This design comes from an exercise in tuning for small area on the open sky130 flow, not from production work. Function was checked by simulation only, so behaviour that the tests miss may differ from the original.

**The metal 1 layer**

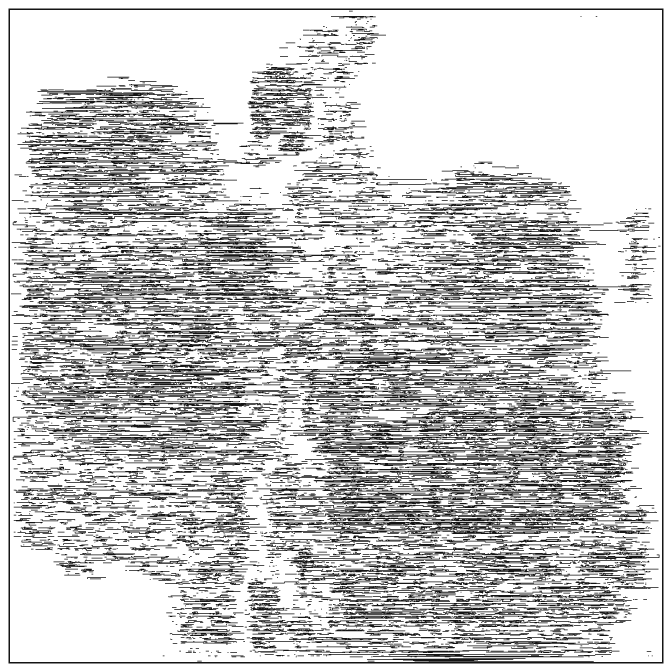
**Signal wires on met2**

Cells faint in the background.
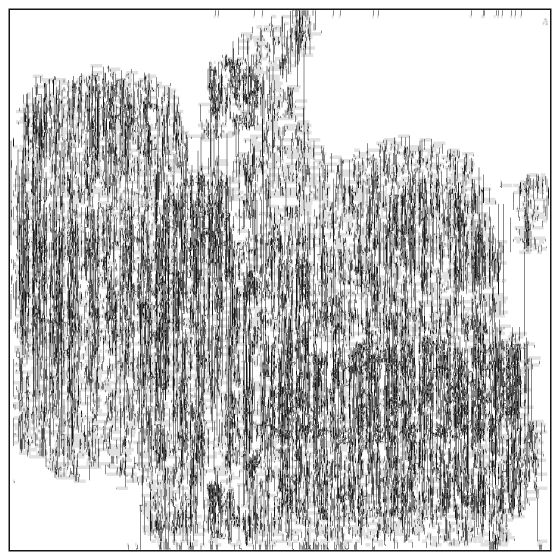
**M3 wires**

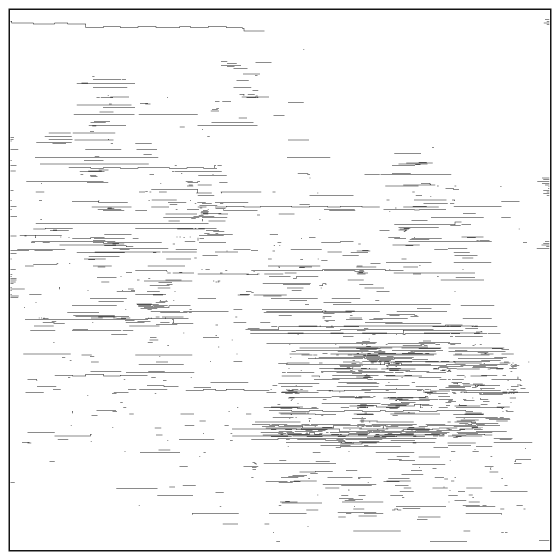
**The metal 4 layer**

Scale bar: 100 µm.
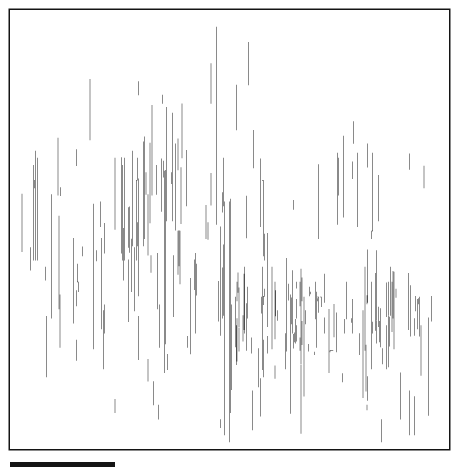
**Critical path on the layout**

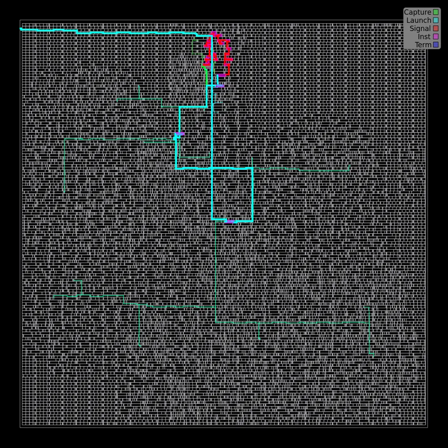
**flow/config.mk**
```make
export PLATFORM = sky130hd
export DESIGN_NAME = jtag_1149_d10_master
export DESIGN_NICKNAME = jtag_1149_d10_master
export VERILOG_FILES = /design/flow/design.v
export SDC_FILE = /design/flow/constraint.sdc
export NUM_CORES = 4
export LEC_CHECK = 0
export CAP_MARGIN = 20
export CORE_MARGIN = 2
export CORE_UTILIZATION = 40
export SLEW_MARGIN = 20
```
**flow/run.sh**
```bash
#!/bin/bash
# synth_recipe.tcl (not shown) runs the flow's synth.tcl, then flattens the netlist and writes it again
# the make line also repeats each setting of config.mk as NAME=value (left out here)
make -C /OpenROAD-flow-scripts/flow DESIGN_CONFIG=/design/flow/config.mk WORK_HOME=/design/flow/orfs CLKGATE_MAP_FILE= SYNTH_SCRIPT=/design/flow/synth_recipe.tcl finish
```
**flow/design.v**
```verilog
module decoding_10b8b (clk,rst_n,data_in,rdisp_in,code_err,disp_err,k_out,data_out);
  input            clk;
  input            rst_n;
  input [9:0]      data_in;   
  input            rdisp_in;  
  output reg [7:0] data_out;  
  output reg       code_err;  
  output reg       k_out;     
  output reg       disp_err;  
  reg [4:0] data_out_5b;
  reg       rd_data;
  reg       rd_m_data;
  reg       d_5b;
  reg       d_k_5b;
  reg [2:0] data_out_3b;
  reg       rd_m_k_5b;
  reg       d_k_3b;
  reg       rd_m_k;
  reg       code_err_temp;
  wire      data_rd_p;
  wire      k_rd_p;
  wire      disp_err_d;
  wire      disp_err_k;
always@(*)
  begin
    code_err_temp = 1'b0;
    case(data_in[9:4])
      6'b100111 : begin data_out_5b = 5'b00000; rd_data = 1'b0; rd_m_data = 1'b1; d_5b = 1'b1; d_k_5b = 1'b1; rd_m_k_5b = 1'b1; end
      6'b011101 : begin data_out_5b = 5'b00001; rd_data = 1'b0; rd_m_data = 1'b1; d_5b = 1'b1; d_k_5b = 1'b1; rd_m_k_5b = 1'b1; end 
      6'b101101 : begin data_out_5b = 5'b00010; rd_data = 1'b0; rd_m_data = 1'b1; d_5b = 1'b1; d_k_5b = 1'b1; rd_m_k_5b = 1'b1; end 
      6'b110101 : begin data_out_5b = 5'b00100; rd_data = 1'b0; rd_m_data = 1'b1; d_5b = 1'b1; d_k_5b = 1'b1; rd_m_k_5b = 1'b1; end 
      6'b111000 : begin data_out_5b = 5'b00111; rd_data = 1'b0; rd_m_data = 1'b1; d_5b = 1'b1; d_k_5b = 1'b1; rd_m_k_5b = 1'b1; end 
      6'b111001 : begin data_out_5b = 5'b01000; rd_data = 1'b0; rd_m_data = 1'b1; d_5b = 1'b1; d_k_5b = 1'b1; rd_m_k_5b = 1'b1; end 
      6'b010111 : begin data_out_5b = 5'b01111; rd_data = 1'b0; rd_m_data = 1'b1; d_5b = 1'b1; d_k_5b = 1'b1; rd_m_k_5b = 1'b1; end 
      6'b011011 : begin data_out_5b = 5'b10000; rd_data = 1'b0; rd_m_data = 1'b1; d_5b = 1'b1; d_k_5b = 1'b1; rd_m_k_5b = 1'b1; end 
      6'b110011 : begin data_out_5b = 5'b11000; rd_data = 1'b0; rd_m_data = 1'b1; d_5b = 1'b1; d_k_5b = 1'b1; rd_m_k_5b = 1'b1; end 
      6'b101011 : begin data_out_5b = 5'b11111; rd_data = 1'b0; rd_m_data = 1'b1; d_5b = 1'b1; d_k_5b = 1'b1; rd_m_k_5b = 1'b1; end 
      6'b111010 : begin data_out_5b = 5'b10111; rd_data = 1'b0; rd_m_data = 1'b1; d_5b = 1'b1; d_k_5b = 1'b0; rd_m_k_5b = 1'b1; end   
      6'b110110 : begin data_out_5b = 5'b11011; rd_data = 1'b0; rd_m_data = 1'b1; d_5b = 1'b1; d_k_5b = 1'b0; rd_m_k_5b = 1'b1; end   
      6'b101110 : begin data_out_5b = 5'b11101; rd_data = 1'b0; rd_m_data = 1'b1; d_5b = 1'b1; d_k_5b = 1'b0; rd_m_k_5b = 1'b1; end   
      6'b011110 : begin data_out_5b = 5'b11110; rd_data = 1'b0; rd_m_data = 1'b1; d_5b = 1'b1; d_k_5b = 1'b0; rd_m_k_5b = 1'b1; end   
      6'b110001 : begin data_out_5b = 5'b00011; rd_data = 1'b1; d_5b = 1'b1; d_k_5b = 1'b1; rd_m_data = 1'b1; rd_m_k_5b = 1'b1; end  
      6'b101001 : begin data_out_5b = 5'b00101; rd_data = 1'b1; d_5b = 1'b1; d_k_5b = 1'b1; rd_m_data = 1'b1; rd_m_k_5b = 1'b1; end  
      6'b011001 : begin data_out_5b = 5'b00110; rd_data = 1'b1; d_5b = 1'b1; d_k_5b = 1'b1; rd_m_data = 1'b1; rd_m_k_5b = 1'b1; end  
      6'b100101 : begin data_out_5b = 5'b01001; rd_data = 1'b1; d_5b = 1'b1; d_k_5b = 1'b1; rd_m_data = 1'b1; rd_m_k_5b = 1'b1; end  
      6'b010101 : begin data_out_5b = 5'b01010; rd_data = 1'b1; d_5b = 1'b1; d_k_5b = 1'b1; rd_m_data = 1'b1; rd_m_k_5b = 1'b1; end  
      6'b110100 : begin data_out_5b = 5'b01011; rd_data = 1'b1; d_5b = 1'b1; d_k_5b = 1'b1; rd_m_data = 1'b1; rd_m_k_5b = 1'b1; end  
      6'b001101 : begin data_out_5b = 5'b01100; rd_data = 1'b1; d_5b = 1'b1; d_k_5b = 1'b1; rd_m_data = 1'b1; rd_m_k_5b = 1'b1; end  
      6'b101100 : begin data_out_5b = 5'b01101; rd_data = 1'b1; d_5b = 1'b1; d_k_5b = 1'b1; rd_m_data = 1'b1; rd_m_k_5b = 1'b1; end  
      6'b011100 : begin data_out_5b = 5'b01110; rd_data = 1'b1; d_5b = 1'b1; d_k_5b = 1'b1; rd_m_data = 1'b1; rd_m_k_5b = 1'b1; end  
      6'b100011 : begin data_out_5b = 5'b10001; rd_data = 1'b1; d_5b = 1'b1; d_k_5b = 1'b1; rd_m_data = 1'b1; rd_m_k_5b = 1'b1; end  
      6'b010011 : begin data_out_5b = 5'b10010; rd_data = 1'b1; d_5b = 1'b1; d_k_5b = 1'b1; rd_m_data = 1'b1; rd_m_k_5b = 1'b1; end  
      6'b110010 : begin data_out_5b = 5'b10011; rd_data = 1'b1; d_5b = 1'b1; d_k_5b = 1'b1; rd_m_data = 1'b1; rd_m_k_5b = 1'b1; end  
      6'b001011 : begin data_out_5b = 5'b10100; rd_data = 1'b1; d_5b = 1'b1; d_k_5b = 1'b1; rd_m_data = 1'b1; rd_m_k_5b = 1'b1; end  
      6'b101010 : begin data_out_5b = 5'b10101; rd_data = 1'b1; d_5b = 1'b1; d_k_5b = 1'b1; rd_m_data = 1'b1; rd_m_k_5b = 1'b1; end  
      6'b011010 : begin data_out_5b = 5'b10110; rd_data = 1'b1; d_5b = 1'b1; d_k_5b = 1'b1; rd_m_data = 1'b1; rd_m_k_5b = 1'b1; end  
      6'b100110 : begin data_out_5b = 5'b11001; rd_data = 1'b1; d_5b = 1'b1; d_k_5b = 1'b1; rd_m_data = 1'b1; rd_m_k_5b = 1'b1; end  
      6'b010110 : begin data_out_5b = 5'b11010; rd_data = 1'b1; d_5b = 1'b1; d_k_5b = 1'b1; rd_m_data = 1'b1; rd_m_k_5b = 1'b1; end  
      6'b001110 : begin data_out_5b = 5'b11100; rd_data = 1'b1; d_5b = 1'b1; d_k_5b = 1'b1; rd_m_data = 1'b1; rd_m_k_5b = 1'b1; end  
      6'b011000 : begin data_out_5b = 5'b00000; rd_data = 1'b0; rd_m_data = 1'b1;  d_5b = 1'b1; d_k_5b = 1'b1; rd_m_k_5b = 1'b1; end
      6'b100010 : begin data_out_5b = 5'b00001; rd_data = 1'b0; rd_m_data = 1'b1;  d_5b = 1'b1; d_k_5b = 1'b1; rd_m_k_5b = 1'b1; end
      6'b010010 : begin data_out_5b = 5'b00010; rd_data = 1'b0; rd_m_data = 1'b1;  d_5b = 1'b1; d_k_5b = 1'b1; rd_m_k_5b = 1'b1; end
      6'b001010 : begin data_out_5b = 5'b00100; rd_data = 1'b0; rd_m_data = 1'b1;  d_5b = 1'b1; d_k_5b = 1'b1; rd_m_k_5b = 1'b1; end
      6'b000111 : begin data_out_5b = 5'b00111; rd_data = 1'b0; rd_m_data = 1'b1;  d_5b = 1'b1; d_k_5b = 1'b1; rd_m_k_5b = 1'b1; end
      6'b000110 : begin data_out_5b = 5'b01000; rd_data = 1'b0; rd_m_data = 1'b1;  d_5b = 1'b1; d_k_5b = 1'b1; rd_m_k_5b = 1'b1; end
      6'b101000 : begin data_out_5b = 5'b01111; rd_data = 1'b0; rd_m_data = 1'b1;  d_5b = 1'b1; d_k_5b = 1'b1; rd_m_k_5b = 1'b1; end
      6'b100100 : begin data_out_5b = 5'b10000; rd_data = 1'b0; rd_m_data = 1'b1;  d_5b = 1'b1; d_k_5b = 1'b1; rd_m_k_5b = 1'b1; end
      6'b001100 : begin data_out_5b = 5'b11000; rd_data = 1'b0; rd_m_data = 1'b1;  d_5b = 1'b1; d_k_5b = 1'b1; rd_m_k_5b = 1'b1; end
      6'b010100 : begin data_out_5b = 5'b11111; rd_data = 1'b0; rd_m_data = 1'b1;  d_5b = 1'b1; d_k_5b = 1'b1; rd_m_k_5b = 1'b1; end
      6'b000101 : begin data_out_5b = 5'b10111; rd_data = 1'b0; rd_m_data = 1'b1;  d_5b = 1'b1; d_k_5b = 1'b0; rd_m_k_5b = 1'b1; end  
      6'b001001 : begin data_out_5b = 5'b11011; rd_data = 1'b0; rd_m_data = 1'b1;  d_5b = 1'b1; d_k_5b = 1'b0; rd_m_k_5b = 1'b1; end  
      6'b010001 : begin data_out_5b = 5'b11101; rd_data = 1'b0; rd_m_data = 1'b1;  d_5b = 1'b1; d_k_5b = 1'b0; rd_m_k_5b = 1'b1; end  
      6'b100001 : begin data_out_5b = 5'b11110; rd_data = 1'b0; rd_m_data = 1'b1;  d_5b = 1'b1; d_k_5b = 1'b0; rd_m_k_5b = 1'b1; end  
      6'b001111 : begin data_out_5b = 5'b11100; d_5b = 1'b0; rd_m_k_5b = 1'b1; rd_data = 1'b0; rd_m_data = 1'b1; d_k_5b = 1'b0; end 
      6'b110000 : begin data_out_5b = 5'b11100; d_5b = 1'b0; rd_m_k_5b = 1'b0; rd_data = 1'b0; rd_m_data = 1'b0; d_k_5b = 1'b0; end 
      default : begin
                  data_out_5b    = 5'b11100;
                  code_err_temp  = 1'b1;
                  d_5b           = 1'b1;
                  d_k_5b         = 1'b1;
                  rd_data        = 1'b1;
                  rd_m_data      = 1'b1;
                  rd_m_k_5b      = 1'b1;
                end
    endcase
    case(data_in[3:0])
      4'b1011 : begin data_out_3b = 3'b000; d_k_3b = 1'b1; rd_m_k = 1'b1; end
      4'b0110 : begin 
                  d_k_3b = 1'b1;
                  disparity_value(d_5b,rd_data,rd_m_data,rd_m_k_5b,3'b001,3'b110,data_out_3b,rd_m_k);
                end
      4'b1010 : begin
                  d_k_3b = 1'b1; 
                  disparity_value(d_5b,rd_data,rd_m_data,rd_m_k_5b,3'b010,3'b101,data_out_3b,rd_m_k);
                end
      4'b1100 : begin data_out_3b = 3'b011; d_k_3b = 1'b1; rd_m_k = 1'b1; end
      4'b1101 : begin data_out_3b = 3'b100; d_k_3b = 1'b1; rd_m_k = 1'b1; end
      4'b0101 : begin
                  d_k_3b = 1'b1; 
                  disparity_value(d_5b,rd_data,rd_m_data,rd_m_k_5b,3'b101,3'b010,data_out_3b,rd_m_k);
                end
      4'b1001 : begin 
                  d_k_3b = 1'b1;
                  disparity_value(d_5b,rd_data,rd_m_data,rd_m_k_5b,3'b110,3'b001,data_out_3b,rd_m_k);
                end
      4'b1110 : begin data_out_3b = 3'b111; d_k_3b = 1'b1; rd_m_k = 1'b1; end  
      4'b0111 : begin data_out_3b = 3'b111; d_k_3b = 1'b0; rd_m_k = 1'b1; end  
      4'b0100 : begin data_out_3b = 3'b000; d_k_3b = 1'b1; rd_m_k = 1'b0; end
      4'b0011 : begin data_out_3b = 3'b011; d_k_3b = 1'b1; rd_m_k = 1'b0; end
      4'b0010 : begin data_out_3b = 3'b100; d_k_3b = 1'b1; rd_m_k = 1'b0; end
      4'b0001 : begin data_out_3b = 3'b111; d_k_3b = 1'b1; rd_m_k = 1'b0; end  
      4'b1000 : begin data_out_3b = 3'b111; d_k_3b = 1'b0; rd_m_k = 1'b0; end  
      default : begin
                  data_out_3b    = 3'b101;  
                  code_err_temp  = 1'b1;
                  d_k_3b         = 1'b0;
                  rd_m_k         = 1'b0;
                end
    endcase
  end
  assign data_rd_p   = rd_data ? (rd_m_k ? 1'b0 : 1'b1) : (rd_m_data ? 1'b0 : 1'b1);  
  assign k_rd_p      = d_5b ? (d_k_5b ? 1'b0 : (d_k_3b ? 1'b0 : (rd_m_k ? 1'b0 : 1'b1))): (rd_m_k_5b ? 1'b0 : 1'b1);  
  assign disp_err_d  = rdisp_in ? (data_rd_p ? 1'b0 : 1'b1) : (data_rd_p ? 1'b1 : 1'b0);
  assign disp_err_k  = rdisp_in ? (k_rd_p    ? 1'b0 : 1'b1) : (k_rd_p ? 1'b1 : 1'b0);
  always@(posedge clk or negedge rst_n) begin
     if (!rst_n) begin
      k_out       <= 1'b0;
      data_out    <= 8'b0;
      disp_err    <= 1'b0;
      code_err    <= 1'b0;
     end
    else begin
      k_out      <=  d_5b ? (d_k_5b ? 1'b0 : (d_k_3b ? 1'b0 : 1'b1)) : 1'b1;
      data_out   <=  {data_out_3b,data_out_5b};
      disp_err   <=  code_err_temp ? 1'b0 : (k_out ? disp_err_k : disp_err_d);
      code_err   <=  code_err_temp;
    end
  end
  task disparity_value (
    input        d_5b_in,
    input        rd_data_in,
    input        rd_m_data_in,
    input        rd_m_k_5b_in,
    input [2:0]  rd_m_in,
    input [2:0]  rd_p_in,
    output [2:0] dataout_3b_out,
    output       rd_m_k_out );
      begin
        if(d_5b_in == 1'b1)
          begin
            if(rd_data_in == 1'b0)
              begin 
                if(rd_m_data_in == 1'b0)
                  begin
                    dataout_3b_out = rd_m_in;
                    rd_m_k_out     = 1'b1;
                  end
                else
                  begin
                    dataout_3b_out = rd_p_in;
                    rd_m_k_out     = 1'b0;
                  end
              end
            else
              begin
                dataout_3b_out = rd_p_in;
                rd_m_k_out     = 1'b0;
              end
          end
        else
          begin
            if(rd_m_k_5b_in == 1'b1)
              begin
                dataout_3b_out = rd_p_in;
                rd_m_k_out     = 1'b0;
              end
            else
              begin
                dataout_3b_out = rd_m_in;
                rd_m_k_out     = 1'b1;
              end
          end
      end
  endtask
endmodule
module disparity(clk,
                 rst_n,
                 data_in,
                 disp_out);
  input        clk;       
  input        rst_n;     
  input  [9:0] data_in;   
  output wire  disp_out;  
  parameter RD_MINUS = 1;
  parameter RD_PLUS  = 0;
  reg cs;
  reg ns;
  reg [3:0] rd;
  reg [3:0] ones;
  assign disp_out = cs;
  function [3:0] no_ones;
    input [9:0] data_in_10b;
    input [3:0] counter;
    reg [3:0] counter1;
    integer index;
      begin 
        counter1 = counter;
        for(index = 0;index < 10;index = index+1)
          begin
            if(data_in_10b[index] == 1'b1)
              begin
                counter1 = counter1+1;
              end
            else
              begin
                counter1 = counter1;
              end
          end
        no_ones = counter1;
      end
  endfunction
  always@(cs,rst_n,data_in)
    begin
      ones = 4'd0;
      rd   = 4'd0;
	if(!rst_n)
	  begin
            ns = 0;
	  end
	else
	  begin
          ones = no_ones(data_in,0);
          case(cs)
            RD_MINUS:
              begin
                rd = ones - (10-ones);
                if(rd == 0)
                  ns = RD_MINUS;
                else
                  ns = RD_PLUS;
              end
            RD_PLUS:
              begin
                rd = ones - (10-ones);
                if(rd == 0)
                  ns = RD_PLUS;
                else
                  ns = RD_MINUS;
              end
          endcase
			  end
    end
  always @ (posedge clk or negedge rst_n)
    begin
      if(!rst_n)
        begin
          cs <= 1'b1;
        end
      else
        begin
          cs <= ns;
        end
    end
endmodule
module encoder_3b4b (k_in,
                     disp_in,
                     data_in,
                     k_err,
                     d_select,
                     k_select,
                     data_out);
  input              k_in;      
  input              disp_in;   
  input        [2:0] data_in;   
  input              d_select;
  input              k_select;
  output reg [3:0]   data_out;  
  output reg         k_err;     
  always@(*)
    begin
      if(k_in)
        begin
          k_err = 1'b0;
          case(data_in)
            3'b000: data_out = (disp_in) ? 4'b1011 : 4'b0100;
            3'b001: data_out = (disp_in) ? 4'b0110 : 4'b1001;
            3'b010: data_out = (disp_in) ? 4'b1010 : 4'b0101;
            3'b011: data_out = (disp_in) ? 4'b1100 : 4'b0011;
            3'b100: data_out = (disp_in) ? 4'b1101 : 4'b0010;
            3'b101: data_out = (disp_in) ? 4'b0101 : 4'b1010;
            3'b110: data_out = (disp_in) ? 4'b1001 : 4'b0110;
            3'b111: data_out = (disp_in) ? 4'b0111 : 4'b1000;
            default:
              begin
                data_out = 4'b1011;
                k_err = 1'b1;
              end
          endcase
        end
      else
        begin
          k_err = 1'b0;
          case(data_in)
            3'b000: data_out = (disp_in) ? (d_select ? 4'b1011 : 4'b0100) : (d_select ? 4'b0100 : 4'b1011);
            3'b001: data_out = 4'b1001;
            3'b010: data_out = 4'b0101;
            3'b011: data_out = (disp_in) ? (d_select ? 4'b1100 : 4'b0011) : (d_select ? 4'b0011 : 4'b1100);
            3'b100: data_out = (disp_in) ? (d_select ? 4'b1101 : 4'b0010) : (d_select ? 4'b0010 : 4'b1101);
            3'b101: data_out = 4'b1010;
            3'b110: data_out = 4'b0110;
            3'b111: data_out = (disp_in) ? (k_select ? 4'b1000 : (d_select ? 4'b1110 : 4'b0001)) : (k_select ? 4'b0111 : (d_select ? 4'b0001 : 4'b1110));
            default:
              begin
                data_out = 4'b1011;
                k_err = 1'b1;
              end
          endcase
        end
    end
endmodule
module encoder_5b6b (k_in,
                     disp_in,
                     k_err,
                     data_in,
                     d_select,
                     k_select,
                     data_out);
  input              k_in;     
  input              disp_in;  
  input        [4:0] data_in;  
  output reg [5:0]   data_out; 
  output reg         k_err;    
  output reg         d_select;  
  output reg         k_select;  
  always@(*)
    begin
      case(data_in)
        5'b00000: begin d_select = 1'b1; k_select = 1'b0; end 
        5'b00001: begin d_select = 1'b1; k_select = 1'b0; end
        5'b00010: begin d_select = 1'b1; k_select = 1'b0; end
        5'b00011: begin d_select = 1'b0; k_select = 1'b0; end
        5'b00100: begin d_select = 1'b1; k_select = 1'b0; end
        5'b00101: begin d_select = 1'b0; k_select = 1'b0; end
        5'b00110: begin d_select = 1'b0; k_select = 1'b0; end
        5'b00111: begin d_select = 1'b0; k_select = 1'b0; end
        5'b01000: begin d_select = 1'b1; k_select = 1'b0; end
        5'b01001: begin d_select = 1'b0; k_select = 1'b0; end
        5'b01010: begin d_select = 1'b0; k_select = 1'b0; end
        5'b01011: begin d_select = 1'b0; k_select = (disp_in) ? 1'b0 : 1'b1; end  
        5'b01100: begin d_select = 1'b0; k_select = 1'b0; end 
        5'b01101: begin d_select = 1'b0; k_select = (disp_in) ? 1'b0 : 1'b1; end  
        5'b01110: begin d_select = 1'b0; k_select = (disp_in) ? 1'b0 : 1'b1; end  
        5'b01111: begin d_select = 1'b1; k_select = 1'b0; end
        5'b10000: begin d_select = 1'b1; k_select = 1'b0; end
        5'b10001: begin d_select = 1'b0; k_select = (disp_in) ? 1'b1 : 1'b0; end  
        5'b10010: begin d_select = 1'b0; k_select = (disp_in) ? 1'b1 : 1'b0; end  
        5'b10011: begin d_select = 1'b0; k_select = 1'b0; end
        5'b10100: begin d_select = 1'b0; k_select = (disp_in) ? 1'b1 : 1'b0; end  
        5'b10101: begin d_select = 1'b0; k_select = 1'b0; end
        5'b10110: begin d_select = 1'b0; k_select = 1'b0; end
        5'b10111: begin d_select = 1'b1; k_select = 1'b0; end
        5'b11000: begin d_select = 1'b1; k_select = 1'b0; end
        5'b11001: begin d_select = 1'b0; k_select = 1'b0; end
        5'b11010: begin d_select = 1'b0; k_select = 1'b0; end
        5'b11011: begin d_select = 1'b1; k_select = 1'b0; end
        5'b11100: begin d_select = 1'b0; k_select = 1'b0; end
        5'b11101: begin d_select = 1'b1; k_select = 1'b0; end
        5'b11110: begin d_select = 1'b1; k_select = 1'b0; end
        5'b11111: begin d_select = 1'b1; k_select = 1'b0; end
      endcase
        end
  always@(*)
    begin
      if(k_in)
        begin
          k_err = 1'b0;
          case(data_in)
            5'b10111: data_out = (disp_in) ? 6'b111010 : 6'b000101;
            5'b11011: data_out = (disp_in) ? 6'b110110 : 6'b001001;
            5'b11100: data_out = (disp_in) ? 6'b001111 : 6'b110000;
            5'b11101: data_out = (disp_in) ? 6'b101110 : 6'b010001;
            5'b11110: data_out = (disp_in) ? 6'b011110 : 6'b100001;
            default: 
              begin
                data_out = 6'b111100;
                k_err = 1'b1;
              end
          endcase
        end
      else
        begin
          k_err = 1'b0;
          case(data_in)
            5'b00000: data_out = (disp_in) ? 6'b100111 : 6'b011000;
            5'b00001: data_out = (disp_in) ? 6'b011101 : 6'b100010;
            5'b00010: data_out = (disp_in) ? 6'b101101 : 6'b010010;
            5'b00011: data_out = 6'b110001;
            5'b00100: data_out = (disp_in) ? 6'b110101 : 6'b001010;
            5'b00101: data_out = 6'b101001;
            5'b00110: data_out = 6'b011001;
            5'b00111: data_out = (disp_in) ? 6'b111000 : 6'b000111;
            5'b01000: data_out = (disp_in) ? 6'b111001 : 6'b000110;
            5'b01001: data_out = 6'b100101;
            5'b01010: data_out = 6'b010101;
            5'b01011: data_out = 6'b110100;
            5'b01100: data_out = 6'b001101;
            5'b01101: data_out = 6'b101100;
            5'b01110: data_out = 6'b011100;
            5'b01111: data_out = (disp_in) ? 6'b010111 : 6'b101000;
            5'b10000: data_out = (disp_in) ? 6'b011011 : 6'b100100;
            5'b10001: data_out = 6'b100011;
            5'b10010: data_out = 6'b010011;
            5'b10011: data_out = 6'b110010;
            5'b10100: data_out = 6'b001011;
            5'b10101: data_out = 6'b101010;
            5'b10110: data_out = 6'b011010;
            5'b10111: data_out = (disp_in) ? 6'b111010 : 6'b000101;
            5'b11000: data_out = (disp_in) ? 6'b110011 : 6'b001100;
            5'b11001: data_out = 6'b100110;
            5'b11010: data_out = 6'b010110;
            5'b11011: data_out = (disp_in) ? 6'b110110 : 6'b001001;
            5'b11100: data_out = 6'b001110;
            5'b11101: data_out = (disp_in) ? 6'b101110 : 6'b010001;
            5'b11110: data_out = (disp_in) ? 6'b011110 : 6'b100001;
            5'b11111: data_out = (disp_in) ? 6'b101011 : 6'b010100;
          endcase
        end
    end
endmodule
module encoder_8b10b (clk,
                      rst_n,
                      k_in,
                      data_in,
                      k_err,
                      data_out);
  input        clk;      
  input        rst_n;    
  input        k_in;     
  input  [7:0] data_in;  
  output [9:0] data_out; 
  output       k_err;    
  wire disp_in;
  encoder encoder ( 
            .clk       (clk),
            .rst_n     (rst_n),
            .disp_in   (disp_in),
            .data_in   (data_in),
            .k_in      (k_in),
            .k_err     (k_err),
            .data_out  (data_out)
            );
  disparity disparity ( 
            .clk       (clk),
            .rst_n     (rst_n),
            .data_in   (data_out),
            .disp_out  (disp_in)
            );
endmodule
module encoder (clk,
                rst_n,
                disp_in,
                data_in,
                k_in,
                k_err,
                data_out);
  input            clk;
  input            rst_n;
  input            disp_in;  
  input            k_in;     
  input      [7:0] data_in;  
  output reg       k_err;    
  output reg [9:0] data_out; 
  wire       d_select;
  wire       k_select;
  wire       k_err_5b6b;
  wire       k_err_3b4b;
  wire [9:0] data_out_temp;
  always@(posedge clk or negedge rst_n) begin
    if(~rst_n) begin
      k_err    <= 1'b0;
      data_out <= 10'b0;
    end
    else begin
      k_err    <= k_err_5b6b | k_err_3b4b;
      data_out <= data_out_temp;
    end
  end
  encoder_5b6b encoder_5b6b (.k_in     (k_in),
                             .disp_in  (disp_in),
                             .data_in  (data_in[4:0]),
                             .data_out (data_out_temp[9:4]),
                             .d_select (d_select),
                             .k_select (k_select),
                             .k_err    (k_err_5b6b));
  encoder_3b4b encoder_3b4b (.k_in     (k_in),
                             .disp_in  (~disp_in),
                             .data_in  (data_in[7:5]),
                             .d_select (d_select),
                             .k_select (k_select),
                             .k_err    (k_err_3b4b),
                             .data_out (data_out_temp[3:0]));
endmodule
module jtag_1149_d10_crc_lfsr (
    input                               clk,          
    input                               rst_n,        
    input                               data_valid,   
    input       [3:0]                   crc_data_be,  
    input                               data_eop,     
    input       [31:0]                  data,         
    output wire [31:0]                  crc           
);
  parameter polynomial = 32'h04C11DB7;   
  reg [31:0] lfsr;
  reg [31:0] lfsrreg;
  reg [ 5:0] i;
  always @(posedge clk or negedge rst_n) begin
    if (!rst_n)
      lfsrreg <= 32'h0000_0000;
    else if
      (data_eop) lfsrreg <= 32'h0000_0000;
    else if
      (data_valid) lfsrreg <= lfsr[31:0];
  end
  always @(*) begin
    lfsr = lfsrreg ^ data;
      case(crc_data_be)
        4'b1111:begin
          for (i = 0; i < 32; i = i+1) begin
            if (lfsr[31]) 
              lfsr = {lfsr[30:0], 1'b0} ^ polynomial;
            else
              lfsr = {lfsr[30:0], 1'b0};
          end
        end
        4'b1110:begin
          for (i = 0; i < 24; i = i+1) begin
            if (lfsr[31])
              lfsr = {lfsr[30:0], 1'b0} ^ polynomial;
            else
              lfsr = {lfsr[30:0], 1'b0};
          end
        end
        4'b1100:begin
          for (i = 0; i < 16; i = i+1) begin
            if (lfsr[31])
              lfsr = {lfsr[30:0], 1'b0} ^ polynomial;
            else
              lfsr = {lfsr[30:0], 1'b0};
          end
        end
        4'b1000:begin
          for (i = 0; i < 8; i = i+1) begin
            if (lfsr[31])
              lfsr = {lfsr[30:0], 1'b0} ^ polynomial;
            else
              lfsr = {lfsr[30:0], 1'b0};
          end
        end
        default : begin
          for (i = 0; i < 32; i = i+1) begin
            if (lfsr[31]) 
              lfsr = {lfsr[30:0], 1'b0} ^ polynomial;
            else
              lfsr = {lfsr[30:0], 1'b0};
          end
        end
      endcase
  end
  assign crc = lfsrreg;
endmodule
module jtag_1149_d10_mstr_rx_error_detector #(parameter DATA_WIDTH = 8
                                             )
                                            (
                                             input                    clk,
                                             input                    rst_n,
                                             input [DATA_WIDTH-1 : 0] decoded_data,
                                             input                    decoder_k_out,
                                             output reg               error_char_detected
                                            );
  reg [31:0] decoder_data_buf;
  always@(posedge clk or negedge rst_n)
    begin
      if(!rst_n)
        begin
          error_char_detected <= 1'b0;
          decoder_data_buf    <= 32'h0000_0000;
        end
      else if((decoded_data == 8'hBC) && (decoder_k_out == 1'b1))
        begin
          decoder_data_buf <= {decoder_data_buf[23:0], decoded_data};
          if(decoder_data_buf == {32'hFEFEFEFE})
            error_char_detected <= 1'b1;
          else
            error_char_detected <= 1'b0;
        end
      else if((decoded_data == 8'hFE) && (decoder_k_out == 1'b1))
        begin
          decoder_data_buf <= {decoder_data_buf[23:0], decoded_data};
        end
      else
        begin
          decoder_data_buf    <= 32'h0000_0000;
          error_char_detected <= 1'b0;
        end
    end
endmodule
module jtag_1149_d10_mstr_rx_flow_ctrl_detector #(parameter DATA_WIDTH = 8
                                                )
                                               (
                                                input                    clk,
                                                input                    rst_n,
                                                input [DATA_WIDTH-1 : 0] decoded_data,
                                                input                    decoder_k_out,
                                                output reg               xoff_detected,
                                                output reg               xon_detected
                                               );
  reg [31:0]  decoder_data_buf;
  always@(posedge clk or negedge rst_n)
    begin
      if(!rst_n)
        begin
          xoff_detected   <= 1'b0;
          xon_detected    <= 1'b0;
          decoder_data_buf <= 32'h0000_0000;
        end
      else if((decoded_data == 8'hBC) && (decoder_k_out == 1'b1))
        begin
          decoder_data_buf <= {decoder_data_buf[23:0], decoded_data};
          if(decoder_data_buf == {32'h7C7C7C7C})
            xoff_detected <= 1'b1;
          else if(decoder_data_buf == {32'h1C1C1C1C})
            xon_detected  <= 1'b1;
          else
            begin
              xoff_detected  <= 1'b0;
              xon_detected   <= 1'b0;
            end
        end
      else if((decoded_data == 8'h7C) && (decoder_k_out == 1'b1))
        begin
          decoder_data_buf <= {decoder_data_buf[23:0], decoded_data};
        end
      else if((decoded_data == 8'h1C) && (decoder_k_out == 1'b1))
        begin
          decoder_data_buf <= {decoder_data_buf[23:0], decoded_data};
        end
      else
        begin
          decoder_data_buf  <= 32'h0000_0000;
          xoff_detected     <= 1'b0;
          xon_detected      <= 1'b0;
        end
    end
endmodule
module jtag_1149_d10_mstr_rx_pkt_detector #(parameter DATA_WIDTH     = 8,
                                           parameter CNT_WIDTH      = 5,
                                           parameter CRC_WIDTH      = 32,
                                           parameter SCAN_WIDTH     = 32,
                                           parameter ERR_CNTR_WIDTH = 16
                                           )
                                          (
                                           input                              clk,
                                           input                              rst_n,
                                           input  [DATA_WIDTH-1 : 0]          decoded_data,
                                           input                              decoder_k_out,
                                           input                              start_compare,
                                           input  [CNT_WIDTH-1 : 0]           compare_delay,
                                           input  [DATA_WIDTH-1 : 0]          lpbk_src_data,
                                           input  [DATA_WIDTH-1 : 0]          send_pkt_type,
                                           input                              exit_lpbk,
                                           output reg [DATA_WIDTH-6 : 0]      instr_type,
                                           output reg                         rd_nxt_instr,
                                           output reg                         crc_error_detecter,
                                           output reg                         enter_lpbk,
                                           output reg                         sop_detected,
                                           input  [CRC_WIDTH-1 : 0]           crc_result,  
                                           output reg                         crc_data_valid,  
                                           output reg [3:0]                   crc_data_be,  
                                           output reg                         crc_data_eop,    
                                           output reg [CRC_WIDTH-1 : 0]       crc_data,  
                                           output reg                         lpbk_error,
                                           output reg                         opcode_error,
                                           output reg                         idle_count_error,
                                           output reg [1:0]                   eop_error,
                                           output reg [SCAN_WIDTH-1 : 0]      jtag_1149_d10_mstr_rsp_data,
                                           output reg [SCAN_WIDTH-29 : 0]     jtag_1149_d10_mstr_rsp_data_be,
                                           output reg                         jtag_1149_d10_mstr_rsp_data_vld,
                                           output reg [ERR_CNTR_WIDTH-1 : 0]  jtag_1149_d10_mstr_crc_err_cnt
                                          );
  localparam IDLE_STATE         = 4'd0;
  localparam PKT_DECODE_STATE   = 4'd1;
  localparam CONFIGR_STATE      = 4'd2;
  localparam TARGETR_STATE      = 4'd3;
  localparam RESETR_STATE       = 4'd4;
  localparam RAWR_STATE         = 4'd5;
  localparam CH_SELECTR_STATE   = 4'd6;
  localparam SCANR_STATE        = 4'd7;
  localparam CRC_CHECKSUM_STATE = 4'd8;
  localparam EOP_STATE          = 4'd9;
  localparam CRC_COMPARE_STATE  = 4'd10;
  localparam LPBK_WAIT_STATE    = 4'd11;
  localparam LPBK_COMPARE_STATE = 4'd12;
  reg [3:0]              current_state;
  reg                    crc_error_valid;
  reg                    send_scan_rsp;
  reg                    scan_rsp_data_in_valid;
  reg [CRC_WIDTH-1 : 0]  crc_data_buf;
  reg [4:0]              byte_count;
  reg [CNT_WIDTH-1 : 0]  lpbk_delay_count;
  reg                    compare_lpbk_data;
  reg [7:0]              pkt_type_buf;
  reg [7:0]              scan_rsp_id;
  reg [7:0]              scan_rsp_icsu;
  reg [31:0]             scan_rsp_payload_frame;
  reg [31:0]             scan_rsp_cycle_count;
  reg [127:0]            scan_rsp_data_buf;
  reg [4:0]              max_payload_count;
  reg [2:0]              max_payload_dword;
  reg [2:0]              scan_tx_count;
  reg [1:0]             idle_count;
  reg [1:0]             eop_count;
  reg [31:0]            crc_result_buf;
  /*verilator lint_off UNUSEDSIGNAL*/
  reg [15:0]             target_id_buf;    /*verilator lint_off UNUSEDSIGNAL*/
  reg [15:0]             reset_value_buf;  /*verilator lint_off UNUSEDSIGNAL*/
  reg [15:0]             raw_value_buf;    /*verilator lint_off UNUSEDSIGNAL*/
  reg [47:0]             ch_select_buf;
  wire [15:0]            crc_error_count_incr;
  wire [4:0]             byte_count_incr;
  wire [7:0]             max_payload_bits;
  assign byte_count_incr    = (scan_rsp_data_in_valid) ? (byte_count + 5'd1) : 5'd0;
  assign max_payload_bits = ch_select_buf[7:0] * scan_rsp_cycle_count[7:0];                              
  assign crc_error_count_incr = (crc_error_valid) ? (jtag_1149_d10_mstr_crc_err_cnt + 16'd1) : jtag_1149_d10_mstr_crc_err_cnt;
  always@(posedge clk or negedge rst_n)
    begin
      if(!rst_n)
        jtag_1149_d10_mstr_crc_err_cnt <= 16'h0000;
      else
        jtag_1149_d10_mstr_crc_err_cnt <= crc_error_count_incr;
    end
  always@(posedge clk or negedge rst_n)
    begin
      if(!rst_n)
        begin
          jtag_1149_d10_mstr_rsp_data     <= {SCAN_WIDTH{1'b0}};
          jtag_1149_d10_mstr_rsp_data_be  <= 4'b0000;
          jtag_1149_d10_mstr_rsp_data_vld <= 1'b0;
          scan_tx_count                   <= 3'd0;
        end
      else if(send_scan_rsp == 1'b0)
        begin
          scan_tx_count  <= 3'd0;
        end
      else if(send_scan_rsp && (scan_tx_count < max_payload_dword))
        begin
          scan_tx_count  <= scan_tx_count + 3'd1;
          if(max_payload_dword == 3'd4)
            begin
              jtag_1149_d10_mstr_rsp_data_vld <= 1'b1;
              if(scan_tx_count == 3'd0)
                begin
                  jtag_1149_d10_mstr_rsp_data     <= scan_rsp_data_buf[127:96];
                  jtag_1149_d10_mstr_rsp_data_be  <= 4'b1111;
                end
              else if(scan_tx_count == 3'd1)
                begin
                  jtag_1149_d10_mstr_rsp_data     <= scan_rsp_data_buf[95:64];
                  jtag_1149_d10_mstr_rsp_data_be  <= 4'b1111;
                end
              else if(scan_tx_count == 3'd2)
                begin
                  jtag_1149_d10_mstr_rsp_data     <= scan_rsp_data_buf[63:32];
                  jtag_1149_d10_mstr_rsp_data_be  <= 4'b1111;
                end
              else
                begin
                  jtag_1149_d10_mstr_rsp_data     <= scan_rsp_data_buf[31:0];
                  if(max_payload_bits > 8'd96 && max_payload_bits <= 8'd104)
                    jtag_1149_d10_mstr_rsp_data_be <= 4'b1000;
                  else if(max_payload_bits > 8'd104 && max_payload_bits <= 8'd112)
                    jtag_1149_d10_mstr_rsp_data_be <= 4'b1100;
                  else if(max_payload_bits > 8'd112 && max_payload_bits <= 8'd120)
                    jtag_1149_d10_mstr_rsp_data_be <= 4'b1110;
                  else
                    jtag_1149_d10_mstr_rsp_data_be <= 4'b1111;
                end
            end
          else if(max_payload_dword == 3'd3)
            begin
              jtag_1149_d10_mstr_rsp_data_vld <= 1'b1;
              if(scan_tx_count == 3'd0)
                begin
                  jtag_1149_d10_mstr_rsp_data     <= scan_rsp_data_buf[95:64];
                  jtag_1149_d10_mstr_rsp_data_be  <= 4'b1111;
                end
              else if(scan_tx_count == 3'd1)
                begin
                  jtag_1149_d10_mstr_rsp_data     <= scan_rsp_data_buf[63:32];
                  jtag_1149_d10_mstr_rsp_data_be  <= 4'b1111;
                end
              else
                begin
                  jtag_1149_d10_mstr_rsp_data     <= scan_rsp_data_buf[31:0];
                  if(max_payload_bits > 8'd64 && max_payload_bits <= 8'd72)
                    jtag_1149_d10_mstr_rsp_data_be <= 4'b1000;
                  else if(max_payload_bits > 8'd72 && max_payload_bits <= 8'd80)
                    jtag_1149_d10_mstr_rsp_data_be <= 4'b1100;
                  else if(max_payload_bits > 8'd80 && max_payload_bits <= 8'd88)
                    jtag_1149_d10_mstr_rsp_data_be <= 4'b1110;
                  else
                    jtag_1149_d10_mstr_rsp_data_be <= 4'b1111;
                end
            end
          else if(max_payload_dword == 3'd2)
            begin
              jtag_1149_d10_mstr_rsp_data_vld <= 1'b1;
              if(scan_tx_count == 3'd0)
                begin
                  jtag_1149_d10_mstr_rsp_data     <= scan_rsp_data_buf[63:32];
                  jtag_1149_d10_mstr_rsp_data_be  <= 4'b1111;
                end
              else
                begin
                  jtag_1149_d10_mstr_rsp_data     <= scan_rsp_data_buf[63:32];
                  if(max_payload_bits > 8'd32 && max_payload_bits <= 8'd40)
                    jtag_1149_d10_mstr_rsp_data_be <= 4'b1000;
                  else if(max_payload_bits > 8'd40 && max_payload_bits <= 8'd48)
                    jtag_1149_d10_mstr_rsp_data_be <= 4'b1100;
                  else if(max_payload_bits > 8'd48 && max_payload_bits <= 8'd56)
                    jtag_1149_d10_mstr_rsp_data_be <= 4'b1110;
                  else
                    jtag_1149_d10_mstr_rsp_data_be <= 4'b1111;
                end
            end
          else
            begin
              jtag_1149_d10_mstr_rsp_data     <= scan_rsp_data_buf[31:0];
              jtag_1149_d10_mstr_rsp_data_vld <= 1'b1;
              if(max_payload_bits <= 8'd8)
                jtag_1149_d10_mstr_rsp_data_be <= 4'b1000;
              else if(max_payload_bits > 8'd8 && max_payload_bits <= 8'd16)
                jtag_1149_d10_mstr_rsp_data_be <= 4'b1100;
              else if(max_payload_bits > 8'd16 && max_payload_bits <= 8'd24)
                jtag_1149_d10_mstr_rsp_data_be <= 4'b1110;
              else
                jtag_1149_d10_mstr_rsp_data_be <= 4'b1111;
            end
        end
      else
        begin
          jtag_1149_d10_mstr_rsp_data     <= {SCAN_WIDTH{1'b0}};
          jtag_1149_d10_mstr_rsp_data_be  <= 4'b0000;
          jtag_1149_d10_mstr_rsp_data_vld <= 1'b0;
          scan_tx_count              <= scan_tx_count;
        end
    end
  always@(posedge clk or negedge rst_n)
    begin
      if(!rst_n)
        begin
          lpbk_delay_count   <= {CNT_WIDTH{1'b0}};
          compare_lpbk_data  <= 1'b0; 
        end
      else
        begin
          if(start_compare)
            begin
              if(lpbk_delay_count == compare_delay)
                begin
                  lpbk_delay_count  <= lpbk_delay_count;
                  compare_lpbk_data <= 1'b1;
                end
              else
                begin
                  lpbk_delay_count  <= lpbk_delay_count + 5'd1;
                  compare_lpbk_data <= 1'b0;
                end
            end
          else
            begin
              lpbk_delay_count  <= {CNT_WIDTH{1'b0}};
              compare_lpbk_data <= 1'b0;
            end
        end
    end
  always@(*)
    begin
      if(!rst_n)
        instr_type = 3'b000;
      else
        begin
          case(pkt_type_buf)
            8'h81 : instr_type = 3'b001;
            8'h82 : instr_type = 3'b010;
            8'h83 : instr_type = 3'b011;
            8'h84 : instr_type = 3'b100;
            8'h85 : instr_type = 3'b101;
            8'h86 : instr_type = 3'b110;
            default : instr_type = 3'b000;
          endcase
        end
    end
  always@(*)
    begin
      if(!rst_n)
        begin
          max_payload_count = 5'd0;
          max_payload_dword = 3'd0;
        end
      else
        begin
          case(scan_rsp_payload_frame[31:24])
            8'h01 : 
               begin
                 max_payload_count = 5'd14;
                 max_payload_dword = 3'd1;
               end
            8'h02 :
               begin
                 max_payload_count = 5'd18;
                 max_payload_dword = 3'd2;
               end
            8'h03 :
               begin
                 max_payload_count = 5'd22;
                 max_payload_dword = 3'd3;
               end
            8'h04 :
               begin
                 max_payload_count = 5'd26;
                 max_payload_dword = 3'd4;
               end
            default :
               begin
                 max_payload_count = 5'd14;
                 max_payload_dword = 3'd1;
               end
          endcase
        end
    end
  always@(posedge clk or negedge rst_n)
    begin
      if(!rst_n)
        begin
          crc_error_detecter       <= 1'b0;
          rd_nxt_instr             <= 1'b0;
          enter_lpbk               <= 1'b0;
          crc_data_valid           <= 1'b0;
          crc_data_be              <= 4'd0;
          crc_data_eop             <= 1'b0;
          crc_data                 <= {CRC_WIDTH{1'b0}};
          crc_error_valid          <= 1'b0;
          send_scan_rsp            <= 1'b0;
          crc_data_buf             <= {CRC_WIDTH{1'b0}};
          lpbk_error               <= 1'b0;
          opcode_error             <= 1'b0;
          scan_rsp_data_in_valid   <= 1'b0;
          byte_count               <= 5'd0;
          pkt_type_buf             <= 8'h00;
          target_id_buf            <= 16'h0000;
          reset_value_buf          <= 16'h0000;
          raw_value_buf            <= 16'h0000;
          ch_select_buf            <= 48'd0;
          scan_rsp_id              <= 8'h0;
          scan_rsp_icsu            <= 8'h0;
          scan_rsp_payload_frame   <= 32'h0000;
          scan_rsp_cycle_count     <= 32'h0000;
          scan_rsp_data_buf        <= 128'd0;
          idle_count               <= 2'd0;
          idle_count_error         <= 1'b0;
          sop_detected             <= 1'b0;
          eop_count                <= 2'd0;
          eop_error                <= 2'b00;
          crc_result_buf           <= 32'h0000_0000;
          current_state            <= IDLE_STATE;
        end
      else
        begin
          case(current_state)
            IDLE_STATE :
              begin
                opcode_error            <= 1'b0;
                crc_error_detecter      <= 1'b0;
                scan_rsp_data_in_valid  <= 1'b0;
                byte_count              <= 5'd0;
                crc_data_eop            <= 1'b0;
                crc_error_valid         <= 1'b0;
                crc_data_buf            <= {CRC_WIDTH{1'b0}};
                crc_data                <= {CRC_WIDTH{1'b0}}; 
                rd_nxt_instr            <= 1'b0;
                target_id_buf           <= 16'h0000;
                reset_value_buf         <= 16'h0000;
                raw_value_buf           <= 16'h0000;
                ch_select_buf           <= 48'd0;
                scan_rsp_id             <= 8'h0;
                scan_rsp_icsu           <= 8'h0;
                scan_rsp_cycle_count    <= 32'h0000;
                crc_result_buf          <= 32'h0000_0000;
                if(idle_count > 2'd0)
                  begin
                    idle_count      <= idle_count - 2'd1;
                    current_state   <= current_state;
                    if((decoded_data == 8'hBC) && (decoder_k_out == 1'b1))
                      idle_count_error  <= 1'b0;
                    else
                      idle_count_error  <= 1'b1;
                  end
                else
                  begin
                    idle_count  <= 2'd3;
                    if((decoded_data == 8'hFB) && (decoder_k_out == 1'b1))
                      begin
                        current_state <= PKT_DECODE_STATE;
                        sop_detected  <= 1'b1;
                      end
                    else
                      begin
                        current_state <= current_state;
                        sop_detected  <= 1'b0;
                      end
                  end
              end
            PKT_DECODE_STATE :
              begin
                sop_detected     <= 1'b0;
                if(decoded_data == 8'h81 && send_pkt_type == 8'h01)
                  begin
                    opcode_error           <= 1'b0;
                    pkt_type_buf           <= decoded_data;
                    scan_rsp_data_in_valid <= 1'b1;
                    byte_count             <= byte_count_incr;
                    current_state          <= CONFIGR_STATE;
                  end
                else if(decoded_data == 8'h82 && send_pkt_type == 8'h02)
                  begin
                    opcode_error           <= 1'b0;
                    pkt_type_buf           <= decoded_data;
                    scan_rsp_data_in_valid <= 1'b1;
                    byte_count             <= byte_count_incr;
                    current_state          <= TARGETR_STATE;
                  end
                else if(decoded_data == 8'h83 && send_pkt_type == 8'h03)
                  begin
                    opcode_error           <= 1'b0;
                    pkt_type_buf           <= decoded_data;
                    scan_rsp_data_in_valid <= 1'b1;
                    byte_count             <= byte_count_incr;
                    current_state          <= RESETR_STATE;
                  end
                else if(decoded_data == 8'h84 && send_pkt_type == 8'h04)
                  begin
                    opcode_error           <= 1'b0;
                    pkt_type_buf           <= decoded_data;
                    scan_rsp_data_in_valid <= 1'b1;
                    byte_count             <= byte_count_incr;
                    current_state          <= RAWR_STATE;
                  end
                else if(decoded_data == 8'h85 && send_pkt_type == 8'h05)
                  begin
                    opcode_error           <= 1'b0;
                    pkt_type_buf           <= decoded_data;
                    scan_rsp_data_in_valid <= 1'b1;
                    byte_count             <= byte_count_incr;
                    current_state          <= CH_SELECTR_STATE;
                  end
                else if(decoded_data == 8'h86)
                  begin
                    opcode_error           <= 1'b0;
                    pkt_type_buf           <= decoded_data;
                    scan_rsp_data_in_valid <= 1'b1;
                    byte_count             <= byte_count_incr;
                    send_scan_rsp            <= 1'b0;
                    scan_rsp_data_buf      <= 128'd0;
                    current_state          <= SCANR_STATE;
                  end
                else
                  begin
                    opcode_error           <= 1'b1;
                    pkt_type_buf           <= 8'h00;
                    scan_rsp_data_in_valid <= 1'b0;
                    byte_count             <= byte_count;
                    current_state          <= IDLE_STATE;
                  end
              end
            CONFIGR_STATE :
              begin
                if(byte_count_incr < 5'd2)
                  begin
                   crc_data               <= 32'h0000;
                   crc_data_be            <= 4'b0000;
                   crc_data_valid         <= 1'b0;
                   target_id_buf          <= {target_id_buf[7:0], decoded_data};
                   scan_rsp_data_in_valid <= 1'b1;
                   byte_count             <= byte_count_incr;
                   current_state          <= current_state;
                  end
                else
                  begin
                   crc_data               <= {pkt_type_buf, target_id_buf[7:0], decoded_data, 8'h00};
                   crc_data_be            <= 4'b1110;
                   crc_data_valid         <= 1'b1;
                   target_id_buf          <= {target_id_buf[7:0], decoded_data};
                   scan_rsp_data_in_valid <= 1'b1;
                   byte_count             <= 5'd0;
                   current_state          <= CRC_CHECKSUM_STATE;
                  end
              end
            TARGETR_STATE :
              begin
                if(byte_count_incr < 5'd2)
                  begin
                   crc_data               <= 32'h0000;
                   crc_data_be            <= 4'b0000;
                   crc_data_valid         <= 1'b0;
                   target_id_buf          <= {target_id_buf[7:0], decoded_data};
                   scan_rsp_data_in_valid <= 1'b1;
                   byte_count             <= byte_count_incr;
                   current_state          <= current_state;
                  end
                else
                  begin
                   crc_data               <= {pkt_type_buf, target_id_buf[7:0], decoded_data, 8'h00};
                   crc_data_be            <= 4'b1110;
                   crc_data_valid         <= 1'b1;
                   target_id_buf          <= {target_id_buf[7:0], decoded_data};
                   scan_rsp_data_in_valid <= 1'b1;
                   byte_count             <= 5'd0;
                   current_state          <= CRC_CHECKSUM_STATE;
                  end
              end
            RESETR_STATE :
              begin
                if(byte_count_incr < 5'd2)
                  begin
                   crc_data               <= 32'h0000;
                   crc_data_be            <= 4'b0000;
                   crc_data_valid         <= 1'b0;
                   reset_value_buf        <= {reset_value_buf[7:0], decoded_data};
                   scan_rsp_data_in_valid <= 1'b1;
                   byte_count             <= byte_count_incr;
                   current_state          <= current_state;
                  end
                else
                  begin
                   crc_data               <= {pkt_type_buf, reset_value_buf[7:0], decoded_data, 8'h00};
                   crc_data_be            <= 4'b1110;
                   crc_data_valid         <= 1'b1;
                   reset_value_buf        <= {reset_value_buf[7:0], decoded_data};
                   scan_rsp_data_in_valid <= 1'b1;
                   byte_count             <= 5'd0;
                   current_state          <= CRC_CHECKSUM_STATE;
                  end
              end
            RAWR_STATE :
              begin
                if(byte_count_incr < 5'd2)
                  begin
                   crc_data               <= 32'h0000;
                   crc_data_be            <= 4'b0000;
                   crc_data_valid         <= 1'b0;
                   raw_value_buf          <= {raw_value_buf[7:0], decoded_data};
                   scan_rsp_data_in_valid <= 1'b1;
                   byte_count             <= byte_count_incr;
                   current_state          <= current_state;
                  end
                else
                  begin
                   crc_data               <= {pkt_type_buf, raw_value_buf[7:0], decoded_data, 8'h00};
                   crc_data_be            <= 4'b1110;
                   crc_data_valid         <= 1'b1;
                   raw_value_buf          <= {raw_value_buf[7:0], decoded_data};
                   scan_rsp_data_in_valid <= 1'b1;
                   byte_count             <= 5'd0;
                   current_state          <= CRC_CHECKSUM_STATE;
                  end
              end
            CH_SELECTR_STATE :
              begin
                if(byte_count_incr < 5'd5)
                  begin
                    crc_data               <= 32'h0000;
                    crc_data_be            <= 4'b0000;
                    crc_data_valid         <= 1'b0;
                    ch_select_buf          <= {ch_select_buf[39:0], decoded_data};
                    scan_rsp_data_in_valid <= 1'b1;
                    byte_count             <= byte_count_incr;
                    current_state          <= current_state;
                  end
                else if(byte_count_incr == 5'd5)
                  begin
                    crc_data               <= {pkt_type_buf, ch_select_buf[31:8]};
                    crc_data_be            <= 4'b1111;
                    crc_data_valid         <= 1'b1;
                    ch_select_buf          <= {ch_select_buf[39:0], decoded_data};
                    scan_rsp_data_in_valid <= 1'b1;
                    byte_count             <= byte_count_incr;
                    current_state          <= current_state;
                  end
                else
                  begin
                    crc_data               <= {ch_select_buf[15:0], decoded_data, 8'h00};
                    crc_data_be            <= 4'b1110;
                    crc_data_valid         <= 1'b1;
                    ch_select_buf          <= {ch_select_buf[39:0], decoded_data};
                    scan_rsp_data_in_valid <= 1'b1;
                    byte_count             <= 5'd0;
                    current_state          <= CRC_CHECKSUM_STATE;
                  end
              end
            SCANR_STATE :
              begin
                if(byte_count_incr < 5'd11)
                  begin
                    crc_data               <= 32'h0000;
                    crc_data_be            <= 4'b0000;
                    crc_data_valid         <= 1'b0;
                    scan_rsp_data_in_valid <= 1'b1;
                    byte_count             <= byte_count_incr;
                    current_state          <= current_state;
                    if(byte_count_incr == 5'd1)
                      scan_rsp_id      <= decoded_data;
                    else if(byte_count_incr == 5'd2)
                      scan_rsp_icsu    <= decoded_data;
                    else if(byte_count_incr > 5'd2 && byte_count_incr < 5'd7)
                      scan_rsp_payload_frame  <= {scan_rsp_payload_frame[23:0], decoded_data};
                    else
                      scan_rsp_cycle_count   <= {scan_rsp_cycle_count[23:0], decoded_data};
                  end
                else if(byte_count_incr > 5'd10 && byte_count_incr < max_payload_count)
                  begin
                    scan_rsp_data_buf      <= {scan_rsp_data_buf[119:0], decoded_data}; 
                    scan_rsp_data_in_valid <= 1'b1;
                    byte_count             <= byte_count_incr;
                    if(max_payload_count == 5'd26)
                      begin
                        if(byte_count_incr == 5'd20)
                          begin
                            crc_data        <= {pkt_type_buf, scan_rsp_id, scan_rsp_icsu, scan_rsp_payload_frame[31:24]};
                            crc_data_be     <= 4'b1111;
                            crc_data_valid  <= 1'b1;
                          end
                        else if(byte_count_incr == 5'd21)
                          begin
                            crc_data        <= {scan_rsp_payload_frame[23:0], scan_rsp_cycle_count[31:24]};
                            crc_data_be     <= 4'b1111;
                            crc_data_valid  <= 1'b1;
                          end
                        else if(byte_count_incr == 5'd22)
                          begin
                            crc_data        <= {scan_rsp_cycle_count[23:0], scan_rsp_data_buf[87:80]};
                            crc_data_be     <= 4'b1111;
                            crc_data_valid  <= 1'b1;
                          end
                        else if(byte_count_incr == 5'd23)
                          begin
                            crc_data        <= scan_rsp_data_buf[87:56];
                            crc_data_be     <= 4'b1111;
                            crc_data_valid  <= 1'b1;
                          end
                        else if(byte_count_incr == 5'd24)
                          begin
                            crc_data        <= scan_rsp_data_buf[63:32];
                            crc_data_be     <= 4'b1111;
                            crc_data_valid  <= 1'b1;
                          end
                        else if(byte_count_incr == 5'd25)
                          begin
                            crc_data        <= scan_rsp_data_buf[39:8];
                            crc_data_be     <= 4'b1111;
                            crc_data_valid  <= 1'b1;
                          end
                        else
                          begin
                            crc_data        <= crc_data;
                            crc_data_be     <= 4'b0000;
                            crc_data_valid  <= 1'b0;
                            current_state   <= current_state;
                          end
                      end
                    else if(max_payload_count == 5'd22)
                      begin
                        if(byte_count_incr == 5'd17)
                          begin
                            crc_data        <= {pkt_type_buf, scan_rsp_id, scan_rsp_icsu, scan_rsp_payload_frame[31:24]};
                            crc_data_be     <= 4'b1111;
                            crc_data_valid  <= 1'b1;
                          end
                        else if(byte_count_incr == 5'd18)
                          begin
                            crc_data        <= {scan_rsp_payload_frame[23:0], scan_rsp_cycle_count[31:24]};
                            crc_data_be     <= 4'b1111;
                            crc_data_valid  <= 1'b1;
                          end
                        else if(byte_count_incr == 5'd19)
                          begin
                            crc_data        <= {scan_rsp_cycle_count[23:0], scan_rsp_data_buf[63:56]};
                            crc_data_be     <= 4'b1111;
                            crc_data_valid  <= 1'b1;
                          end
                        else if(byte_count_incr == 5'd20)
                          begin
                            crc_data        <= scan_rsp_data_buf[63:32];
                            crc_data_be     <= 4'b1111;
                            crc_data_valid  <= 1'b1;
                          end
                        else if(byte_count_incr == 5'd21)
                          begin
                            crc_data        <= scan_rsp_data_buf[39:8];
                            crc_data_be     <= 4'b1111;
                            crc_data_valid  <= 1'b1;
                          end
                        else
                          begin
                            crc_data        <= crc_data;
                            crc_data_be     <= 4'b0000;
                            crc_data_valid  <= 1'b0;
                            current_state   <= current_state;
                          end
                      end
                    else if(max_payload_count == 5'd18)
                      begin
                        if(byte_count_incr == 5'd14)
                          begin
                            crc_data        <= {pkt_type_buf, scan_rsp_id, scan_rsp_icsu, scan_rsp_payload_frame[31:24]};
                            crc_data_be     <= 4'b1111;
                            crc_data_valid  <= 1'b1;
                          end
                        else if(byte_count_incr == 5'd15)
                          begin
                            crc_data        <= {scan_rsp_payload_frame[23:0], scan_rsp_cycle_count[31:24]};
                            crc_data_be     <= 4'b1111;
                            crc_data_valid  <= 1'b1;
                          end
                        else if(byte_count_incr == 5'd16)
                          begin
                            crc_data        <= {scan_rsp_cycle_count[23:0], scan_rsp_data_buf[39:32]};
                            crc_data_be     <= 4'b1111;
                            crc_data_valid  <= 1'b1;
                          end
                        else if(byte_count_incr == 5'd17)
                          begin
                            crc_data        <= scan_rsp_data_buf[39:8];
                            crc_data_be     <= 4'b1111;
                            crc_data_valid  <= 1'b1;
                          end
                        else
                          begin
                            crc_data        <= crc_data;
                            crc_data_be     <= 4'b0000;
                            crc_data_valid  <= 1'b0;
                            current_state   <= current_state;
                          end
                      end
                    else
                      begin
                        if(byte_count_incr == 5'd11)
                          begin
                            crc_data        <= {pkt_type_buf, scan_rsp_id, scan_rsp_icsu, scan_rsp_payload_frame[31:24]};
                            crc_data_be     <= 4'b1111;
                            crc_data_valid  <= 1'b1;
                          end
                        else if(byte_count_incr == 5'd12)
                          begin
                            crc_data        <= {scan_rsp_payload_frame[23:0], scan_rsp_cycle_count[31:24]};
                            crc_data_be     <= 4'b1111;
                            crc_data_valid  <= 1'b1;
                          end
                        else if(byte_count_incr == 5'd13)
                          begin
                            crc_data        <= {scan_rsp_cycle_count[23:0], scan_rsp_data_buf[15:8]};
                            crc_data_be     <= 4'b1111;
                            crc_data_valid  <= 1'b1;
                          end
                      end
                  end
                else
                  begin
                    scan_rsp_data_buf      <= {scan_rsp_data_buf[119:0], decoded_data}; 
                    crc_data               <= {scan_rsp_data_buf[15:0], decoded_data, 8'h00};
                    crc_data_be            <= 4'b1110;
                    crc_data_valid         <= 1'b1;
                    scan_rsp_data_in_valid <= 1'b1;
                    byte_count             <= 5'd0;
                    current_state          <= CRC_CHECKSUM_STATE;
                  end
              end
            CRC_CHECKSUM_STATE :
              begin
                crc_data_be      <= 4'b0000;
                crc_data_valid   <= 1'b0;
                crc_error_valid  <= 1'b0;
                send_scan_rsp    <= 1'b0;
                if(byte_count_incr < 5'd4)
                  begin
                    crc_data_buf             <= {crc_data_buf[23:0], decoded_data};
                    scan_rsp_data_in_valid   <= 1'b1;
                    byte_count               <= byte_count_incr;
                    current_state            <= current_state;
                  end
                else
                  begin
                    crc_data_buf             <= {crc_data_buf[23:0], decoded_data};
                    scan_rsp_data_in_valid   <= 1'b1;
                    byte_count               <= 5'd0;
                    current_state            <= EOP_STATE;
                  end
              end
            EOP_STATE :
              begin
                if(byte_count_incr < 5'd4)
                  begin
                    byte_count      <= byte_count_incr;
                    current_state   <= current_state;
                    crc_result_buf    <= {crc_result[7:0], crc_result[15:8], crc_result[23:16], crc_result[31:24]};
                    if((decoded_data == 8'hFD) && (decoder_k_out == 1'b1))
                      eop_count  <= eop_count + 2'd1;
                    else
                      eop_count  <= eop_count;
                  end
                else
                  begin
                     current_state     <= CRC_COMPARE_STATE;
                     crc_data_eop      <= 1'b1;
                     if((decoded_data == 8'hFD) && (decoder_k_out == 1'b1) && (eop_count == 2'd3))
                       begin
                         byte_count    <= 5'd0;
                         eop_count     <= 2'd0;
                         eop_error     <= 2'b00;  
                       end
                     else if((decoded_data == 8'hFD) && (decoder_k_out == 1'b1) && (eop_count == 2'd2))
                       begin
                         byte_count    <= 5'd0;
                         eop_count     <= 2'd0;
                         eop_error     <= 2'b11;  
                       end
                     else
                       begin
                         byte_count    <= 5'd0;
                         eop_count     <= 2'd0;
                         eop_error     <= 2'b10;  
                       end
                  end
              end
            CRC_COMPARE_STATE :
              begin
                if(crc_data_buf == crc_result_buf)
                  begin
                    crc_error_valid     <= 1'b0;
                    crc_error_detecter  <= 1'b0;
                    if(instr_type == 3'b110 || instr_type == 3'b100)        
                      rd_nxt_instr      <= 1'b0;
                    else
                      rd_nxt_instr      <= 1'b1;
                    if(instr_type == 3'b100)
                      begin
                        enter_lpbk    <= 1'b1;
                        current_state <= LPBK_WAIT_STATE;
                      end
                    else if(instr_type == 3'b110)
                      begin
                        send_scan_rsp <= 1'b1;
                        current_state <= IDLE_STATE;
                      end
                    else
                      begin
                        enter_lpbk    <= 1'b0;
                        send_scan_rsp <= 1'b0;
                        current_state <= IDLE_STATE;
                      end
                  end
                else
                  begin
                    crc_error_valid     <= 1'b1;
                    send_scan_rsp       <= 1'b0;
                    rd_nxt_instr        <= 1'b0;
                    crc_error_detecter  <= 1'b1;
                    current_state       <= IDLE_STATE;
                  end
              end
            LPBK_WAIT_STATE :
              begin
                rd_nxt_instr    <= 1'b0;
                if(compare_lpbk_data)
                  current_state <= LPBK_COMPARE_STATE;
                else
                  current_state <= current_state;
              end
            LPBK_COMPARE_STATE :
              begin
                if(!exit_lpbk)
                  begin
                    if(lpbk_src_data == decoded_data)
                      lpbk_error  <= 1'b0;
                    else
                      lpbk_error  <= 1'b1;
                    current_state <= current_state;
                  end
                else
                  begin
                   lpbk_error    <= 1'b0;
                   enter_lpbk    <= 1'b0;
                   current_state <= IDLE_STATE;
                  end
              end
            default :
              begin
                current_state <= IDLE_STATE;
              end
          endcase
        end
    end
  endmodule
module jtag_1149_d10_mstr_rx_ctrl_top #(parameter DATA_WIDTH     = 8,
                                        parameter CNT_WIDTH      = 5,
                                        parameter CRC_WIDTH      = 32,
                                        parameter SCAN_WIDTH     = 32,
                                        parameter ERR_CNTR_WIDTH = 16
                                       )
                                      (
                                       input                              clk,
                                       input                              rst_n,
                                       input  [DATA_WIDTH-1 : 0]          decoded_data,
                                       input                              decoder_k_out,
                                       input                              start_compare,
                                       input  [CNT_WIDTH-1 : 0]           compare_delay,
                                       input  [DATA_WIDTH-1 : 0]          lpbk_src_data,
                                       input                              exit_lpbk,
                                       input                              send_pkt,
                                       input  [DATA_WIDTH-1 : 0]          send_pkt_type,
                                       output wire [DATA_WIDTH-6 : 0]     instr_type,
                                       output wire                        rd_nxt_instr,
                                       output wire                        enter_lpbk,
                                       output reg                         instr_retry,
                                       output reg                         suspend_xmission,
                                       input  [CRC_WIDTH-1 : 0]           crc_result,  
                                       output wire                        crc_data_valid,  
                                       output wire [3:0]                  crc_data_be,  
                                       output wire                        crc_data_eop,    
                                       output wire [CRC_WIDTH-1 : 0]      crc_data_in,  
                                       output wire                        lpbk_error,
                                       output wire                        opcode_error,
                                       output wire                        idle_count_error,
                                       output wire [1:0]                  eop_error,
                                       output reg                         unrecoverable_error,
                                       output reg                         scan_rsp_time_out,
                                       output wire [SCAN_WIDTH-1 : 0]     jtag_1149_d10_mstr_rsp_data,
                                       output wire [SCAN_WIDTH-29 : 0]    jtag_1149_d10_mstr_rsp_data_be,
                                       output wire                        jtag_1149_d10_mstr_rsp_data_vld,
                                       output wire [ERR_CNTR_WIDTH-1 : 0] jtag_1149_d10_mstr_crc_err_cnt
                                      );
  localparam IDLE_STATE  = 1'b0;
  localparam COUNT_STATE = 1'b1;
   wire     error_char_detected;
   wire     crc_error_detecter;
   wire     xoff_detected;
   wire     xon_detected;
   wire     sop_detected;
   reg       time_out_state;
   reg [2:0] retry_count;
   reg [9:0] time_out_count;
  always@(posedge clk or negedge rst_n)
    begin
      if(!rst_n)
        begin
          retry_count          <= 3'd0;
          instr_retry          <= 1'b0;
          unrecoverable_error  <= 1'b0;
        end
      else
        begin
          if((retry_count < 3'd4) && (error_char_detected || crc_error_detecter))
            begin
              retry_count  <= retry_count + 3'd1;
              instr_retry  <= 1'b1;
            end
          else if((retry_count > 3'd0) && rd_nxt_instr)
            begin
              retry_count          <= 3'd0;
              instr_retry          <= 1'b0;
              unrecoverable_error  <= 1'b0;
            end
          else if(retry_count > 3'd3)
            begin
              retry_count          <= 3'd0;
              unrecoverable_error  <= 1'b1;
            end
          else
            begin
              retry_count          <= retry_count;
              instr_retry          <= 1'b0;
              unrecoverable_error  <= 1'b0;
            end
        end
    end
  always@(posedge clk or negedge rst_n)
    begin
      if(!rst_n)
        suspend_xmission <= 1'b0;
      else
        begin
          if(xoff_detected)
            suspend_xmission <= 1'b1;
          else if(xon_detected)
            suspend_xmission <= 1'b0;
          else
            suspend_xmission <= suspend_xmission;
        end
    end
  always@(posedge clk or negedge rst_n)
    begin
      if(!rst_n)
        begin
          scan_rsp_time_out  <= 1'b0;
          time_out_count     <= 10'd0;
          time_out_state     <= IDLE_STATE;
        end
      else
        begin
          case(time_out_state)
            IDLE_STATE :
              begin
                scan_rsp_time_out  <= 1'b0;
                time_out_count     <= 10'd0;
                if(send_pkt)
                  time_out_state   <= COUNT_STATE;
                else
                  time_out_state   <= IDLE_STATE;
              end
            COUNT_STATE :
              begin
                if(time_out_count < 10'd1000)
                  begin
                    scan_rsp_time_out  <= 1'b0;
                    time_out_count     <= time_out_count + 10'd1;
                    if(sop_detected || error_char_detected)
                      time_out_state   <= IDLE_STATE;
                    else
                      time_out_state   <= COUNT_STATE;
                  end
                else
                  begin
                    scan_rsp_time_out  <= 1'b1;
                    time_out_count     <= 10'd0;
                    time_out_state     <= IDLE_STATE;
                  end
              end
          endcase
        end
    end
  jtag_1149_d10_mstr_rx_pkt_detector #(
                                      .DATA_WIDTH      (DATA_WIDTH      ), 
                                      .CNT_WIDTH       (CNT_WIDTH       ), 
                                      .CRC_WIDTH       (CRC_WIDTH       ), 
                                      .SCAN_WIDTH      (SCAN_WIDTH      ),
                                      .ERR_CNTR_WIDTH  (ERR_CNTR_WIDTH  )
                                      )
               i_mstr_rx_pkt_detector (
                                      .clk                               (clk                              ),
                                      .rst_n                             (rst_n                            ),
                                      .decoded_data                      (decoded_data                     ),
                                      .decoder_k_out                     (decoder_k_out                    ),
                                      .start_compare                     (start_compare                    ),
                                      .compare_delay                     (compare_delay                    ),
                                      .lpbk_src_data                     (lpbk_src_data                    ),
                                      .send_pkt_type                     (send_pkt_type                    ),
                                      .exit_lpbk                         (exit_lpbk                        ),
                                      .instr_type                        (instr_type                       ),
                                      .rd_nxt_instr                      (rd_nxt_instr                     ),
                                      .crc_error_detecter                (crc_error_detecter               ),
                                      .enter_lpbk                        (enter_lpbk                       ),
                                      .sop_detected                      (sop_detected                     ),
                                      .crc_result                        (crc_result                       ),
                                      .crc_data_valid                    (crc_data_valid                   ),  
                                      .crc_data_be                       (crc_data_be                      ),  
                                      .crc_data_eop                      (crc_data_eop                     ),    
                                      .crc_data                          (crc_data_in                      ),
                                      .lpbk_error                        (lpbk_error                       ),
                                      .opcode_error                      (opcode_error                     ),
                                      .idle_count_error                  (idle_count_error                 ),
                                      .eop_error                         (eop_error                        ),
                                      .jtag_1149_d10_mstr_rsp_data       (jtag_1149_d10_mstr_rsp_data      ),
                                      .jtag_1149_d10_mstr_rsp_data_be    (jtag_1149_d10_mstr_rsp_data_be   ),
                                      .jtag_1149_d10_mstr_rsp_data_vld   (jtag_1149_d10_mstr_rsp_data_vld  ),
                                      .jtag_1149_d10_mstr_crc_err_cnt    (jtag_1149_d10_mstr_crc_err_cnt   )
                                     );
  jtag_1149_d10_mstr_rx_error_detector #(
                                        .DATA_WIDTH (DATA_WIDTH  )
                                       )
              i_mstr_rx_error_detector (
                                       .clk                   (clk                  ),
                                       .rst_n                 (rst_n                ),
                                       .decoded_data          (decoded_data         ),
                                       .decoder_k_out         (decoder_k_out        ),
                                       .error_char_detected   (error_char_detected  )
                                      ); 
  jtag_1149_d10_mstr_rx_flow_ctrl_detector #(
                                           .DATA_WIDTH (DATA_WIDTH  )
                                          )
             i_mstr_rx_flow_ctrl_detector (
                                          .clk             (clk            ),
                                          .rst_n           (rst_n          ),
                                          .decoded_data    (decoded_data   ),
                                          .decoder_k_out   (decoder_k_out  ),
                                          .xoff_detected   (xoff_detected  ),
                                          .xon_detected    (xon_detected   )
                                         );
endmodule
module jtag_1149_d10_mstr_rx_top  #(parameter DATA_WIDTH     = 8,
                                    parameter CNT_WIDTH      = 5,
                                    parameter CRC_WIDTH      = 32,
                                    parameter SCAN_WIDTH     = 32,
                                    parameter ENC_DATA_WIDTH = 10,
                                    parameter ERR_CNTR_WIDTH = 16
                                   )
                                  (
                                   input                              clk,
                                   input                              rst_n,
                                   input [ENC_DATA_WIDTH-1 : 0]       jtag_1149_d10_mstr_data_in,
                                   input                              start_compare,
                                   input  [CNT_WIDTH-1 : 0]           compare_delay,
                                   input  [DATA_WIDTH-1 : 0]          lpbk_src_data,
                                   input                              exit_lpbk,
                                   input                              send_pkt,
                                   input  [DATA_WIDTH-1 : 0]          send_pkt_type,
                                   output wire [DATA_WIDTH-6 : 0]     instr_type,
                                   output wire                        rd_nxt_instr,
                                   output wire                        instr_retry,
                                   output wire                        enter_lpbk,
                                   output wire                        suspend_xmission,
                                   output wire                        lpbk_error,
                                   output wire                        opcode_error,
                                   output wire                        unrecoverable_error,
                                   output wire                        scan_rsp_time_out,
                                   output wire                        idle_count_error,
                                   output wire [1:0]                  eop_error,
                                   output wire [SCAN_WIDTH-1 : 0]     jtag_1149_d10_mstr_rsp_data,
                                   output wire [SCAN_WIDTH-29 : 0]    jtag_1149_d10_mstr_rsp_data_be,
                                   output wire                        jtag_1149_d10_mstr_rsp_data_vld,
                                   output wire [ERR_CNTR_WIDTH-1 : 0] jtag_1149_d10_mstr_crc_err_cnt
                                  );
  wire [DATA_WIDTH-1 : 0]       decoded_data;
  wire                          decoder_k_out;
  wire [CRC_WIDTH-1 : 0]        crc_result;
  wire                          crc_data_valid;  
  wire [3:0]                    crc_data_be;  
  wire                          crc_data_eop;    
  wire [CRC_WIDTH-1 : 0]        crc_data_in;
  wire                          unused__code_err;  
  wire                          unused__disp_err;  
  jtag_1149_d10_mstr_rx_ctrl_top #(
                                   .DATA_WIDTH      (DATA_WIDTH      ), 
                                   .CNT_WIDTH       (CNT_WIDTH       ), 
                                   .CRC_WIDTH       (CRC_WIDTH       ), 
                                   .SCAN_WIDTH      (SCAN_WIDTH      ),
                                   .ERR_CNTR_WIDTH  (ERR_CNTR_WIDTH  )
                                  )
              i_mstr_rx_ctrl_top (
                                  .clk                               (clk                               ),
                                  .rst_n                             (rst_n                             ),
                                  .decoded_data                      (decoded_data                      ),
                                  .decoder_k_out                     (decoder_k_out                     ),
                                  .start_compare                     (start_compare                     ),
                                  .compare_delay                     (compare_delay                     ),
                                  .lpbk_src_data                     (lpbk_src_data                     ),
                                  .exit_lpbk                         (exit_lpbk                         ),
                                  .send_pkt                          (send_pkt                          ),
                                  .send_pkt_type                     (send_pkt_type                     ),
                                  .instr_type                        (instr_type                        ),
                                  .rd_nxt_instr                      (rd_nxt_instr                      ),
                                  .instr_retry                       (instr_retry                       ),
                                  .enter_lpbk                        (enter_lpbk                        ),
                                  .suspend_xmission                  (suspend_xmission                  ),
                                  .crc_result                        (crc_result                        ),
                                  .crc_data_valid                    (crc_data_valid                    ),  
                                  .crc_data_be                       (crc_data_be                       ),  
                                  .crc_data_eop                      (crc_data_eop                      ),    
                                  .crc_data_in                       (crc_data_in                       ),
                                  .lpbk_error                        (lpbk_error                        ),
                                  .opcode_error                      (opcode_error                      ),
                                  .unrecoverable_error               (unrecoverable_error               ),
                                  .scan_rsp_time_out                 (scan_rsp_time_out                 ),
                                  .idle_count_error                  (idle_count_error                  ),
                                  .eop_error                         (eop_error                         ),
                                  .jtag_1149_d10_mstr_rsp_data       (jtag_1149_d10_mstr_rsp_data       ),
                                  .jtag_1149_d10_mstr_rsp_data_be    (jtag_1149_d10_mstr_rsp_data_be    ),
                                  .jtag_1149_d10_mstr_rsp_data_vld   (jtag_1149_d10_mstr_rsp_data_vld   ),
                                  .jtag_1149_d10_mstr_crc_err_cnt    (jtag_1149_d10_mstr_crc_err_cnt    )
                                 );
  jtag_1149_d10_crc_lfsr 
       i_mst_rx_crc_lfsr(
                         .clk           (clk             ),
                         .rst_n         (rst_n           ),
                         .data_valid    (crc_data_valid  ),
                         .crc_data_be   (crc_data_be     ),
                         .data_eop      (crc_data_eop    ),
                         .data          (crc_data_in     ),
                         .crc           (crc_result      )
                        );
  decoding_10b8b 
   i_mst_decoder(
                 .clk         (clk                          ),
                 .rst_n       (rst_n                        ),
                 .data_in     (jtag_1149_d10_mstr_data_in   ),
                 .rdisp_in    (1'b0                         ),  
                 .code_err    (unused__code_err             ),
                 .disp_err    (unused__disp_err             ),
                 .k_out       (decoder_k_out                ),
                 .data_out    (decoded_data                 )
                );
endmodule                                  
module jtag_1149_d10_mstr_sram_rd_ctrl
  #(
  parameter SRAMD_WIDTH        = 32,
  parameter SRAMA_WIDTH        = 10,
  parameter CH_SEL_WIDTH       = 8,
  parameter BYTE_WIDTH         = 8,
  parameter WORD_WIDTH         = 16,
  parameter NIBBLE_WIDTH       = 4
  )
  (
       input                          clk,
       input                          rst_n,
       output reg[SRAMA_WIDTH-1:0]    sram_addr,
       input [SRAMD_WIDTH-1:0]        sram_rd_data,
       output reg                     sram_we,
       output reg[SRAMD_WIDTH-1:0]    sram_wr_data,
       input                          read_next_loc,
       input                          comp_char_done,
       output reg                     start_op_dtctd,        
       output reg                     send_pkt_vld,
       output reg [BYTE_WIDTH-1:0]    send_pkt_type,
       output reg [WORD_WIDTH-1:0]    send_target_id,
       output reg [WORD_WIDTH-1:0]    send_reset_value,
       output reg [WORD_WIDTH-1:0]    send_raw_value,
       output reg [CH_SEL_WIDTH-1:0]  send_ch_sel,
       output reg [BYTE_WIDTH-1:0]    scan_pkt_id,
       output reg [NIBBLE_WIDTH-1:0]  scan_pkt_icsu,
       output reg [NIBBLE_WIDTH-1:0]  scan_pkt_payld_frame,
       output reg [BYTE_WIDTH-1:0]    scan_pkt_cycle_count,
       input                          scan_instr_processed,   
       output reg                     test_ptrn_data_vld,
       output reg [SRAMD_WIDTH-1:0]   test_ptrn_data,
       output reg                     test_ptrn_data_last,
       input                          enter_lpbk,
       output reg                     raw_data_vld,
       output reg [SRAMD_WIDTH-1:0]   send_raw_data,
       output reg                     exit_lpbk_mode,
       output reg                     ptrn_end              
              );
  reg[6:0]                counter;
  reg[2:0]                state;
  reg[NIBBLE_WIDTH-1:0]   btb_rd_count;
  reg                     d_cycle_count;
  reg[SRAMA_WIDTH-1:0]    sram_new_addr;
  reg                     scan_pkt_dtctd;
  reg                     raw_pkt_dtctd;  
  reg                     roll_ovr_dtctd;      
  localparam IDLE           = 3'b000;
  localparam SRAM_ADDR_INCR = 3'b001;
  localparam PLACE_NEW_ADDR = 3'b010;
  localparam RD_DECODE_ST   = 3'b011;
  localparam WAIT           = 3'b100;
  localparam WRITE_ST       = 3'b101;
  always @(posedge clk or negedge rst_n) begin
   if(!rst_n) begin
   counter      <= 7'd0;
   end
   else begin
     if (state == WRITE_ST && !start_op_dtctd && roll_ovr_dtctd) begin
       counter  <= 7'd0;
     end
     else if (counter<7'h64) begin
       counter  <= counter+7'd1;
     end
     else begin
       counter  <= 7'd0;
     end
   end
  end
  always @(posedge clk or negedge rst_n) begin
    if(!rst_n) begin
      sram_we              <= 1'd0; 
      sram_addr            <= 10'd0;
      sram_wr_data         <= 32'd0; 
      send_pkt_vld         <= 1'd0;
      send_pkt_type        <= 8'd0;
      send_target_id       <= 16'd0;
      send_reset_value     <= 16'd0;
      send_raw_value       <= 16'd0;
      send_ch_sel          <= 8'd0;
      scan_pkt_id          <= 8'd0;
      scan_pkt_icsu        <= 4'd0;
      scan_pkt_payld_frame <= 4'd0;
      scan_pkt_cycle_count <= 8'd0;
      test_ptrn_data_vld   <= 1'd0;
      test_ptrn_data       <= 32'd0;
      test_ptrn_data_last  <= 1'd0;
      ptrn_end             <= 1'd0;
      raw_data_vld         <= 1'd0;
      send_raw_data        <= 32'd0;
      exit_lpbk_mode       <= 1'd0;
      start_op_dtctd       <= 1'd0;
      roll_ovr_dtctd       <= 1'd0;
      scan_pkt_dtctd       <= 1'd0; 
      raw_pkt_dtctd        <= 1'd0;
      btb_rd_count         <= 4'd0;
      d_cycle_count        <= 1'd0;
      sram_new_addr        <= 10'd0;
      state                <= IDLE;
    end
  else begin
   case (state)
     IDLE         : begin  
                       if(counter==7'h63) begin
                         if(sram_rd_data[7:0]==8'h08) begin   
                           start_op_dtctd         <= 1'b1;
                           state                  <= WRITE_ST;
                         end
                         else begin
                           start_op_dtctd         <= 1'b0;    
                           state                  <= IDLE;
                         end       
                       end
                       else begin
                         btb_rd_count             <= 4'd0;
                         d_cycle_count            <= 1'd0;
                         exit_lpbk_mode           <= 1'd0;
                         state                    <= IDLE;
                       end
                     end
      SRAM_ADDR_INCR: begin
                       sram_we                    <= 1'd0;
                       start_op_dtctd             <= 1'd0;
                       test_ptrn_data_vld         <= 1'd0;
                       sram_new_addr              <= sram_new_addr+10'd1; 
                       state                      <= PLACE_NEW_ADDR;
                      end
      PLACE_NEW_ADDR: begin
                       sram_addr                  <= sram_new_addr;
                       d_cycle_count              <= 1'b0; 
                       state                      <= RD_DECODE_ST;
                     end   
      RD_DECODE_ST:   begin
                      if(~raw_pkt_dtctd && ~scan_pkt_dtctd && sram_rd_data[7:0]==8'h01) begin        
                        if(comp_char_done) begin
                        send_pkt_vld              <= 1'b1;
                        send_pkt_type             <= sram_rd_data[7:0];
                        send_target_id            <= sram_rd_data[23:8];
                        state                     <= WAIT;
                        end
                        else begin
                          send_pkt_vld              <= 1'b0;
                          state                     <=RD_DECODE_ST;
                        end
                      end
                      else if(~raw_pkt_dtctd && ~scan_pkt_dtctd && sram_rd_data[7:0]==8'h02) begin   
                        send_pkt_vld              <= 1'b1;
                        send_pkt_type             <= sram_rd_data[7:0];
                        send_target_id            <= sram_rd_data[23:8];
                        state                     <= WAIT;
                      end
                      else if(~raw_pkt_dtctd && ~scan_pkt_dtctd && sram_rd_data[7:0]==8'h03) begin   
                        send_pkt_vld              <= 1'b1;
                        send_pkt_type             <= sram_rd_data[7:0];
                        send_reset_value          <= sram_rd_data[23:8];
                        state                     <= WAIT;
                      end
                      else if(~raw_pkt_dtctd && ~scan_pkt_dtctd && sram_rd_data[7:0]==8'h04) begin    
                        send_pkt_vld              <= 1'b1;
                        send_pkt_type             <= sram_rd_data[7:0];
                        send_raw_value            <= sram_rd_data[23:8]; 
                        raw_pkt_dtctd             <= 1'b1;
                        state                     <= WAIT;
                      end
                      else if(~raw_pkt_dtctd && ~scan_pkt_dtctd && sram_rd_data[7:0]==8'h05) begin   
                        send_pkt_vld              <= 1'b1;
                        send_pkt_type             <= sram_rd_data[7:0];
                        send_ch_sel               <= sram_rd_data[15:8];
                        state                     <= WAIT;
                      end
                      else if(~raw_pkt_dtctd && ~scan_pkt_dtctd && sram_rd_data[7:0]==8'h06) begin   
                        send_pkt_vld              <= 1'b1;
                        send_pkt_type             <= sram_rd_data[7:0];
                        scan_pkt_cycle_count      <= sram_rd_data[15:8];
                        scan_pkt_payld_frame      <= sram_rd_data[19:16];
                        scan_pkt_icsu             <= sram_rd_data[23:20];
                        scan_pkt_id               <= sram_rd_data[31:24];
                        scan_pkt_dtctd            <= 1'b1;  
                        state                     <= WAIT;
                      end
                      else if(~raw_pkt_dtctd && ~scan_pkt_dtctd && sram_rd_data[7:0]==8'h07) begin   
                        ptrn_end                  <= 1'd1;
                        if(send_pkt_type == 8'h4) begin
                          exit_lpbk_mode          <= 1'b1;
                          raw_pkt_dtctd           <= 1'b0;
                          raw_data_vld            <= 1'b0;
                          state                   <= IDLE;
                        end
                        else begin
                          exit_lpbk_mode          <= 1'b0;
                          state                   <= IDLE;
                        end
                      end
                      else if(~raw_pkt_dtctd && ~scan_pkt_dtctd && sram_rd_data[7:0]==8'h09) begin   
                        roll_ovr_dtctd            <= 1'b1;
                        state                     <= WRITE_ST; 
                      end
                      else if(scan_pkt_dtctd) begin          
                        if(scan_pkt_payld_frame==4'd1 && btb_rd_count==4'd0) begin         
                         if(d_cycle_count==1'b1) begin
                           test_ptrn_data_vld     <= 1'b1;
                           test_ptrn_data_last    <= 1'b1;
                           test_ptrn_data         <= sram_rd_data;
                           scan_pkt_dtctd         <= 1'b0;
                           state                  <= WAIT;
                         end
                         else begin
                          d_cycle_count           <= d_cycle_count+1'b1;
                          state                   <= RD_DECODE_ST;
                         end
                        end
                        else if(scan_pkt_payld_frame==4'd2 && btb_rd_count<=4'd1) begin    
                         if(d_cycle_count==1'b1) begin
                          test_ptrn_data_vld      <= 1'b1;
                          test_ptrn_data          <= sram_rd_data;
                          d_cycle_count           <= d_cycle_count+1'b1;
                          if(btb_rd_count==4'd1) begin
                            test_ptrn_data_last   <= 1'b1;
                            scan_pkt_dtctd        <= 1'b0;
                            btb_rd_count          <= 4'd0;
                            state                 <= WAIT;
                          end
                          else begin
                            test_ptrn_data_last   <= 1'd0;
                            btb_rd_count          <= btb_rd_count+4'd1;
                            state                 <= SRAM_ADDR_INCR;
                          end
                         end
                         else begin
                          d_cycle_count           <= d_cycle_count+1'b1;
                          state                   <= RD_DECODE_ST;
                         end
                       end
                      else if(scan_pkt_payld_frame==4'd3 && btb_rd_count<=4'd2) begin     
                        if(d_cycle_count==1'b1) begin
                         test_ptrn_data_vld       <= 1'b1;
                         test_ptrn_data           <= sram_rd_data;
                         d_cycle_count           <= d_cycle_count+1'b1;
                         if(btb_rd_count==4'd2) begin
                           test_ptrn_data_last    <= 1'b1;
                           scan_pkt_dtctd         <= 1'b0;
                           btb_rd_count           <= 4'd0;
                           state                  <= WAIT;
                         end
                         else begin
                           test_ptrn_data_last    <= 1'd0;
                           btb_rd_count           <= btb_rd_count+4'd1;
                           state                  <= SRAM_ADDR_INCR;
                         end
                        end
                        else begin
                          d_cycle_count           <= d_cycle_count+1'b1;
                          state                   <= RD_DECODE_ST;
                        end
                     end
                     else if(scan_pkt_payld_frame==4'd4 && btb_rd_count<=4'd3) begin      
                       if(d_cycle_count==1'b1) begin
                         test_ptrn_data_vld       <= 1'b1;
                         test_ptrn_data           <= sram_rd_data;
                         d_cycle_count           <= d_cycle_count+1'b1;
                         if(btb_rd_count==4'd3) begin
                           test_ptrn_data_last    <= 1'b1;
                           scan_pkt_dtctd         <= 1'b0;
                           btb_rd_count           <= 4'd0;
                           state                  <= WAIT;
                         end
                         else begin
                           test_ptrn_data_last    <= 1'd0;
                           btb_rd_count           <= btb_rd_count+4'd1;
                           state                  <= SRAM_ADDR_INCR;
                         end
                       end
                       else begin
                         d_cycle_count            <= d_cycle_count+1'b1;
                         state                    <= RD_DECODE_ST;
                       end
                     end
                   end
                   else if(raw_pkt_dtctd) begin
                       if(d_cycle_count==1'b1) begin   
                         raw_pkt_dtctd            <= 1'b0;
                         raw_data_vld             <= 1'b1;               
                         send_raw_data            <= sram_rd_data;
                         state                    <= SRAM_ADDR_INCR;
                       end
                       else begin
                         d_cycle_count            <= d_cycle_count+1'b1;
                         raw_pkt_dtctd            <= 1'b0;
                         state                    <= RD_DECODE_ST;
                       end   
                   end
                   else begin
                     state                        <= RD_DECODE_ST;
                   end
                   end
     WAIT         : begin
                    send_pkt_vld                  <= 1'd0;
                    test_ptrn_data_vld            <= 1'd0;
                    test_ptrn_data_last           <= 1'd0;
                      if(read_next_loc | enter_lpbk | scan_instr_processed) begin                  
                        state                     <= SRAM_ADDR_INCR;
                      end
                      else begin
                        state                     <= WAIT;
                      end
                    end
     WRITE_ST      : begin
                        sram_new_addr             <= sram_addr;
                       if(start_op_dtctd) begin
                         sram_we                  <= 1'b1;
                         sram_wr_data             <= 32'h0c;
                         state                    <= SRAM_ADDR_INCR;
                       end
                       else if(roll_ovr_dtctd) begin
                         roll_ovr_dtctd           <= 1'b0;
                         sram_we                  <= 1'b1;
                         sram_wr_data             <= 32'h0d;
                         state                    <= IDLE;
                       end
                     end
     default       : begin
                      state                       <= IDLE;
                      test_ptrn_data_vld          <= 1'd0;
                      test_ptrn_data_last         <= 1'd0;
                      raw_data_vld                <= 1'd0;
                    end
   endcase
  end
 end
endmodule
module jtag_1149_d10_mstr_tx_ctrl
  #(
  parameter NIBBLE_WIDTH          = 4,
  parameter BYTE_WIDTH            = 8,
  parameter WORD_WIDTH            = 16,
  parameter D_WORD_WIDTH          = 32
  )
  (
  input                           clk,
  input                           rst_n,
  input                           send_comp_char,  
  input                           send_pkt_vld,
   /*verilator lint_off UNUSEDSIGNAL*/
  input [BYTE_WIDTH-1:0]          send_pkt_type,  
  input [WORD_WIDTH-1:0]          send_target_id,
  input [WORD_WIDTH-1:0]          send_reset_value,
  input [WORD_WIDTH-1:0]          send_raw_value,
  input [BYTE_WIDTH-1:0]          send_ch_sel,
  input [BYTE_WIDTH-1:0]          scan_pkt_id,
  input [NIBBLE_WIDTH-1:0]        scan_pkt_icsu,
  input [NIBBLE_WIDTH-1:0]        scan_pkt_payld_frame,
  input [BYTE_WIDTH-1:0]          scan_pkt_cycle_count,
  input                           test_ptrn_data_vld,
  input [D_WORD_WIDTH-1:0]        test_ptrn_data,
  input                           test_ptrn_data_last,
   /*verilator lint_off UNUSEDSIGNAL*/
  input                           ptrn_end, 
  input                           enter_lpbk,
  input                           raw_data_vld,
  input [D_WORD_WIDTH-1:0]        raw_data_in,
  input                           exit_lpbk_mode,
  output reg                      pkt_txm_done,
  output reg                      read_next_loc,
  output reg                      comp_char_done,
  input                           rd_nxt_instr,
  input                           instr_retry,
  input                           suspend_xmission,
  output reg                      start_compare,  
  output reg                      lpbk_data_vld,  
  output reg  [BYTE_WIDTH-1 : 0]  lpbk_src_data,  
  output reg                      raw_lpbk_entered,  
  input [D_WORD_WIDTH-1:0]        crc_data_out,
  output reg  [D_WORD_WIDTH-1:0]  crc_data_in,
  output reg  [NIBBLE_WIDTH-1:0]  crc_data_be,
  output reg                      crc_data_vld,
  output reg                      crc_data_eop,
  output reg                      scan_pyld_read_en,
  output reg  [BYTE_WIDTH-1:0]    data_enc,
  output reg                      encoder_k_out
  );
  localparam IDLE_STATE           = 0;
  localparam COMPILANCE_STATE     = 1;
  localparam CONFIG_STATE         = 2;
  localparam TARGET_STATE         = 3;
  localparam RESET_STATE          = 4;
  localparam RAW_STATE            = 5;
  localparam CH_SEL_STATE         = 6;
  localparam SCAN_STATE           = 7;
  localparam SCAN_PYLD_STATE      = 8;
  localparam SOP_STATE            = 9;
  localparam EOP_STATE            = 10;
  localparam CRC_STATE            = 11;
  localparam PKT_CHECK_STATE      = 12;
  localparam RAW_MODE_STATE       = 13;
  reg [WORD_WIDTH-1:0]            target_id_reg;
  reg [WORD_WIDTH-1:0]            reset_value_reg;
  reg [WORD_WIDTH-1:0]            raw_value_reg;
  reg [D_WORD_WIDTH-1:0]          crc_data_reg;
  reg                             comp_en;
  reg [NIBBLE_WIDTH-1:0]          counter;
  reg [1:0]                       idle_char_count;
  reg                             idle_char_count_en;
  reg [D_WORD_WIDTH-1:0]          raw_data_reg;
  reg                             raw_mode_en;
  reg [48-1:0]                    ch_sel_pkt_reg;
  reg [80-1:0]                    scan_pkt_reg;
  reg [D_WORD_WIDTH-1:0]          scan_pyld;
  reg                             scan_pyld_rd_entered;
  reg                             scan_pkt_entered;
  reg                             last_scan_data_word_en;
  reg [NIBBLE_WIDTH-1:0]          state;
  always@(posedge clk or negedge rst_n) begin
    if(!rst_n) begin
      pkt_txm_done              <= 1'b0;
      read_next_loc             <= 1'b0;
      crc_data_vld              <= 1'b0;
      crc_data_be               <= 4'h0;
      crc_data_eop              <= 1'b0;
      crc_data_in               <= {32{1'b0}};
      crc_data_reg              <= {32{1'b0}};
      comp_en                   <= 1'b0;
      comp_char_done            <= 1'b0;
      counter                   <= 4'h0;
      encoder_k_out             <= 1'b0;
      data_enc                  <= 8'b00;  
      idle_char_count           <= 2'h0;
      idle_char_count_en        <= 1'b0;
      target_id_reg             <= {16{1'b0}};
      reset_value_reg           <= {16{1'b0}};
      raw_value_reg             <= {16{1'b0}};
      raw_data_reg              <= {32{1'b0}};  
      raw_mode_en               <= 1'b0;  
      raw_lpbk_entered          <= 1'b0;  
      start_compare             <= 1'b0;
      lpbk_data_vld             <= 1'b0;
      lpbk_src_data             <= 8'h00;  
      ch_sel_pkt_reg            <= {48{1'b0}};
      scan_pkt_reg              <= {80{1'b0}};
      scan_pyld_read_en         <= 1'b0;
      scan_pyld                 <= {32{1'b0}};
      scan_pyld_rd_entered      <= 1'b0;
      scan_pkt_entered          <= 1'b0;
      last_scan_data_word_en    <= 1'b0;
      state                     <= IDLE_STATE;
    end
    else begin
      case(state)
        IDLE_STATE    : begin
                          encoder_k_out    <= 1'b1;
                          idle_char_count  <= idle_char_count + 2'h1;
                          crc_data_vld     <= 1'b0;
                          crc_data_eop     <= 1'b0;
                          read_next_loc    <= 1'b0;
                          comp_char_done   <= 1'b0;
                          pkt_txm_done     <= 1'b0;
                          if(send_comp_char) begin  
                            if(idle_char_count == 2'b00) begin
                              data_enc           <= 8'hDC;
                              comp_en            <= 1'b1;
                              idle_char_count_en <= 1'b0;
                              state              <= COMPILANCE_STATE;
                            end
                            else begin
                              data_enc           <= 8'hBC;
                              comp_en            <= 1'b1;
                              idle_char_count_en <= 1'b1;
                              state              <= IDLE_STATE;
                            end
                          end
                          else if(send_pkt_vld) begin  
                            if(idle_char_count == 2'b00) begin
                              data_enc           <= 8'hFB;
                              idle_char_count_en <= 1'b0;
                              state              <= SOP_STATE;
                            end
                            else begin
                              data_enc           <= 8'hBC;
                              idle_char_count_en <= 1'b1;
                              state              <= IDLE_STATE;
                            end
                          end
                          else if(idle_char_count_en) begin
                            if(idle_char_count == 2'b00) begin
                              if(comp_en) begin
                                data_enc           <= 8'hDC;
                                idle_char_count_en <= 1'b0;
                                state              <= COMPILANCE_STATE;
                              end
                              else begin
                                data_enc           <= 8'hFB;
                                idle_char_count_en <= 1'b0;
                                state              <= SOP_STATE;
                              end
                            end
                            else begin
                              data_enc           <= 8'hBC;
                              state              <= IDLE_STATE;
                            end
                          end
                          else begin
                            data_enc       <= 8'hBC;
                            state          <= IDLE_STATE;
                          end
                        end
  COMPILANCE_STATE    : begin
                          idle_char_count  <= 2'h0;
                          comp_en          <= 1'b0;
                          if(counter < 4'h6) begin
                            counter        <= counter + 1'b1;
                            encoder_k_out  <= 1'b1;
                            data_enc       <= 8'hDC;
                            state          <= COMPILANCE_STATE;
                          end
                          else begin
                            counter        <= 4'h0;
                            encoder_k_out  <= 1'b1;
                            comp_char_done <= 1'b1;
                            data_enc       <= 8'hDC;
                            state          <= IDLE_STATE;
                          end
                        end
   PKT_CHECK_STATE    : begin
                          encoder_k_out       <= 1'b1;
                          crc_data_vld        <= 1'b0;
                          crc_data_eop        <= 1'b0;
                          pkt_txm_done        <= 1'b0;
                          idle_char_count     <= idle_char_count + 2'h1;
                          if(suspend_xmission) begin
                            data_enc          <= 8'hBC;
                            state             <= PKT_CHECK_STATE;
                          end
                          else if(rd_nxt_instr) begin
                            read_next_loc     <= 1'b1;
                            state             <= IDLE_STATE;
                          end
                          else if(scan_pkt_entered) begin
                            data_enc          <= 8'hBC;
                            read_next_loc     <= 1'b1;
                            scan_pkt_entered  <= 1'b0;
                            state             <= IDLE_STATE;
                          end
                          else if(instr_retry) begin
                            if(idle_char_count == 2'b00) begin
                              data_enc           <= 8'hFB;
                              idle_char_count_en <= 1'b0;
                              state              <= SOP_STATE;
                            end
                            else begin
                              data_enc           <= 8'hBC;
                              idle_char_count_en <= 1'b1;
                              state              <= PKT_CHECK_STATE;
                            end
                          end
                          else if(idle_char_count_en) begin
                            if(idle_char_count == 2'b00) begin
                              data_enc           <= 8'hFB;
                              idle_char_count_en <= 1'b0;
                              state              <= SOP_STATE;
                            end
                            else begin
                              data_enc           <= 8'hBC;
                              state              <= PKT_CHECK_STATE;
                            end
                          end
                          else begin
                            data_enc       <= 8'hBC;
                            state          <= PKT_CHECK_STATE;
                          end
                        end
         SOP_STATE    : begin
                          idle_char_count  <= 2'h0;
                          encoder_k_out    <= 1'b0;
                          crc_data_be      <= 4'b1111;
                          crc_data_vld     <= 1'b1;
                          if(send_pkt_type[2:0] == 3'b001) begin
                            data_enc       <= 8'h01;
                            crc_data_in    <= {8'h00,8'h01,send_target_id[7:0],send_target_id[15:8]}; 
                            target_id_reg  <= send_target_id; 
                            state          <= CONFIG_STATE;
                          end
                          else if(send_pkt_type[2:0] == 3'b010) begin
                            data_enc       <= 8'h02;
                            crc_data_in    <= {8'h00,8'h02,send_target_id[7:0],send_target_id[15:8]}; 
                            target_id_reg  <= send_target_id; 
                            state          <= TARGET_STATE;
                          end
                          else if(send_pkt_type[2:0] == 3'b011) begin
                            data_enc       <= 8'h03;
                            crc_data_in    <= {8'h00,8'h03,send_reset_value[7:0],send_reset_value[15:8]}; 
                            reset_value_reg <= send_reset_value;
                            state          <= RESET_STATE;
                          end
                          else if(send_pkt_type[2:0] == 3'b100) begin
                            data_enc       <= 8'h04;
                            crc_data_in    <= {8'h00,8'h04,send_raw_value[7:0],send_raw_value[15:8]}; 
                            raw_value_reg  <= send_raw_value;
                            state          <= RAW_STATE;
                          end
                          else if(send_pkt_type[2:0] == 3'b101) begin
                            data_enc       <= 8'h05;
                            crc_data_in    <= {8'h05,16'h0100,8'h01};  
                            ch_sel_pkt_reg <= {16'h0100,16'h0100,send_ch_sel,8'h00};  
                            state          <= CH_SEL_STATE;
                          end
                          else if(send_pkt_type[2:0] == 3'b110) begin
                            data_enc       <= 8'h06;
                            crc_data_in    <= {8'h06,scan_pkt_id,4'h0,scan_pkt_icsu,4'h0,scan_pkt_payld_frame}; 
                            scan_pkt_reg   <= {scan_pkt_id,4'h0,scan_pkt_icsu,4'h0,scan_pkt_payld_frame,24'h0000_00,scan_pkt_cycle_count,24'h0000_00};  
                            state          <= SCAN_STATE;
                          end
                          else begin
                            state          <= IDLE_STATE;  
                          end
                        end
      CONFIG_STATE    : begin
                          target_id_reg  <= {target_id_reg[7:0],target_id_reg[15:8]}; 
                          data_enc       <= target_id_reg[7:0]; 
                          crc_data_vld   <= 1'b0;
                          crc_data_reg   <= crc_data_out;
                          if(counter < 4'h1) begin
                            counter <= counter + 1'b1;
                            state   <= CONFIG_STATE;
                          end
                          else begin
                            counter <= 4'h0;
                            state   <= CRC_STATE;
                          end
                        end
      TARGET_STATE    : begin
                          target_id_reg  <= {target_id_reg[7:0],target_id_reg[15:8]}; 
                          data_enc       <= target_id_reg[7:0]; 
                          crc_data_vld   <= 1'b0;
                          crc_data_reg   <= crc_data_out;
                          if(counter < 4'h1) begin
                            counter <= counter + 1'b1;
                            state   <= TARGET_STATE;
                          end
                          else begin
                            counter <= 4'h0;
                            state   <= CRC_STATE;
                          end
                        end
       RESET_STATE    : begin
                          reset_value_reg  <= {reset_value_reg[7:0],reset_value_reg[15:8]}; 
                          data_enc       <= reset_value_reg[7:0]; 
                          crc_data_vld   <= 1'b0;
                          crc_data_reg   <= crc_data_out;
                          if(counter < 4'h1) begin
                            counter <= counter + 1'b1;
                            state   <= RESET_STATE;
                          end
                          else begin
                            counter <= 4'h0;
                            state   <= CRC_STATE;
                          end
                        end
         RAW_STATE    : begin
                          raw_mode_en    <= 1'b1;  
                          raw_value_reg  <= {raw_value_reg[7:0],raw_value_reg[15:8]}; 
                          data_enc       <= raw_value_reg[7:0]; 
                          crc_data_vld   <= 1'b0;
                          crc_data_reg   <= crc_data_out;
                          if(counter < 4'h1) begin
                            counter <= counter + 1'b1;
                            state   <= RAW_STATE;
                          end
                          else begin
                            counter <= 4'h0;
                            state   <= CRC_STATE;
                          end
                        end
      CH_SEL_STATE    : begin
                          data_enc       <= ch_sel_pkt_reg[47:40];
                          ch_sel_pkt_reg <= {ch_sel_pkt_reg[39:0],ch_sel_pkt_reg[47:40]};
                          if(counter < 4'h5) begin
                            if(counter == 4'h0) begin
                              crc_data_in  <= {8'h00,send_ch_sel,8'h00,8'h00};
                              crc_data_be  <= 4'b1110;
                              crc_data_vld <= 1'b1;
                            end
                            else begin
                              crc_data_vld <= 1'b0;
                            end
                            counter <= counter + 1'b1;
                            state   <= CH_SEL_STATE;
                          end
                          else begin
                            crc_data_reg   <= crc_data_out;
                            counter        <= 4'h0;
                            state          <= CRC_STATE;
                          end
                        end
        SCAN_STATE    : begin
                          data_enc     <= scan_pkt_reg[79:72];
                          scan_pkt_reg <= {scan_pkt_reg[71:0],scan_pkt_reg[79:72]};
                          if(counter < 4'h9) begin
                            if(counter == 4'h0) begin
                              scan_pyld_read_en <= 1'b0;
                              crc_data_in       <= {24'h0000_00,scan_pkt_cycle_count};
                              crc_data_be       <= 4'b1111;
                              crc_data_vld      <= 1'b1;
                            end
                            else if(counter == 4'h1) begin
                              crc_data_in       <= {24'h0000_00,8'h00};
                              crc_data_be       <= 4'b1110;
                              crc_data_vld      <= 1'b1;
                            end
                            else begin
                              crc_data_vld <= 1'b0;
                              if(counter == 4'h4) begin  
                                scan_pyld_read_en <= 1'b1;  
                              end
                              else begin
                                scan_pyld_read_en <= 1'b0;  
                              end
                            end
                            counter <= counter + 1'b1;
                            state   <= SCAN_STATE;
                          end
                          else begin
                            counter           <= 4'h0;
                            state             <= SCAN_PYLD_STATE;
                          end
                        end
   SCAN_PYLD_STATE    : begin
                          scan_pyld_read_en <= 1'b0;
                          scan_pkt_entered  <= 1'b1;
                          if((test_ptrn_data_vld) && (!test_ptrn_data_last)) begin  
                            scan_pyld              <= {test_ptrn_data[7:0],test_ptrn_data[31:8]};
                            crc_data_in            <= {test_ptrn_data[7:0],test_ptrn_data[15:8],test_ptrn_data[23:16],test_ptrn_data[31:24]};
                            data_enc               <= test_ptrn_data[7:0];
                            scan_pyld_rd_entered   <= 1'b1;  
                            last_scan_data_word_en <= 1'b0;
                            crc_data_be            <= 4'b1111;
                            crc_data_vld           <= 1'b1;
                            state                  <= SCAN_PYLD_STATE;
                          end
                          else if((test_ptrn_data_vld) && (test_ptrn_data_last)) begin
                            scan_pyld              <= {test_ptrn_data[7:0],test_ptrn_data[31:8]};
                            crc_data_in            <= {test_ptrn_data[7:0],test_ptrn_data[15:8],test_ptrn_data[23:16],test_ptrn_data[31:24]};
                            data_enc               <= test_ptrn_data[7:0];
                            last_scan_data_word_en <= 1'b1;
                            crc_data_be            <= 4'b1111;
                            crc_data_vld           <= 1'b1;
                            state                  <= SCAN_PYLD_STATE;
                          end
                          else begin
                            crc_data_vld           <= 1'b0;
                            if(scan_pyld_rd_entered) begin
                              data_enc             <= scan_pyld[7:0];
                              if(counter < 4'h2) begin
                                scan_pyld          <= {scan_pyld[7:0],scan_pyld[31:8]};
                                counter            <= counter + 1'b1;
                                state              <= SCAN_PYLD_STATE;
                              end
                              else begin
                                counter            <= 4'h0;
                                if(last_scan_data_word_en) begin
                                  crc_data_reg     <= crc_data_out;
                                  state            <= CRC_STATE;
                                end
                                else begin
                                  state            <= SCAN_PYLD_STATE;
                                end
                              end
                            end
                            else begin
                              state                <= SCAN_PYLD_STATE;
                            end
                          end
                        end
         CRC_STATE    : begin
                          crc_data_reg    <= {crc_data_reg[7:0],crc_data_reg[31:8]};
                          data_enc        <= crc_data_reg[7:0];
                          crc_data_vld    <= 1'b0;
                          if(counter < 4'h3) begin
                            counter       <= counter + 1'b1;
                            state         <= CRC_STATE;
                          end
                          else begin
                            counter       <= 4'h0;
                            state         <= EOP_STATE;
                          end
                        end
         EOP_STATE    : begin
                          encoder_k_out   <= 1'b1;
                          data_enc        <= 8'hFD;
                          crc_data_in     <= 32'h0000_0000;
                          crc_data_be     <= 4'b1111;
                          crc_data_vld    <= 1'b0;
                          crc_data_eop    <= 1'b1;
                          if(counter < 4'h3) begin
                            counter       <= counter + 1'b1;
                            state         <= EOP_STATE;
                          end
                          else begin
                            counter       <= 4'h0;
                            pkt_txm_done  <= 1'b1;
                            if(raw_mode_en) begin
                              raw_mode_en <= 1'b0;
                              state       <= RAW_MODE_STATE;
                            end
                            else begin
                              state       <= PKT_CHECK_STATE;
                            end
                          end
                        end
    RAW_MODE_STATE    : begin
                          pkt_txm_done       <= 1'b0;
                          if(exit_lpbk_mode) begin
                            encoder_k_out    <= 1'b1;
                            idle_char_count  <= 2'h1;  
                            data_enc         <= 8'hBC; 
                            lpbk_data_vld    <= 1'b0;
                            start_compare    <= 1'b0;
                            raw_lpbk_entered <= 1'b0;
                            counter          <= 4'h0;
                            state            <= IDLE_STATE;  
                          end
                          else if(enter_lpbk) begin
                            raw_lpbk_entered <= 1'b1;
                            if(raw_data_vld) begin
                              raw_data_reg   <= {raw_data_in[7:0],raw_data_in[31:8]};  
                              data_enc       <= raw_data_in[7:0];
                              encoder_k_out  <= 1'b0;  
                              start_compare  <= 1'b1;
                              lpbk_data_vld  <= 1'b1;  
                              lpbk_src_data  <= raw_data_in[7:0];
                              counter        <= 4'h0;
                              state          <= RAW_MODE_STATE;
                            end
                            else if((counter < 4'h3) && (lpbk_data_vld)) begin
                              raw_data_reg   <= {raw_data_reg[7:0],raw_data_reg[31:8]};  
                              encoder_k_out  <= 1'b0;  
                              data_enc       <= raw_data_reg[7:0];
                              lpbk_data_vld  <= 1'b1;
                              lpbk_src_data  <= raw_data_reg[7:0];
                              counter        <= counter + 1'b1;
                              state          <= RAW_MODE_STATE;
                            end
                            else begin
                              encoder_k_out  <= 1'b1;
                              data_enc       <= 8'hBC;
                              start_compare  <= 1'b0;
                              lpbk_data_vld  <= 1'b0;
                              state          <= RAW_MODE_STATE;
                            end
                          end
                          else begin
                            encoder_k_out    <= 1'b1;
                            data_enc         <= 8'hBC;
                            start_compare    <= 1'b0;
                            raw_lpbk_entered <= 1'b0;
                            state            <= RAW_MODE_STATE;
                          end
                        end
              default : begin
                          encoder_k_out      <= 1'b1;
                          data_enc           <= 8'hBC;
                          state              <= IDLE_STATE;
                        end
      endcase
    end
  end
endmodule
module jtag_1149_d10_mstr_tx_ctrl_top
  #(
  parameter NIBBLE_WIDTH          = 4,
  parameter BYTE_WIDTH            = 8,
  parameter WORD_WIDTH            = 16,
  parameter D_WORD_WIDTH          = 32
  )
  (
  input                           clk,
  input                           rst_n,
  input                           send_comp_char,
  input                           send_pkt_vld,
  input [BYTE_WIDTH-1:0]          send_pkt_type,
  input [WORD_WIDTH-1:0]          send_target_id,
  input [WORD_WIDTH-1:0]          send_reset_value,
  input [WORD_WIDTH-1:0]          send_raw_value,
  input [BYTE_WIDTH-1:0]          send_ch_sel,
  input [BYTE_WIDTH-1:0]          scan_pkt_id,
  input [NIBBLE_WIDTH-1:0]        scan_pkt_icsu,
  input [NIBBLE_WIDTH-1:0]        scan_pkt_payld_frame,
  input [BYTE_WIDTH-1:0]          scan_pkt_cycle_count,
  input                           test_ptrn_data_vld,
  input [D_WORD_WIDTH-1:0]        test_ptrn_data,
  input                           test_ptrn_data_last,
  input                           ptrn_end,
  input                           enter_lpbk,
  input                           raw_data_vld,
  input [D_WORD_WIDTH-1:0]        raw_data_in,
  input                           exit_lpbk_mode,
  output wire                     read_next_loc,
  output wire                     pkt_txm_done,
  output wire                     comp_char_done,
  input                           rd_nxt_instr,
  input                           instr_retry,
  input                           suspend_xmission,
  output wire                     start_compare,
  output wire                     lpbk_data_vld,
  output wire [BYTE_WIDTH-1 : 0]  lpbk_src_data,
  output wire                     raw_lpbk_entered,
  output wire                     scan_pyld_read_en,
  output wire [BYTE_WIDTH-1:0]    data_enc,
  output wire                     encoder_k_out
  );
  wire  [D_WORD_WIDTH-1:0]        crc_data_out;
  wire  [D_WORD_WIDTH-1:0]        crc_data_in;
  wire  [NIBBLE_WIDTH-1:0]        crc_data_be;
  wire                            crc_data_vld;
  wire                            crc_data_eop;
  jtag_1149_d10_crc_lfsr crc_lfsr
  (
  .clk                         (  clk                    ),
  .rst_n                       (  rst_n                  ),
  .data_valid                  (  crc_data_vld           ),
  .crc_data_be                 (  crc_data_be            ),
  .data_eop                    (  crc_data_eop           ),
  .data                        (  crc_data_in            ),
  .crc                         (  crc_data_out           )
  );
  jtag_1149_d10_mstr_tx_ctrl
  #(
  .NIBBLE_WIDTH                (  NIBBLE_WIDTH           ),
  .BYTE_WIDTH                  (  BYTE_WIDTH             ),
  .WORD_WIDTH                  (  WORD_WIDTH             ),
  .D_WORD_WIDTH                (  D_WORD_WIDTH           )
  ) mstr_tx_ctrl
  (
  .clk                         (  clk                    ),
  .rst_n                       (  rst_n                  ),
  .send_comp_char              (  send_comp_char         ),
  .send_pkt_vld                (  send_pkt_vld           ),
  .send_pkt_type               (  send_pkt_type          ),
  .send_target_id              (  send_target_id         ),
  .send_reset_value            (  send_reset_value       ),
  .send_raw_value              (  send_raw_value         ),
  .send_ch_sel                 (  send_ch_sel            ),
  .scan_pkt_id                 (  scan_pkt_id            ),
  .scan_pkt_icsu               (  scan_pkt_icsu          ),
  .scan_pkt_payld_frame        (  scan_pkt_payld_frame   ),
  .scan_pkt_cycle_count        (  scan_pkt_cycle_count   ),
  .test_ptrn_data_vld          (  test_ptrn_data_vld     ),
  .test_ptrn_data              (  test_ptrn_data         ),
  .test_ptrn_data_last         (  test_ptrn_data_last    ),
  .ptrn_end                    (  ptrn_end               ),
  .enter_lpbk                  (  enter_lpbk             ),
  .raw_data_vld                (  raw_data_vld           ),
  .raw_data_in                 (  raw_data_in            ),
  .exit_lpbk_mode              (  exit_lpbk_mode         ),
  .read_next_loc               (  read_next_loc          ),
  .pkt_txm_done                (  pkt_txm_done           ),
  .comp_char_done              (  comp_char_done         ),
  .rd_nxt_instr                (  rd_nxt_instr           ),
  .instr_retry                 (  instr_retry            ),
  .suspend_xmission            (  suspend_xmission       ),
  .start_compare               (  start_compare          ),
  .lpbk_data_vld               (  lpbk_data_vld          ),
  .lpbk_src_data               (  lpbk_src_data          ),
  .raw_lpbk_entered            (  raw_lpbk_entered       ),
  .crc_data_out                (  crc_data_out           ),
  .crc_data_in                 (  crc_data_in            ),
  .crc_data_be                 (  crc_data_be            ),
  .crc_data_vld                (  crc_data_vld           ),
  .crc_data_eop                (  crc_data_eop           ),
  .scan_pyld_read_en           (  scan_pyld_read_en      ),
  .data_enc                    (  data_enc               ),
  .encoder_k_out               (  encoder_k_out          )
   );
endmodule
module jtag_1149_d10_mstr_tx_top
  #(
  parameter SRAMD_WIDTH           = 32,
  parameter SRAMA_WIDTH           = 10,
  parameter CH_SEL_WIDTH          = 8,
  parameter NIBBLE_WIDTH          = 4,
  parameter BYTE_WIDTH            = 8,
  parameter WORD_WIDTH            = 16,
  parameter D_WORD_WIDTH          = 32
  )
  (
  input                          clk,
  input                          rst_n,
  input [SRAMD_WIDTH-1:0]        sram_rd_data,
  output wire                    sram_we,
  output wire[SRAMA_WIDTH-1:0]   sram_addr,
  output wire[SRAMD_WIDTH-1:0]   sram_wr_data,
  input                          enter_lpbk,
  input                          rd_nxt_instr,
  input                          instr_retry,
  input                          suspend_xmission,
  output wire                    exit_lpbk_mode,
  output wire                    pkt_txm_done,
  output wire                    start_compare,
  output wire                    lpbk_data_vld,
  output wire [BYTE_WIDTH-1 : 0] lpbk_src_data,
  output wire [BYTE_WIDTH-1:0]   send_pkt_type,
  output wire [10-1:0]           jtag_1149_d10_mstr_data_out
  );
  wire                           scan_pyld_read_en;
  wire                           start_op_dtctd;
  wire                           send_pkt_vld;
  wire [WORD_WIDTH-1:0]          send_target_id;
  wire [WORD_WIDTH-1:0]          send_reset_value;
  wire [WORD_WIDTH-1:0]          send_raw_value;
  wire [BYTE_WIDTH-1:0]          send_ch_sel;
  wire [BYTE_WIDTH-1:0]          scan_pkt_id;
  wire [NIBBLE_WIDTH-1:0]        scan_pkt_icsu;
  wire [NIBBLE_WIDTH-1:0]        scan_pkt_payld_frame;
  wire [BYTE_WIDTH-1:0]          scan_pkt_cycle_count;
  wire                           test_ptrn_data_vld;
  wire [D_WORD_WIDTH-1:0]        test_ptrn_data;
  wire                           test_ptrn_data_last;
  wire                           unused__ptrn_end;  
  wire                           raw_data_vld;
  wire [SRAMD_WIDTH-1:0]         send_raw_data;
  wire                           read_next_loc;
  wire                           comp_char_done;
  wire                           raw_lpbk_entered;
  wire [BYTE_WIDTH-1:0]          data_in_enc;
  wire                           encoder_k_out;
  wire                           unused__k_err;
  jtag_1149_d10_mstr_tx_ctrl_top
  #(
  .NIBBLE_WIDTH                (  NIBBLE_WIDTH           ),
  .BYTE_WIDTH                  (  BYTE_WIDTH             ),
  .WORD_WIDTH                  (  WORD_WIDTH             ),
  .D_WORD_WIDTH                (  D_WORD_WIDTH           )
  ) i_mstr_tx_ctrl_top
  (
  .clk                         (  clk                    ),
  .rst_n                       (  rst_n                  ),
  .send_comp_char              (  start_op_dtctd         ),
  .send_pkt_vld                (  send_pkt_vld           ),
  .send_pkt_type               (  send_pkt_type          ),
  .send_target_id              (  send_target_id         ),
  .send_reset_value            (  send_reset_value       ),
  .send_raw_value              (  send_raw_value         ),
  .send_ch_sel                 (  send_ch_sel            ),
  .scan_pkt_id                 (  scan_pkt_id            ),
  .scan_pkt_icsu               (  scan_pkt_icsu          ),
  .scan_pkt_payld_frame        (  scan_pkt_payld_frame   ),
  .scan_pkt_cycle_count        (  scan_pkt_cycle_count   ),
  .test_ptrn_data_vld          (  test_ptrn_data_vld     ),
  .test_ptrn_data              (  test_ptrn_data         ),
  .test_ptrn_data_last         (  test_ptrn_data_last    ),
  .enter_lpbk                  (  enter_lpbk             ),
  .raw_data_vld                (  raw_data_vld           ),
  .raw_data_in                 (  send_raw_data          ),
  .exit_lpbk_mode              (  exit_lpbk_mode         ),
  .read_next_loc               (  read_next_loc          ),
  .pkt_txm_done                (  pkt_txm_done           ),
  .comp_char_done              (  comp_char_done         ),
  .rd_nxt_instr                (  rd_nxt_instr           ),
  .instr_retry                 (  instr_retry            ),
  .suspend_xmission            (  suspend_xmission       ),
  .start_compare               (  start_compare          ),
  .lpbk_data_vld               (  lpbk_data_vld          ),
  .lpbk_src_data               (  lpbk_src_data          ),
  .raw_lpbk_entered            (  raw_lpbk_entered       ),
  .scan_pyld_read_en           (  scan_pyld_read_en      ),
  .data_enc                    (  data_in_enc            ),
  .encoder_k_out               (  encoder_k_out          )
   );
  encoder_8b10b i_mstr_encoder
  (
  .clk                         (  clk                         ),
  .rst_n                       (  rst_n                       ),
  .k_in                        (  encoder_k_out               ),
  .data_in                     (  data_in_enc                 ),
  .k_err                       (  unused__k_err               ),
  .data_out                    (  jtag_1149_d10_mstr_data_out )
  );
   jtag_1149_d10_mstr_sram_rd_ctrl
  #(
  .SRAMD_WIDTH                 (  SRAMD_WIDTH            ),
  .SRAMA_WIDTH                 (  SRAMA_WIDTH            ),
  .CH_SEL_WIDTH                (  CH_SEL_WIDTH           ),
  .BYTE_WIDTH                  (  BYTE_WIDTH             ),
  .WORD_WIDTH                  (  WORD_WIDTH             ),
  .NIBBLE_WIDTH                (  NIBBLE_WIDTH           )
  ) i_mstr_sram_rd_ctrl
  (
  .clk                         (  clk                    ),
  .rst_n                       (  rst_n                  ),
  .sram_addr                   (  sram_addr              ),
  .sram_rd_data                (  sram_rd_data           ),
  .sram_we                     (  sram_we                ),
  .sram_wr_data                (  sram_wr_data           ),
  .read_next_loc               (  read_next_loc          ),
  .comp_char_done              (  comp_char_done         ),
  .send_pkt_vld                (  send_pkt_vld           ),
  .send_pkt_type               (  send_pkt_type          ),
  .send_target_id              (  send_target_id         ),
  .send_reset_value            (  send_reset_value       ),
  .send_raw_value              (  send_raw_value         ),
  .send_ch_sel                 (  send_ch_sel            ),
  .scan_pkt_id                 (  scan_pkt_id            ),
  .scan_pkt_icsu               (  scan_pkt_icsu          ),
  .scan_pkt_payld_frame        (  scan_pkt_payld_frame   ),
  .scan_pkt_cycle_count        (  scan_pkt_cycle_count   ),
  .scan_instr_processed        (  scan_pyld_read_en      ),
  .test_ptrn_data_vld          (  test_ptrn_data_vld     ),
  .test_ptrn_data              (  test_ptrn_data         ),
  .test_ptrn_data_last         (  test_ptrn_data_last    ),
  .enter_lpbk                  (  raw_lpbk_entered       ),
  .raw_data_vld                (  raw_data_vld           ),
  .send_raw_data               (  send_raw_data          ),
  .exit_lpbk_mode              (  exit_lpbk_mode         ),
  .ptrn_end                    (  unused__ptrn_end       ),
  .start_op_dtctd              (  start_op_dtctd         )
  );
endmodule
module jtag_1149_d10_mstr_status_mux
  #(
   parameter DBG_OUT_WIDTH =16
   )
  (
  input                           clk,
  input                           rst_n,
  input                           opcode_error,
  input [1:0]                     eop_error,
  input                           unrecoverable_error,
  input                           lpbk_error,
  input                           scan_rsp_time_out,
  input                           idle_count_error,
  input [3:0]                     dbg_mux_sel,
  output reg [DBG_OUT_WIDTH-1:0]  dbg_mux_out,
  output reg [2:0]                pedda_mst_status1_out
  );
  always@(posedge clk or negedge rst_n) begin
    if(!rst_n) begin
      pedda_mst_status1_out <= 3'h0;
    end
    else begin
      case({opcode_error,eop_error,unrecoverable_error,lpbk_error,scan_rsp_time_out,idle_count_error})
        7'b1_00_0_0_0_0 : begin
                          pedda_mst_status1_out <= 3'h1;  
                        end
        7'b0_10_0_0_0_0 : begin
                          pedda_mst_status1_out <= 3'h2;  
                        end
        7'b0_11_0_0_0_0 : begin
                          pedda_mst_status1_out <= 3'h3;  
                        end
        7'b0_00_1_0_0_0 : begin
                          pedda_mst_status1_out <= 3'h4;  
                        end
        7'b0_00_0_1_0_0 : begin
                          pedda_mst_status1_out <= 3'h5;  
                        end
        7'b0_00_0_0_1_0 : begin
                          pedda_mst_status1_out <= 3'h6;  
                        end
        7'b0_00_0_0_0_1 : begin
                          pedda_mst_status1_out <= 3'h7;  
                        end
              default : begin
                          pedda_mst_status1_out <= 3'h0;
                      end
      endcase
    end
  end
  always@(*) begin
    case(dbg_mux_sel)
      4'b0000 : dbg_mux_out = 16'h0;  
      4'b0001 : dbg_mux_out = 16'h0;  
      4'b0010 : dbg_mux_out = 16'h0;  
      4'b0011 : dbg_mux_out = 16'h0;  
      4'b0100 : dbg_mux_out = 16'h0;  
      4'b0101 : dbg_mux_out = 16'h0;  
      4'b0110 : dbg_mux_out = 16'h0;  
      4'b0111 : dbg_mux_out = 16'h0;  
      4'b1000 : dbg_mux_out = 16'h0;  
      4'b1001 : dbg_mux_out = 16'h0;  
      4'b1010 : dbg_mux_out = 16'h0;  
      4'b1011 : dbg_mux_out = 16'h0;  
      4'b1100 : dbg_mux_out = 16'h0;  
      4'b1101 : dbg_mux_out = 16'h0;  
      4'b1110 : dbg_mux_out = 16'h0;  
      4'b1111 : dbg_mux_out = 16'h0;  
    endcase
  end
endmodule
module jtag_1149_d10_master
  #(
  parameter SRAMD_WIDTH        = 32,
  parameter SRAMA_WIDTH        = 10,
  parameter CH_SEL_WIDTH       = 8,
  parameter DATA_WIDTH         = 8,
  parameter CNT_WIDTH          = 5,
  parameter CRC_WIDTH          = 32,
  parameter SCAN_WIDTH         = 32,
  parameter ENC_DATA_WIDTH     = 10,
  parameter ERR_CNTR_WIDTH     = 16,
  parameter NIBBLE_WIDTH       = 4,
  parameter BYTE_WIDTH         = 8,
  parameter WORD_WIDTH         = 16,
  parameter D_WORD_WIDTH       = 32,
  parameter DBG_OUT_WIDTH      = 16
  )
  (
  input                               clk,
  input                               rst_n,
  input [SRAMD_WIDTH-1:0]             sram_rd_data,
  output wire                         sram_we,
  output wire[SRAMA_WIDTH-1:0]        sram_addr,
  output wire[SRAMD_WIDTH-1:0]        sram_wr_data,
  input [ENC_DATA_WIDTH-1 : 0]        jtag_1149_d10_mstr_data_in,
  input  [CNT_WIDTH-1 : 0]            compare_delay,  
  output wire [SCAN_WIDTH-1 : 0]      jtag_1149_d10_mstr_rsp_data,
  output wire [SCAN_WIDTH-29 : 0]     jtag_1149_d10_mstr_rsp_data_be,
  output wire                         jtag_1149_d10_mstr_rsp_data_vld,
  output wire [ERR_CNTR_WIDTH-1 : 0]  jtag_1149_d10_mstr_crc_err_cnt,
  output wire [10-1:0]                jtag_1149_d10_mstr_data_out,
  input [3:0]                         dbg_mux_sel,
  output wire [DBG_OUT_WIDTH-1:0]     dbg_mux_out,
  output wire [2:0]                   pedda_mst_status1_out
  );
  wire                         lpbk_error;
  wire                         opcode_error;
  wire                         unrecoverable_error;
  wire                         scan_rsp_time_out;
  wire                         idle_count_error;
  wire [1:0]                   eop_error;
  wire [DATA_WIDTH-6 : 0]      unused__instr_type;
  wire                         unused__lpbk_data_vld;
  wire                         start_compare;
  wire [BYTE_WIDTH-1 : 0]      lpbk_src_data;
  wire                         pkt_txm_done;
  wire                         rd_nxt_instr;
  wire                         instr_retry;
  wire                         enter_lpbk;
  wire                         suspend_xmission;
  wire                         exit_lpbk_mode;
  wire [BYTE_WIDTH-1:0]        send_pkt_type;
  jtag_1149_d10_mstr_rx_top
  #(
  .DATA_WIDTH                        (  DATA_WIDTH                       ),
  .CNT_WIDTH                         (  CNT_WIDTH                        ),
  .CRC_WIDTH                         (  CRC_WIDTH                        ),
  .SCAN_WIDTH                        (  SCAN_WIDTH                       ),
  .ENC_DATA_WIDTH                    (  ENC_DATA_WIDTH                   ),
  .ERR_CNTR_WIDTH                    (  ERR_CNTR_WIDTH                   )
  ) i_mstr_rx_top
  (
  .clk                               (  clk                              ),
  .rst_n                             (  rst_n                            ),
  .jtag_1149_d10_mstr_data_in        (  jtag_1149_d10_mstr_data_in       ),
  .start_compare                     (  start_compare                    ),
  .compare_delay                     (  compare_delay                    ),
  .lpbk_src_data                     (  lpbk_src_data                    ),
  .exit_lpbk                         (  exit_lpbk_mode                   ),
  .send_pkt                          (  pkt_txm_done                     ),
  .send_pkt_type                     (  send_pkt_type                    ),
  .instr_type                        (  unused__instr_type               ),
  .rd_nxt_instr                      (  rd_nxt_instr                     ),
  .instr_retry                       (  instr_retry                      ),
  .enter_lpbk                        (  enter_lpbk                       ),
  .suspend_xmission                  (  suspend_xmission                 ),
  .lpbk_error                        (  lpbk_error                       ),
  .opcode_error                      (  opcode_error                     ),
  .unrecoverable_error               (  unrecoverable_error              ),
  .scan_rsp_time_out                 (  scan_rsp_time_out                ),
  .idle_count_error                  (  idle_count_error                 ),
  .eop_error                         (  eop_error                        ),
  .jtag_1149_d10_mstr_rsp_data       (  jtag_1149_d10_mstr_rsp_data      ),
  .jtag_1149_d10_mstr_rsp_data_be    (  jtag_1149_d10_mstr_rsp_data_be   ),
  .jtag_1149_d10_mstr_rsp_data_vld   (  jtag_1149_d10_mstr_rsp_data_vld  ),
  .jtag_1149_d10_mstr_crc_err_cnt    (  jtag_1149_d10_mstr_crc_err_cnt   )
  );
  jtag_1149_d10_mstr_tx_top
  #(
  .NIBBLE_WIDTH                     (  NIBBLE_WIDTH          ),
  .BYTE_WIDTH                       (  BYTE_WIDTH            ),
  .WORD_WIDTH                       (  WORD_WIDTH            ),
  .CH_SEL_WIDTH                     (  CH_SEL_WIDTH          ),
  .D_WORD_WIDTH                     (  D_WORD_WIDTH          )
  ) i_mstr_tx_top
  (
  .clk                              (  clk                           ),
  .rst_n                            (  rst_n                         ),
  .sram_addr                        (  sram_addr                     ),
  .sram_rd_data                     (  sram_rd_data                  ),
  .sram_we                          (  sram_we                       ),
  .sram_wr_data                     (  sram_wr_data                  ),
  .enter_lpbk                       (  enter_lpbk                    ),
  .exit_lpbk_mode                   (  exit_lpbk_mode                ),
  .pkt_txm_done                     (  pkt_txm_done                  ),
  .rd_nxt_instr                     (  rd_nxt_instr                  ),
  .instr_retry                      (  instr_retry                   ),
  .suspend_xmission                 (  suspend_xmission              ),
  .start_compare                    (  start_compare                 ),
  .lpbk_data_vld                    (  unused__lpbk_data_vld         ),
  .lpbk_src_data                    (  lpbk_src_data                 ),
  .send_pkt_type                    (  send_pkt_type                 ),
  .jtag_1149_d10_mstr_data_out      (  jtag_1149_d10_mstr_data_out   )
  );
  jtag_1149_d10_mstr_status_mux
  #(
   .DBG_OUT_WIDTH  (  DBG_OUT_WIDTH  ) 
   ) i_mstr_status_mux
  (
  .clk                     (  clk                   ),
  .rst_n                   (  rst_n                 ),
  .opcode_error            (  opcode_error          ),
  .eop_error               (  eop_error             ),
  .unrecoverable_error     (  unrecoverable_error   ),
  .lpbk_error              (  lpbk_error            ),
  .scan_rsp_time_out       (  scan_rsp_time_out     ),
  .idle_count_error        (  idle_count_error      ),
  .dbg_mux_sel             (  dbg_mux_sel           ),
  .dbg_mux_out             (  dbg_mux_out           ),
  .pedda_mst_status1_out   (  pedda_mst_status1_out )
  );
endmodule
```
**flow/constraint.sdc**
```tcl
create_clock -name core_clock -period 10.0 [get_ports {clk}]
set_input_delay 2.0000 -clock core_clock [delete_from_list [all_inputs] [get_ports {clk}]]
set_output_delay 2.0000 -clock core_clock [all_outputs]
set_load 0.01 [all_outputs]
```
==> summary.md <==
| Metric | Value |
|---|---|
| Peak-usage layer in the global routing report | `met2` |
| Element type at the critical path end | `flop` |
| Result of the run | `no timing/DRC/antenna violations` |
| Setup violators final | `0` |
| Clock sink count | `between 1000 and 1500` |
| Clock tree from TritonCTS | `yes` |
| Largest area contributor in the netlist | `sky130_fd_sc_hd__dfrtp_1` |
| Data required time of the worst path | `between 10000 and 15000 ps` |
| Peak clock frequency supported by timing | `175.3 MHz` |
| Worst path cell trace | `inv_1, ha_1, xor2_1, ha_1, mux2_2, ha_1, mux2_2, ha_1, mux2_2, ha_1, mux2_2, ha_1, mux2_2, ha_1, mux2_2, ha_1, mux2i_1, ha_1, xnor2_1, xnor2_1, xnor2_1, nand2_1, nor3_1, and3b_1` |
| Worst setup path startpoint | `i_mstr_tx_top.i_mstr_encoder.encoder.data_out[0]` |
| Reg-to-reg critical path startpoint | `i_mstr_tx_top.i_mstr_encoder.encoder.data_out[0]` |
| Clock latency reported for the late side of the worst-skew pair | `790 ps` |
| Overall overflow remaining after global route | `0` |
| Reg-to-reg setup timing slack | `4300 ps` |
| Max-cap viol count | `0` |
| Avg Cell Area, Syn | `9.315 µm²` |
| Count of buffering cells on the critical path with inverters included | `1` |
| Most frequent cells in the layout | `sky130_fd_sc_hd__dfrtp_1, sky130_fd_sc_hd__nand2_1, sky130_fd_sc_hd__o21ai_0` |
| Largest net degree at the start of global routing | `171` |
| Critical path depth | `24` |
| Flip-flop and latch count after synthesis | `around 1200` |
-- 'the metal 1 layer' (at the start) --
- nets with wire on the layer: 6794
- wire length on this layer: 93.8 mm
- main direction: horizontal
- share of all routed wire: 42%
WL final: 223100 µm
DR vias: 56370
met1 demand-to-capacity share in global routing: 34.02%

-- 'signal wires on met2' (at the start) --
- wire length on this layer: 102 mm
- share of all routed wire: 46%
- longest straight run: 124 µm

-- 'M3 wires' (at the start) --
- main direction: horizontal
- share of all routed wire: 7.6%
- longest straight run: 133 µm
- nets with wire on the layer: 596

-- 'the metal 4 layer' (at the start) --
- share of all routed wire: 4.6%
- nets with wire on the layer: 157
- main direction: vertical
- wire length on this layer: 10400 µm
- longest straight run: 229 µm

-- 'critical path on the layout' (at the start) --
accumulated negative setup slack: 0 ps
Finished Layout Cells: 9514
post-route worst setup slack: 4297 ps
final critical path time including I/O delays and setup: 5703 ps

## logic make-up after synthesis
group           synth area share, %
buf+inv                       4.569
other cells                0.005496
xor+xnor                      11.04
compound gates                18.29
fa+ha+maj                     1.559
mux                           7.503
flops                         42.84
simple gates                  14.20
## area by class of cell
type                            instances  area (µm²)  area share [%]
Antenna cell                            3       7.507        0.009864
Clock buffer                          203        4018           5.279
Clock inverter                         40       511.7          0.6724
Inverter                              194       728.2          0.9568
Multi-Input combinational cell       5422       36440           47.88
Sequential cell                      1168       29240           38.42
Tap cell                             2218        2775           3.647
Timing Repair Buffer                  266        2387           3.137
## how the worst min path moves through the flow
| stage | startpoint | end | slack (ps) | cells past startpoint |
|---|---|---|---|---|
| after global routing | flop | flop | 490 | 1 |
| after floorplan | flop | flop | 420 | 1 |
| after detailed placement | flop | flop | 460 | 1 |
| after global placement | flop | flop | 440 | 1 |
| after CTS | flop | flop | 470 | 1 |
| final | flop | flop | 460 | 1 |

## what the ideal ports hide
The flow's constraints put no driver on any port. The routed layout listed below was extracted and timed again, unchanged, in two steps. Step 1: set_driving_cell puts a clkbuf_16 on clk and a buf_2 on each other input, an assumption about the parent block. Step 2 times the ports against the registers' clock, not the clock port: input delays grow and output delays shrink by t, the midpoint of the rising clock arrivals with the driver on. Slacks: ideal / step 1 / step 2; pairs: ideal / step 1.
t (ns): 0.847
setup WS [ns]: 4.297 / 4.297 / 3.995
worst hold slack (ns): 0.462 / 0.462 / 0.462
clock arrival spread, ns: 0.060 / 0.059
worst data-port slew with drivers (ns): 0.09
After both steps this run still meets setup and hold. For this run, drivers alone change the setup slack by 0.000 ns; drivers and shift together by -0.302 ns.
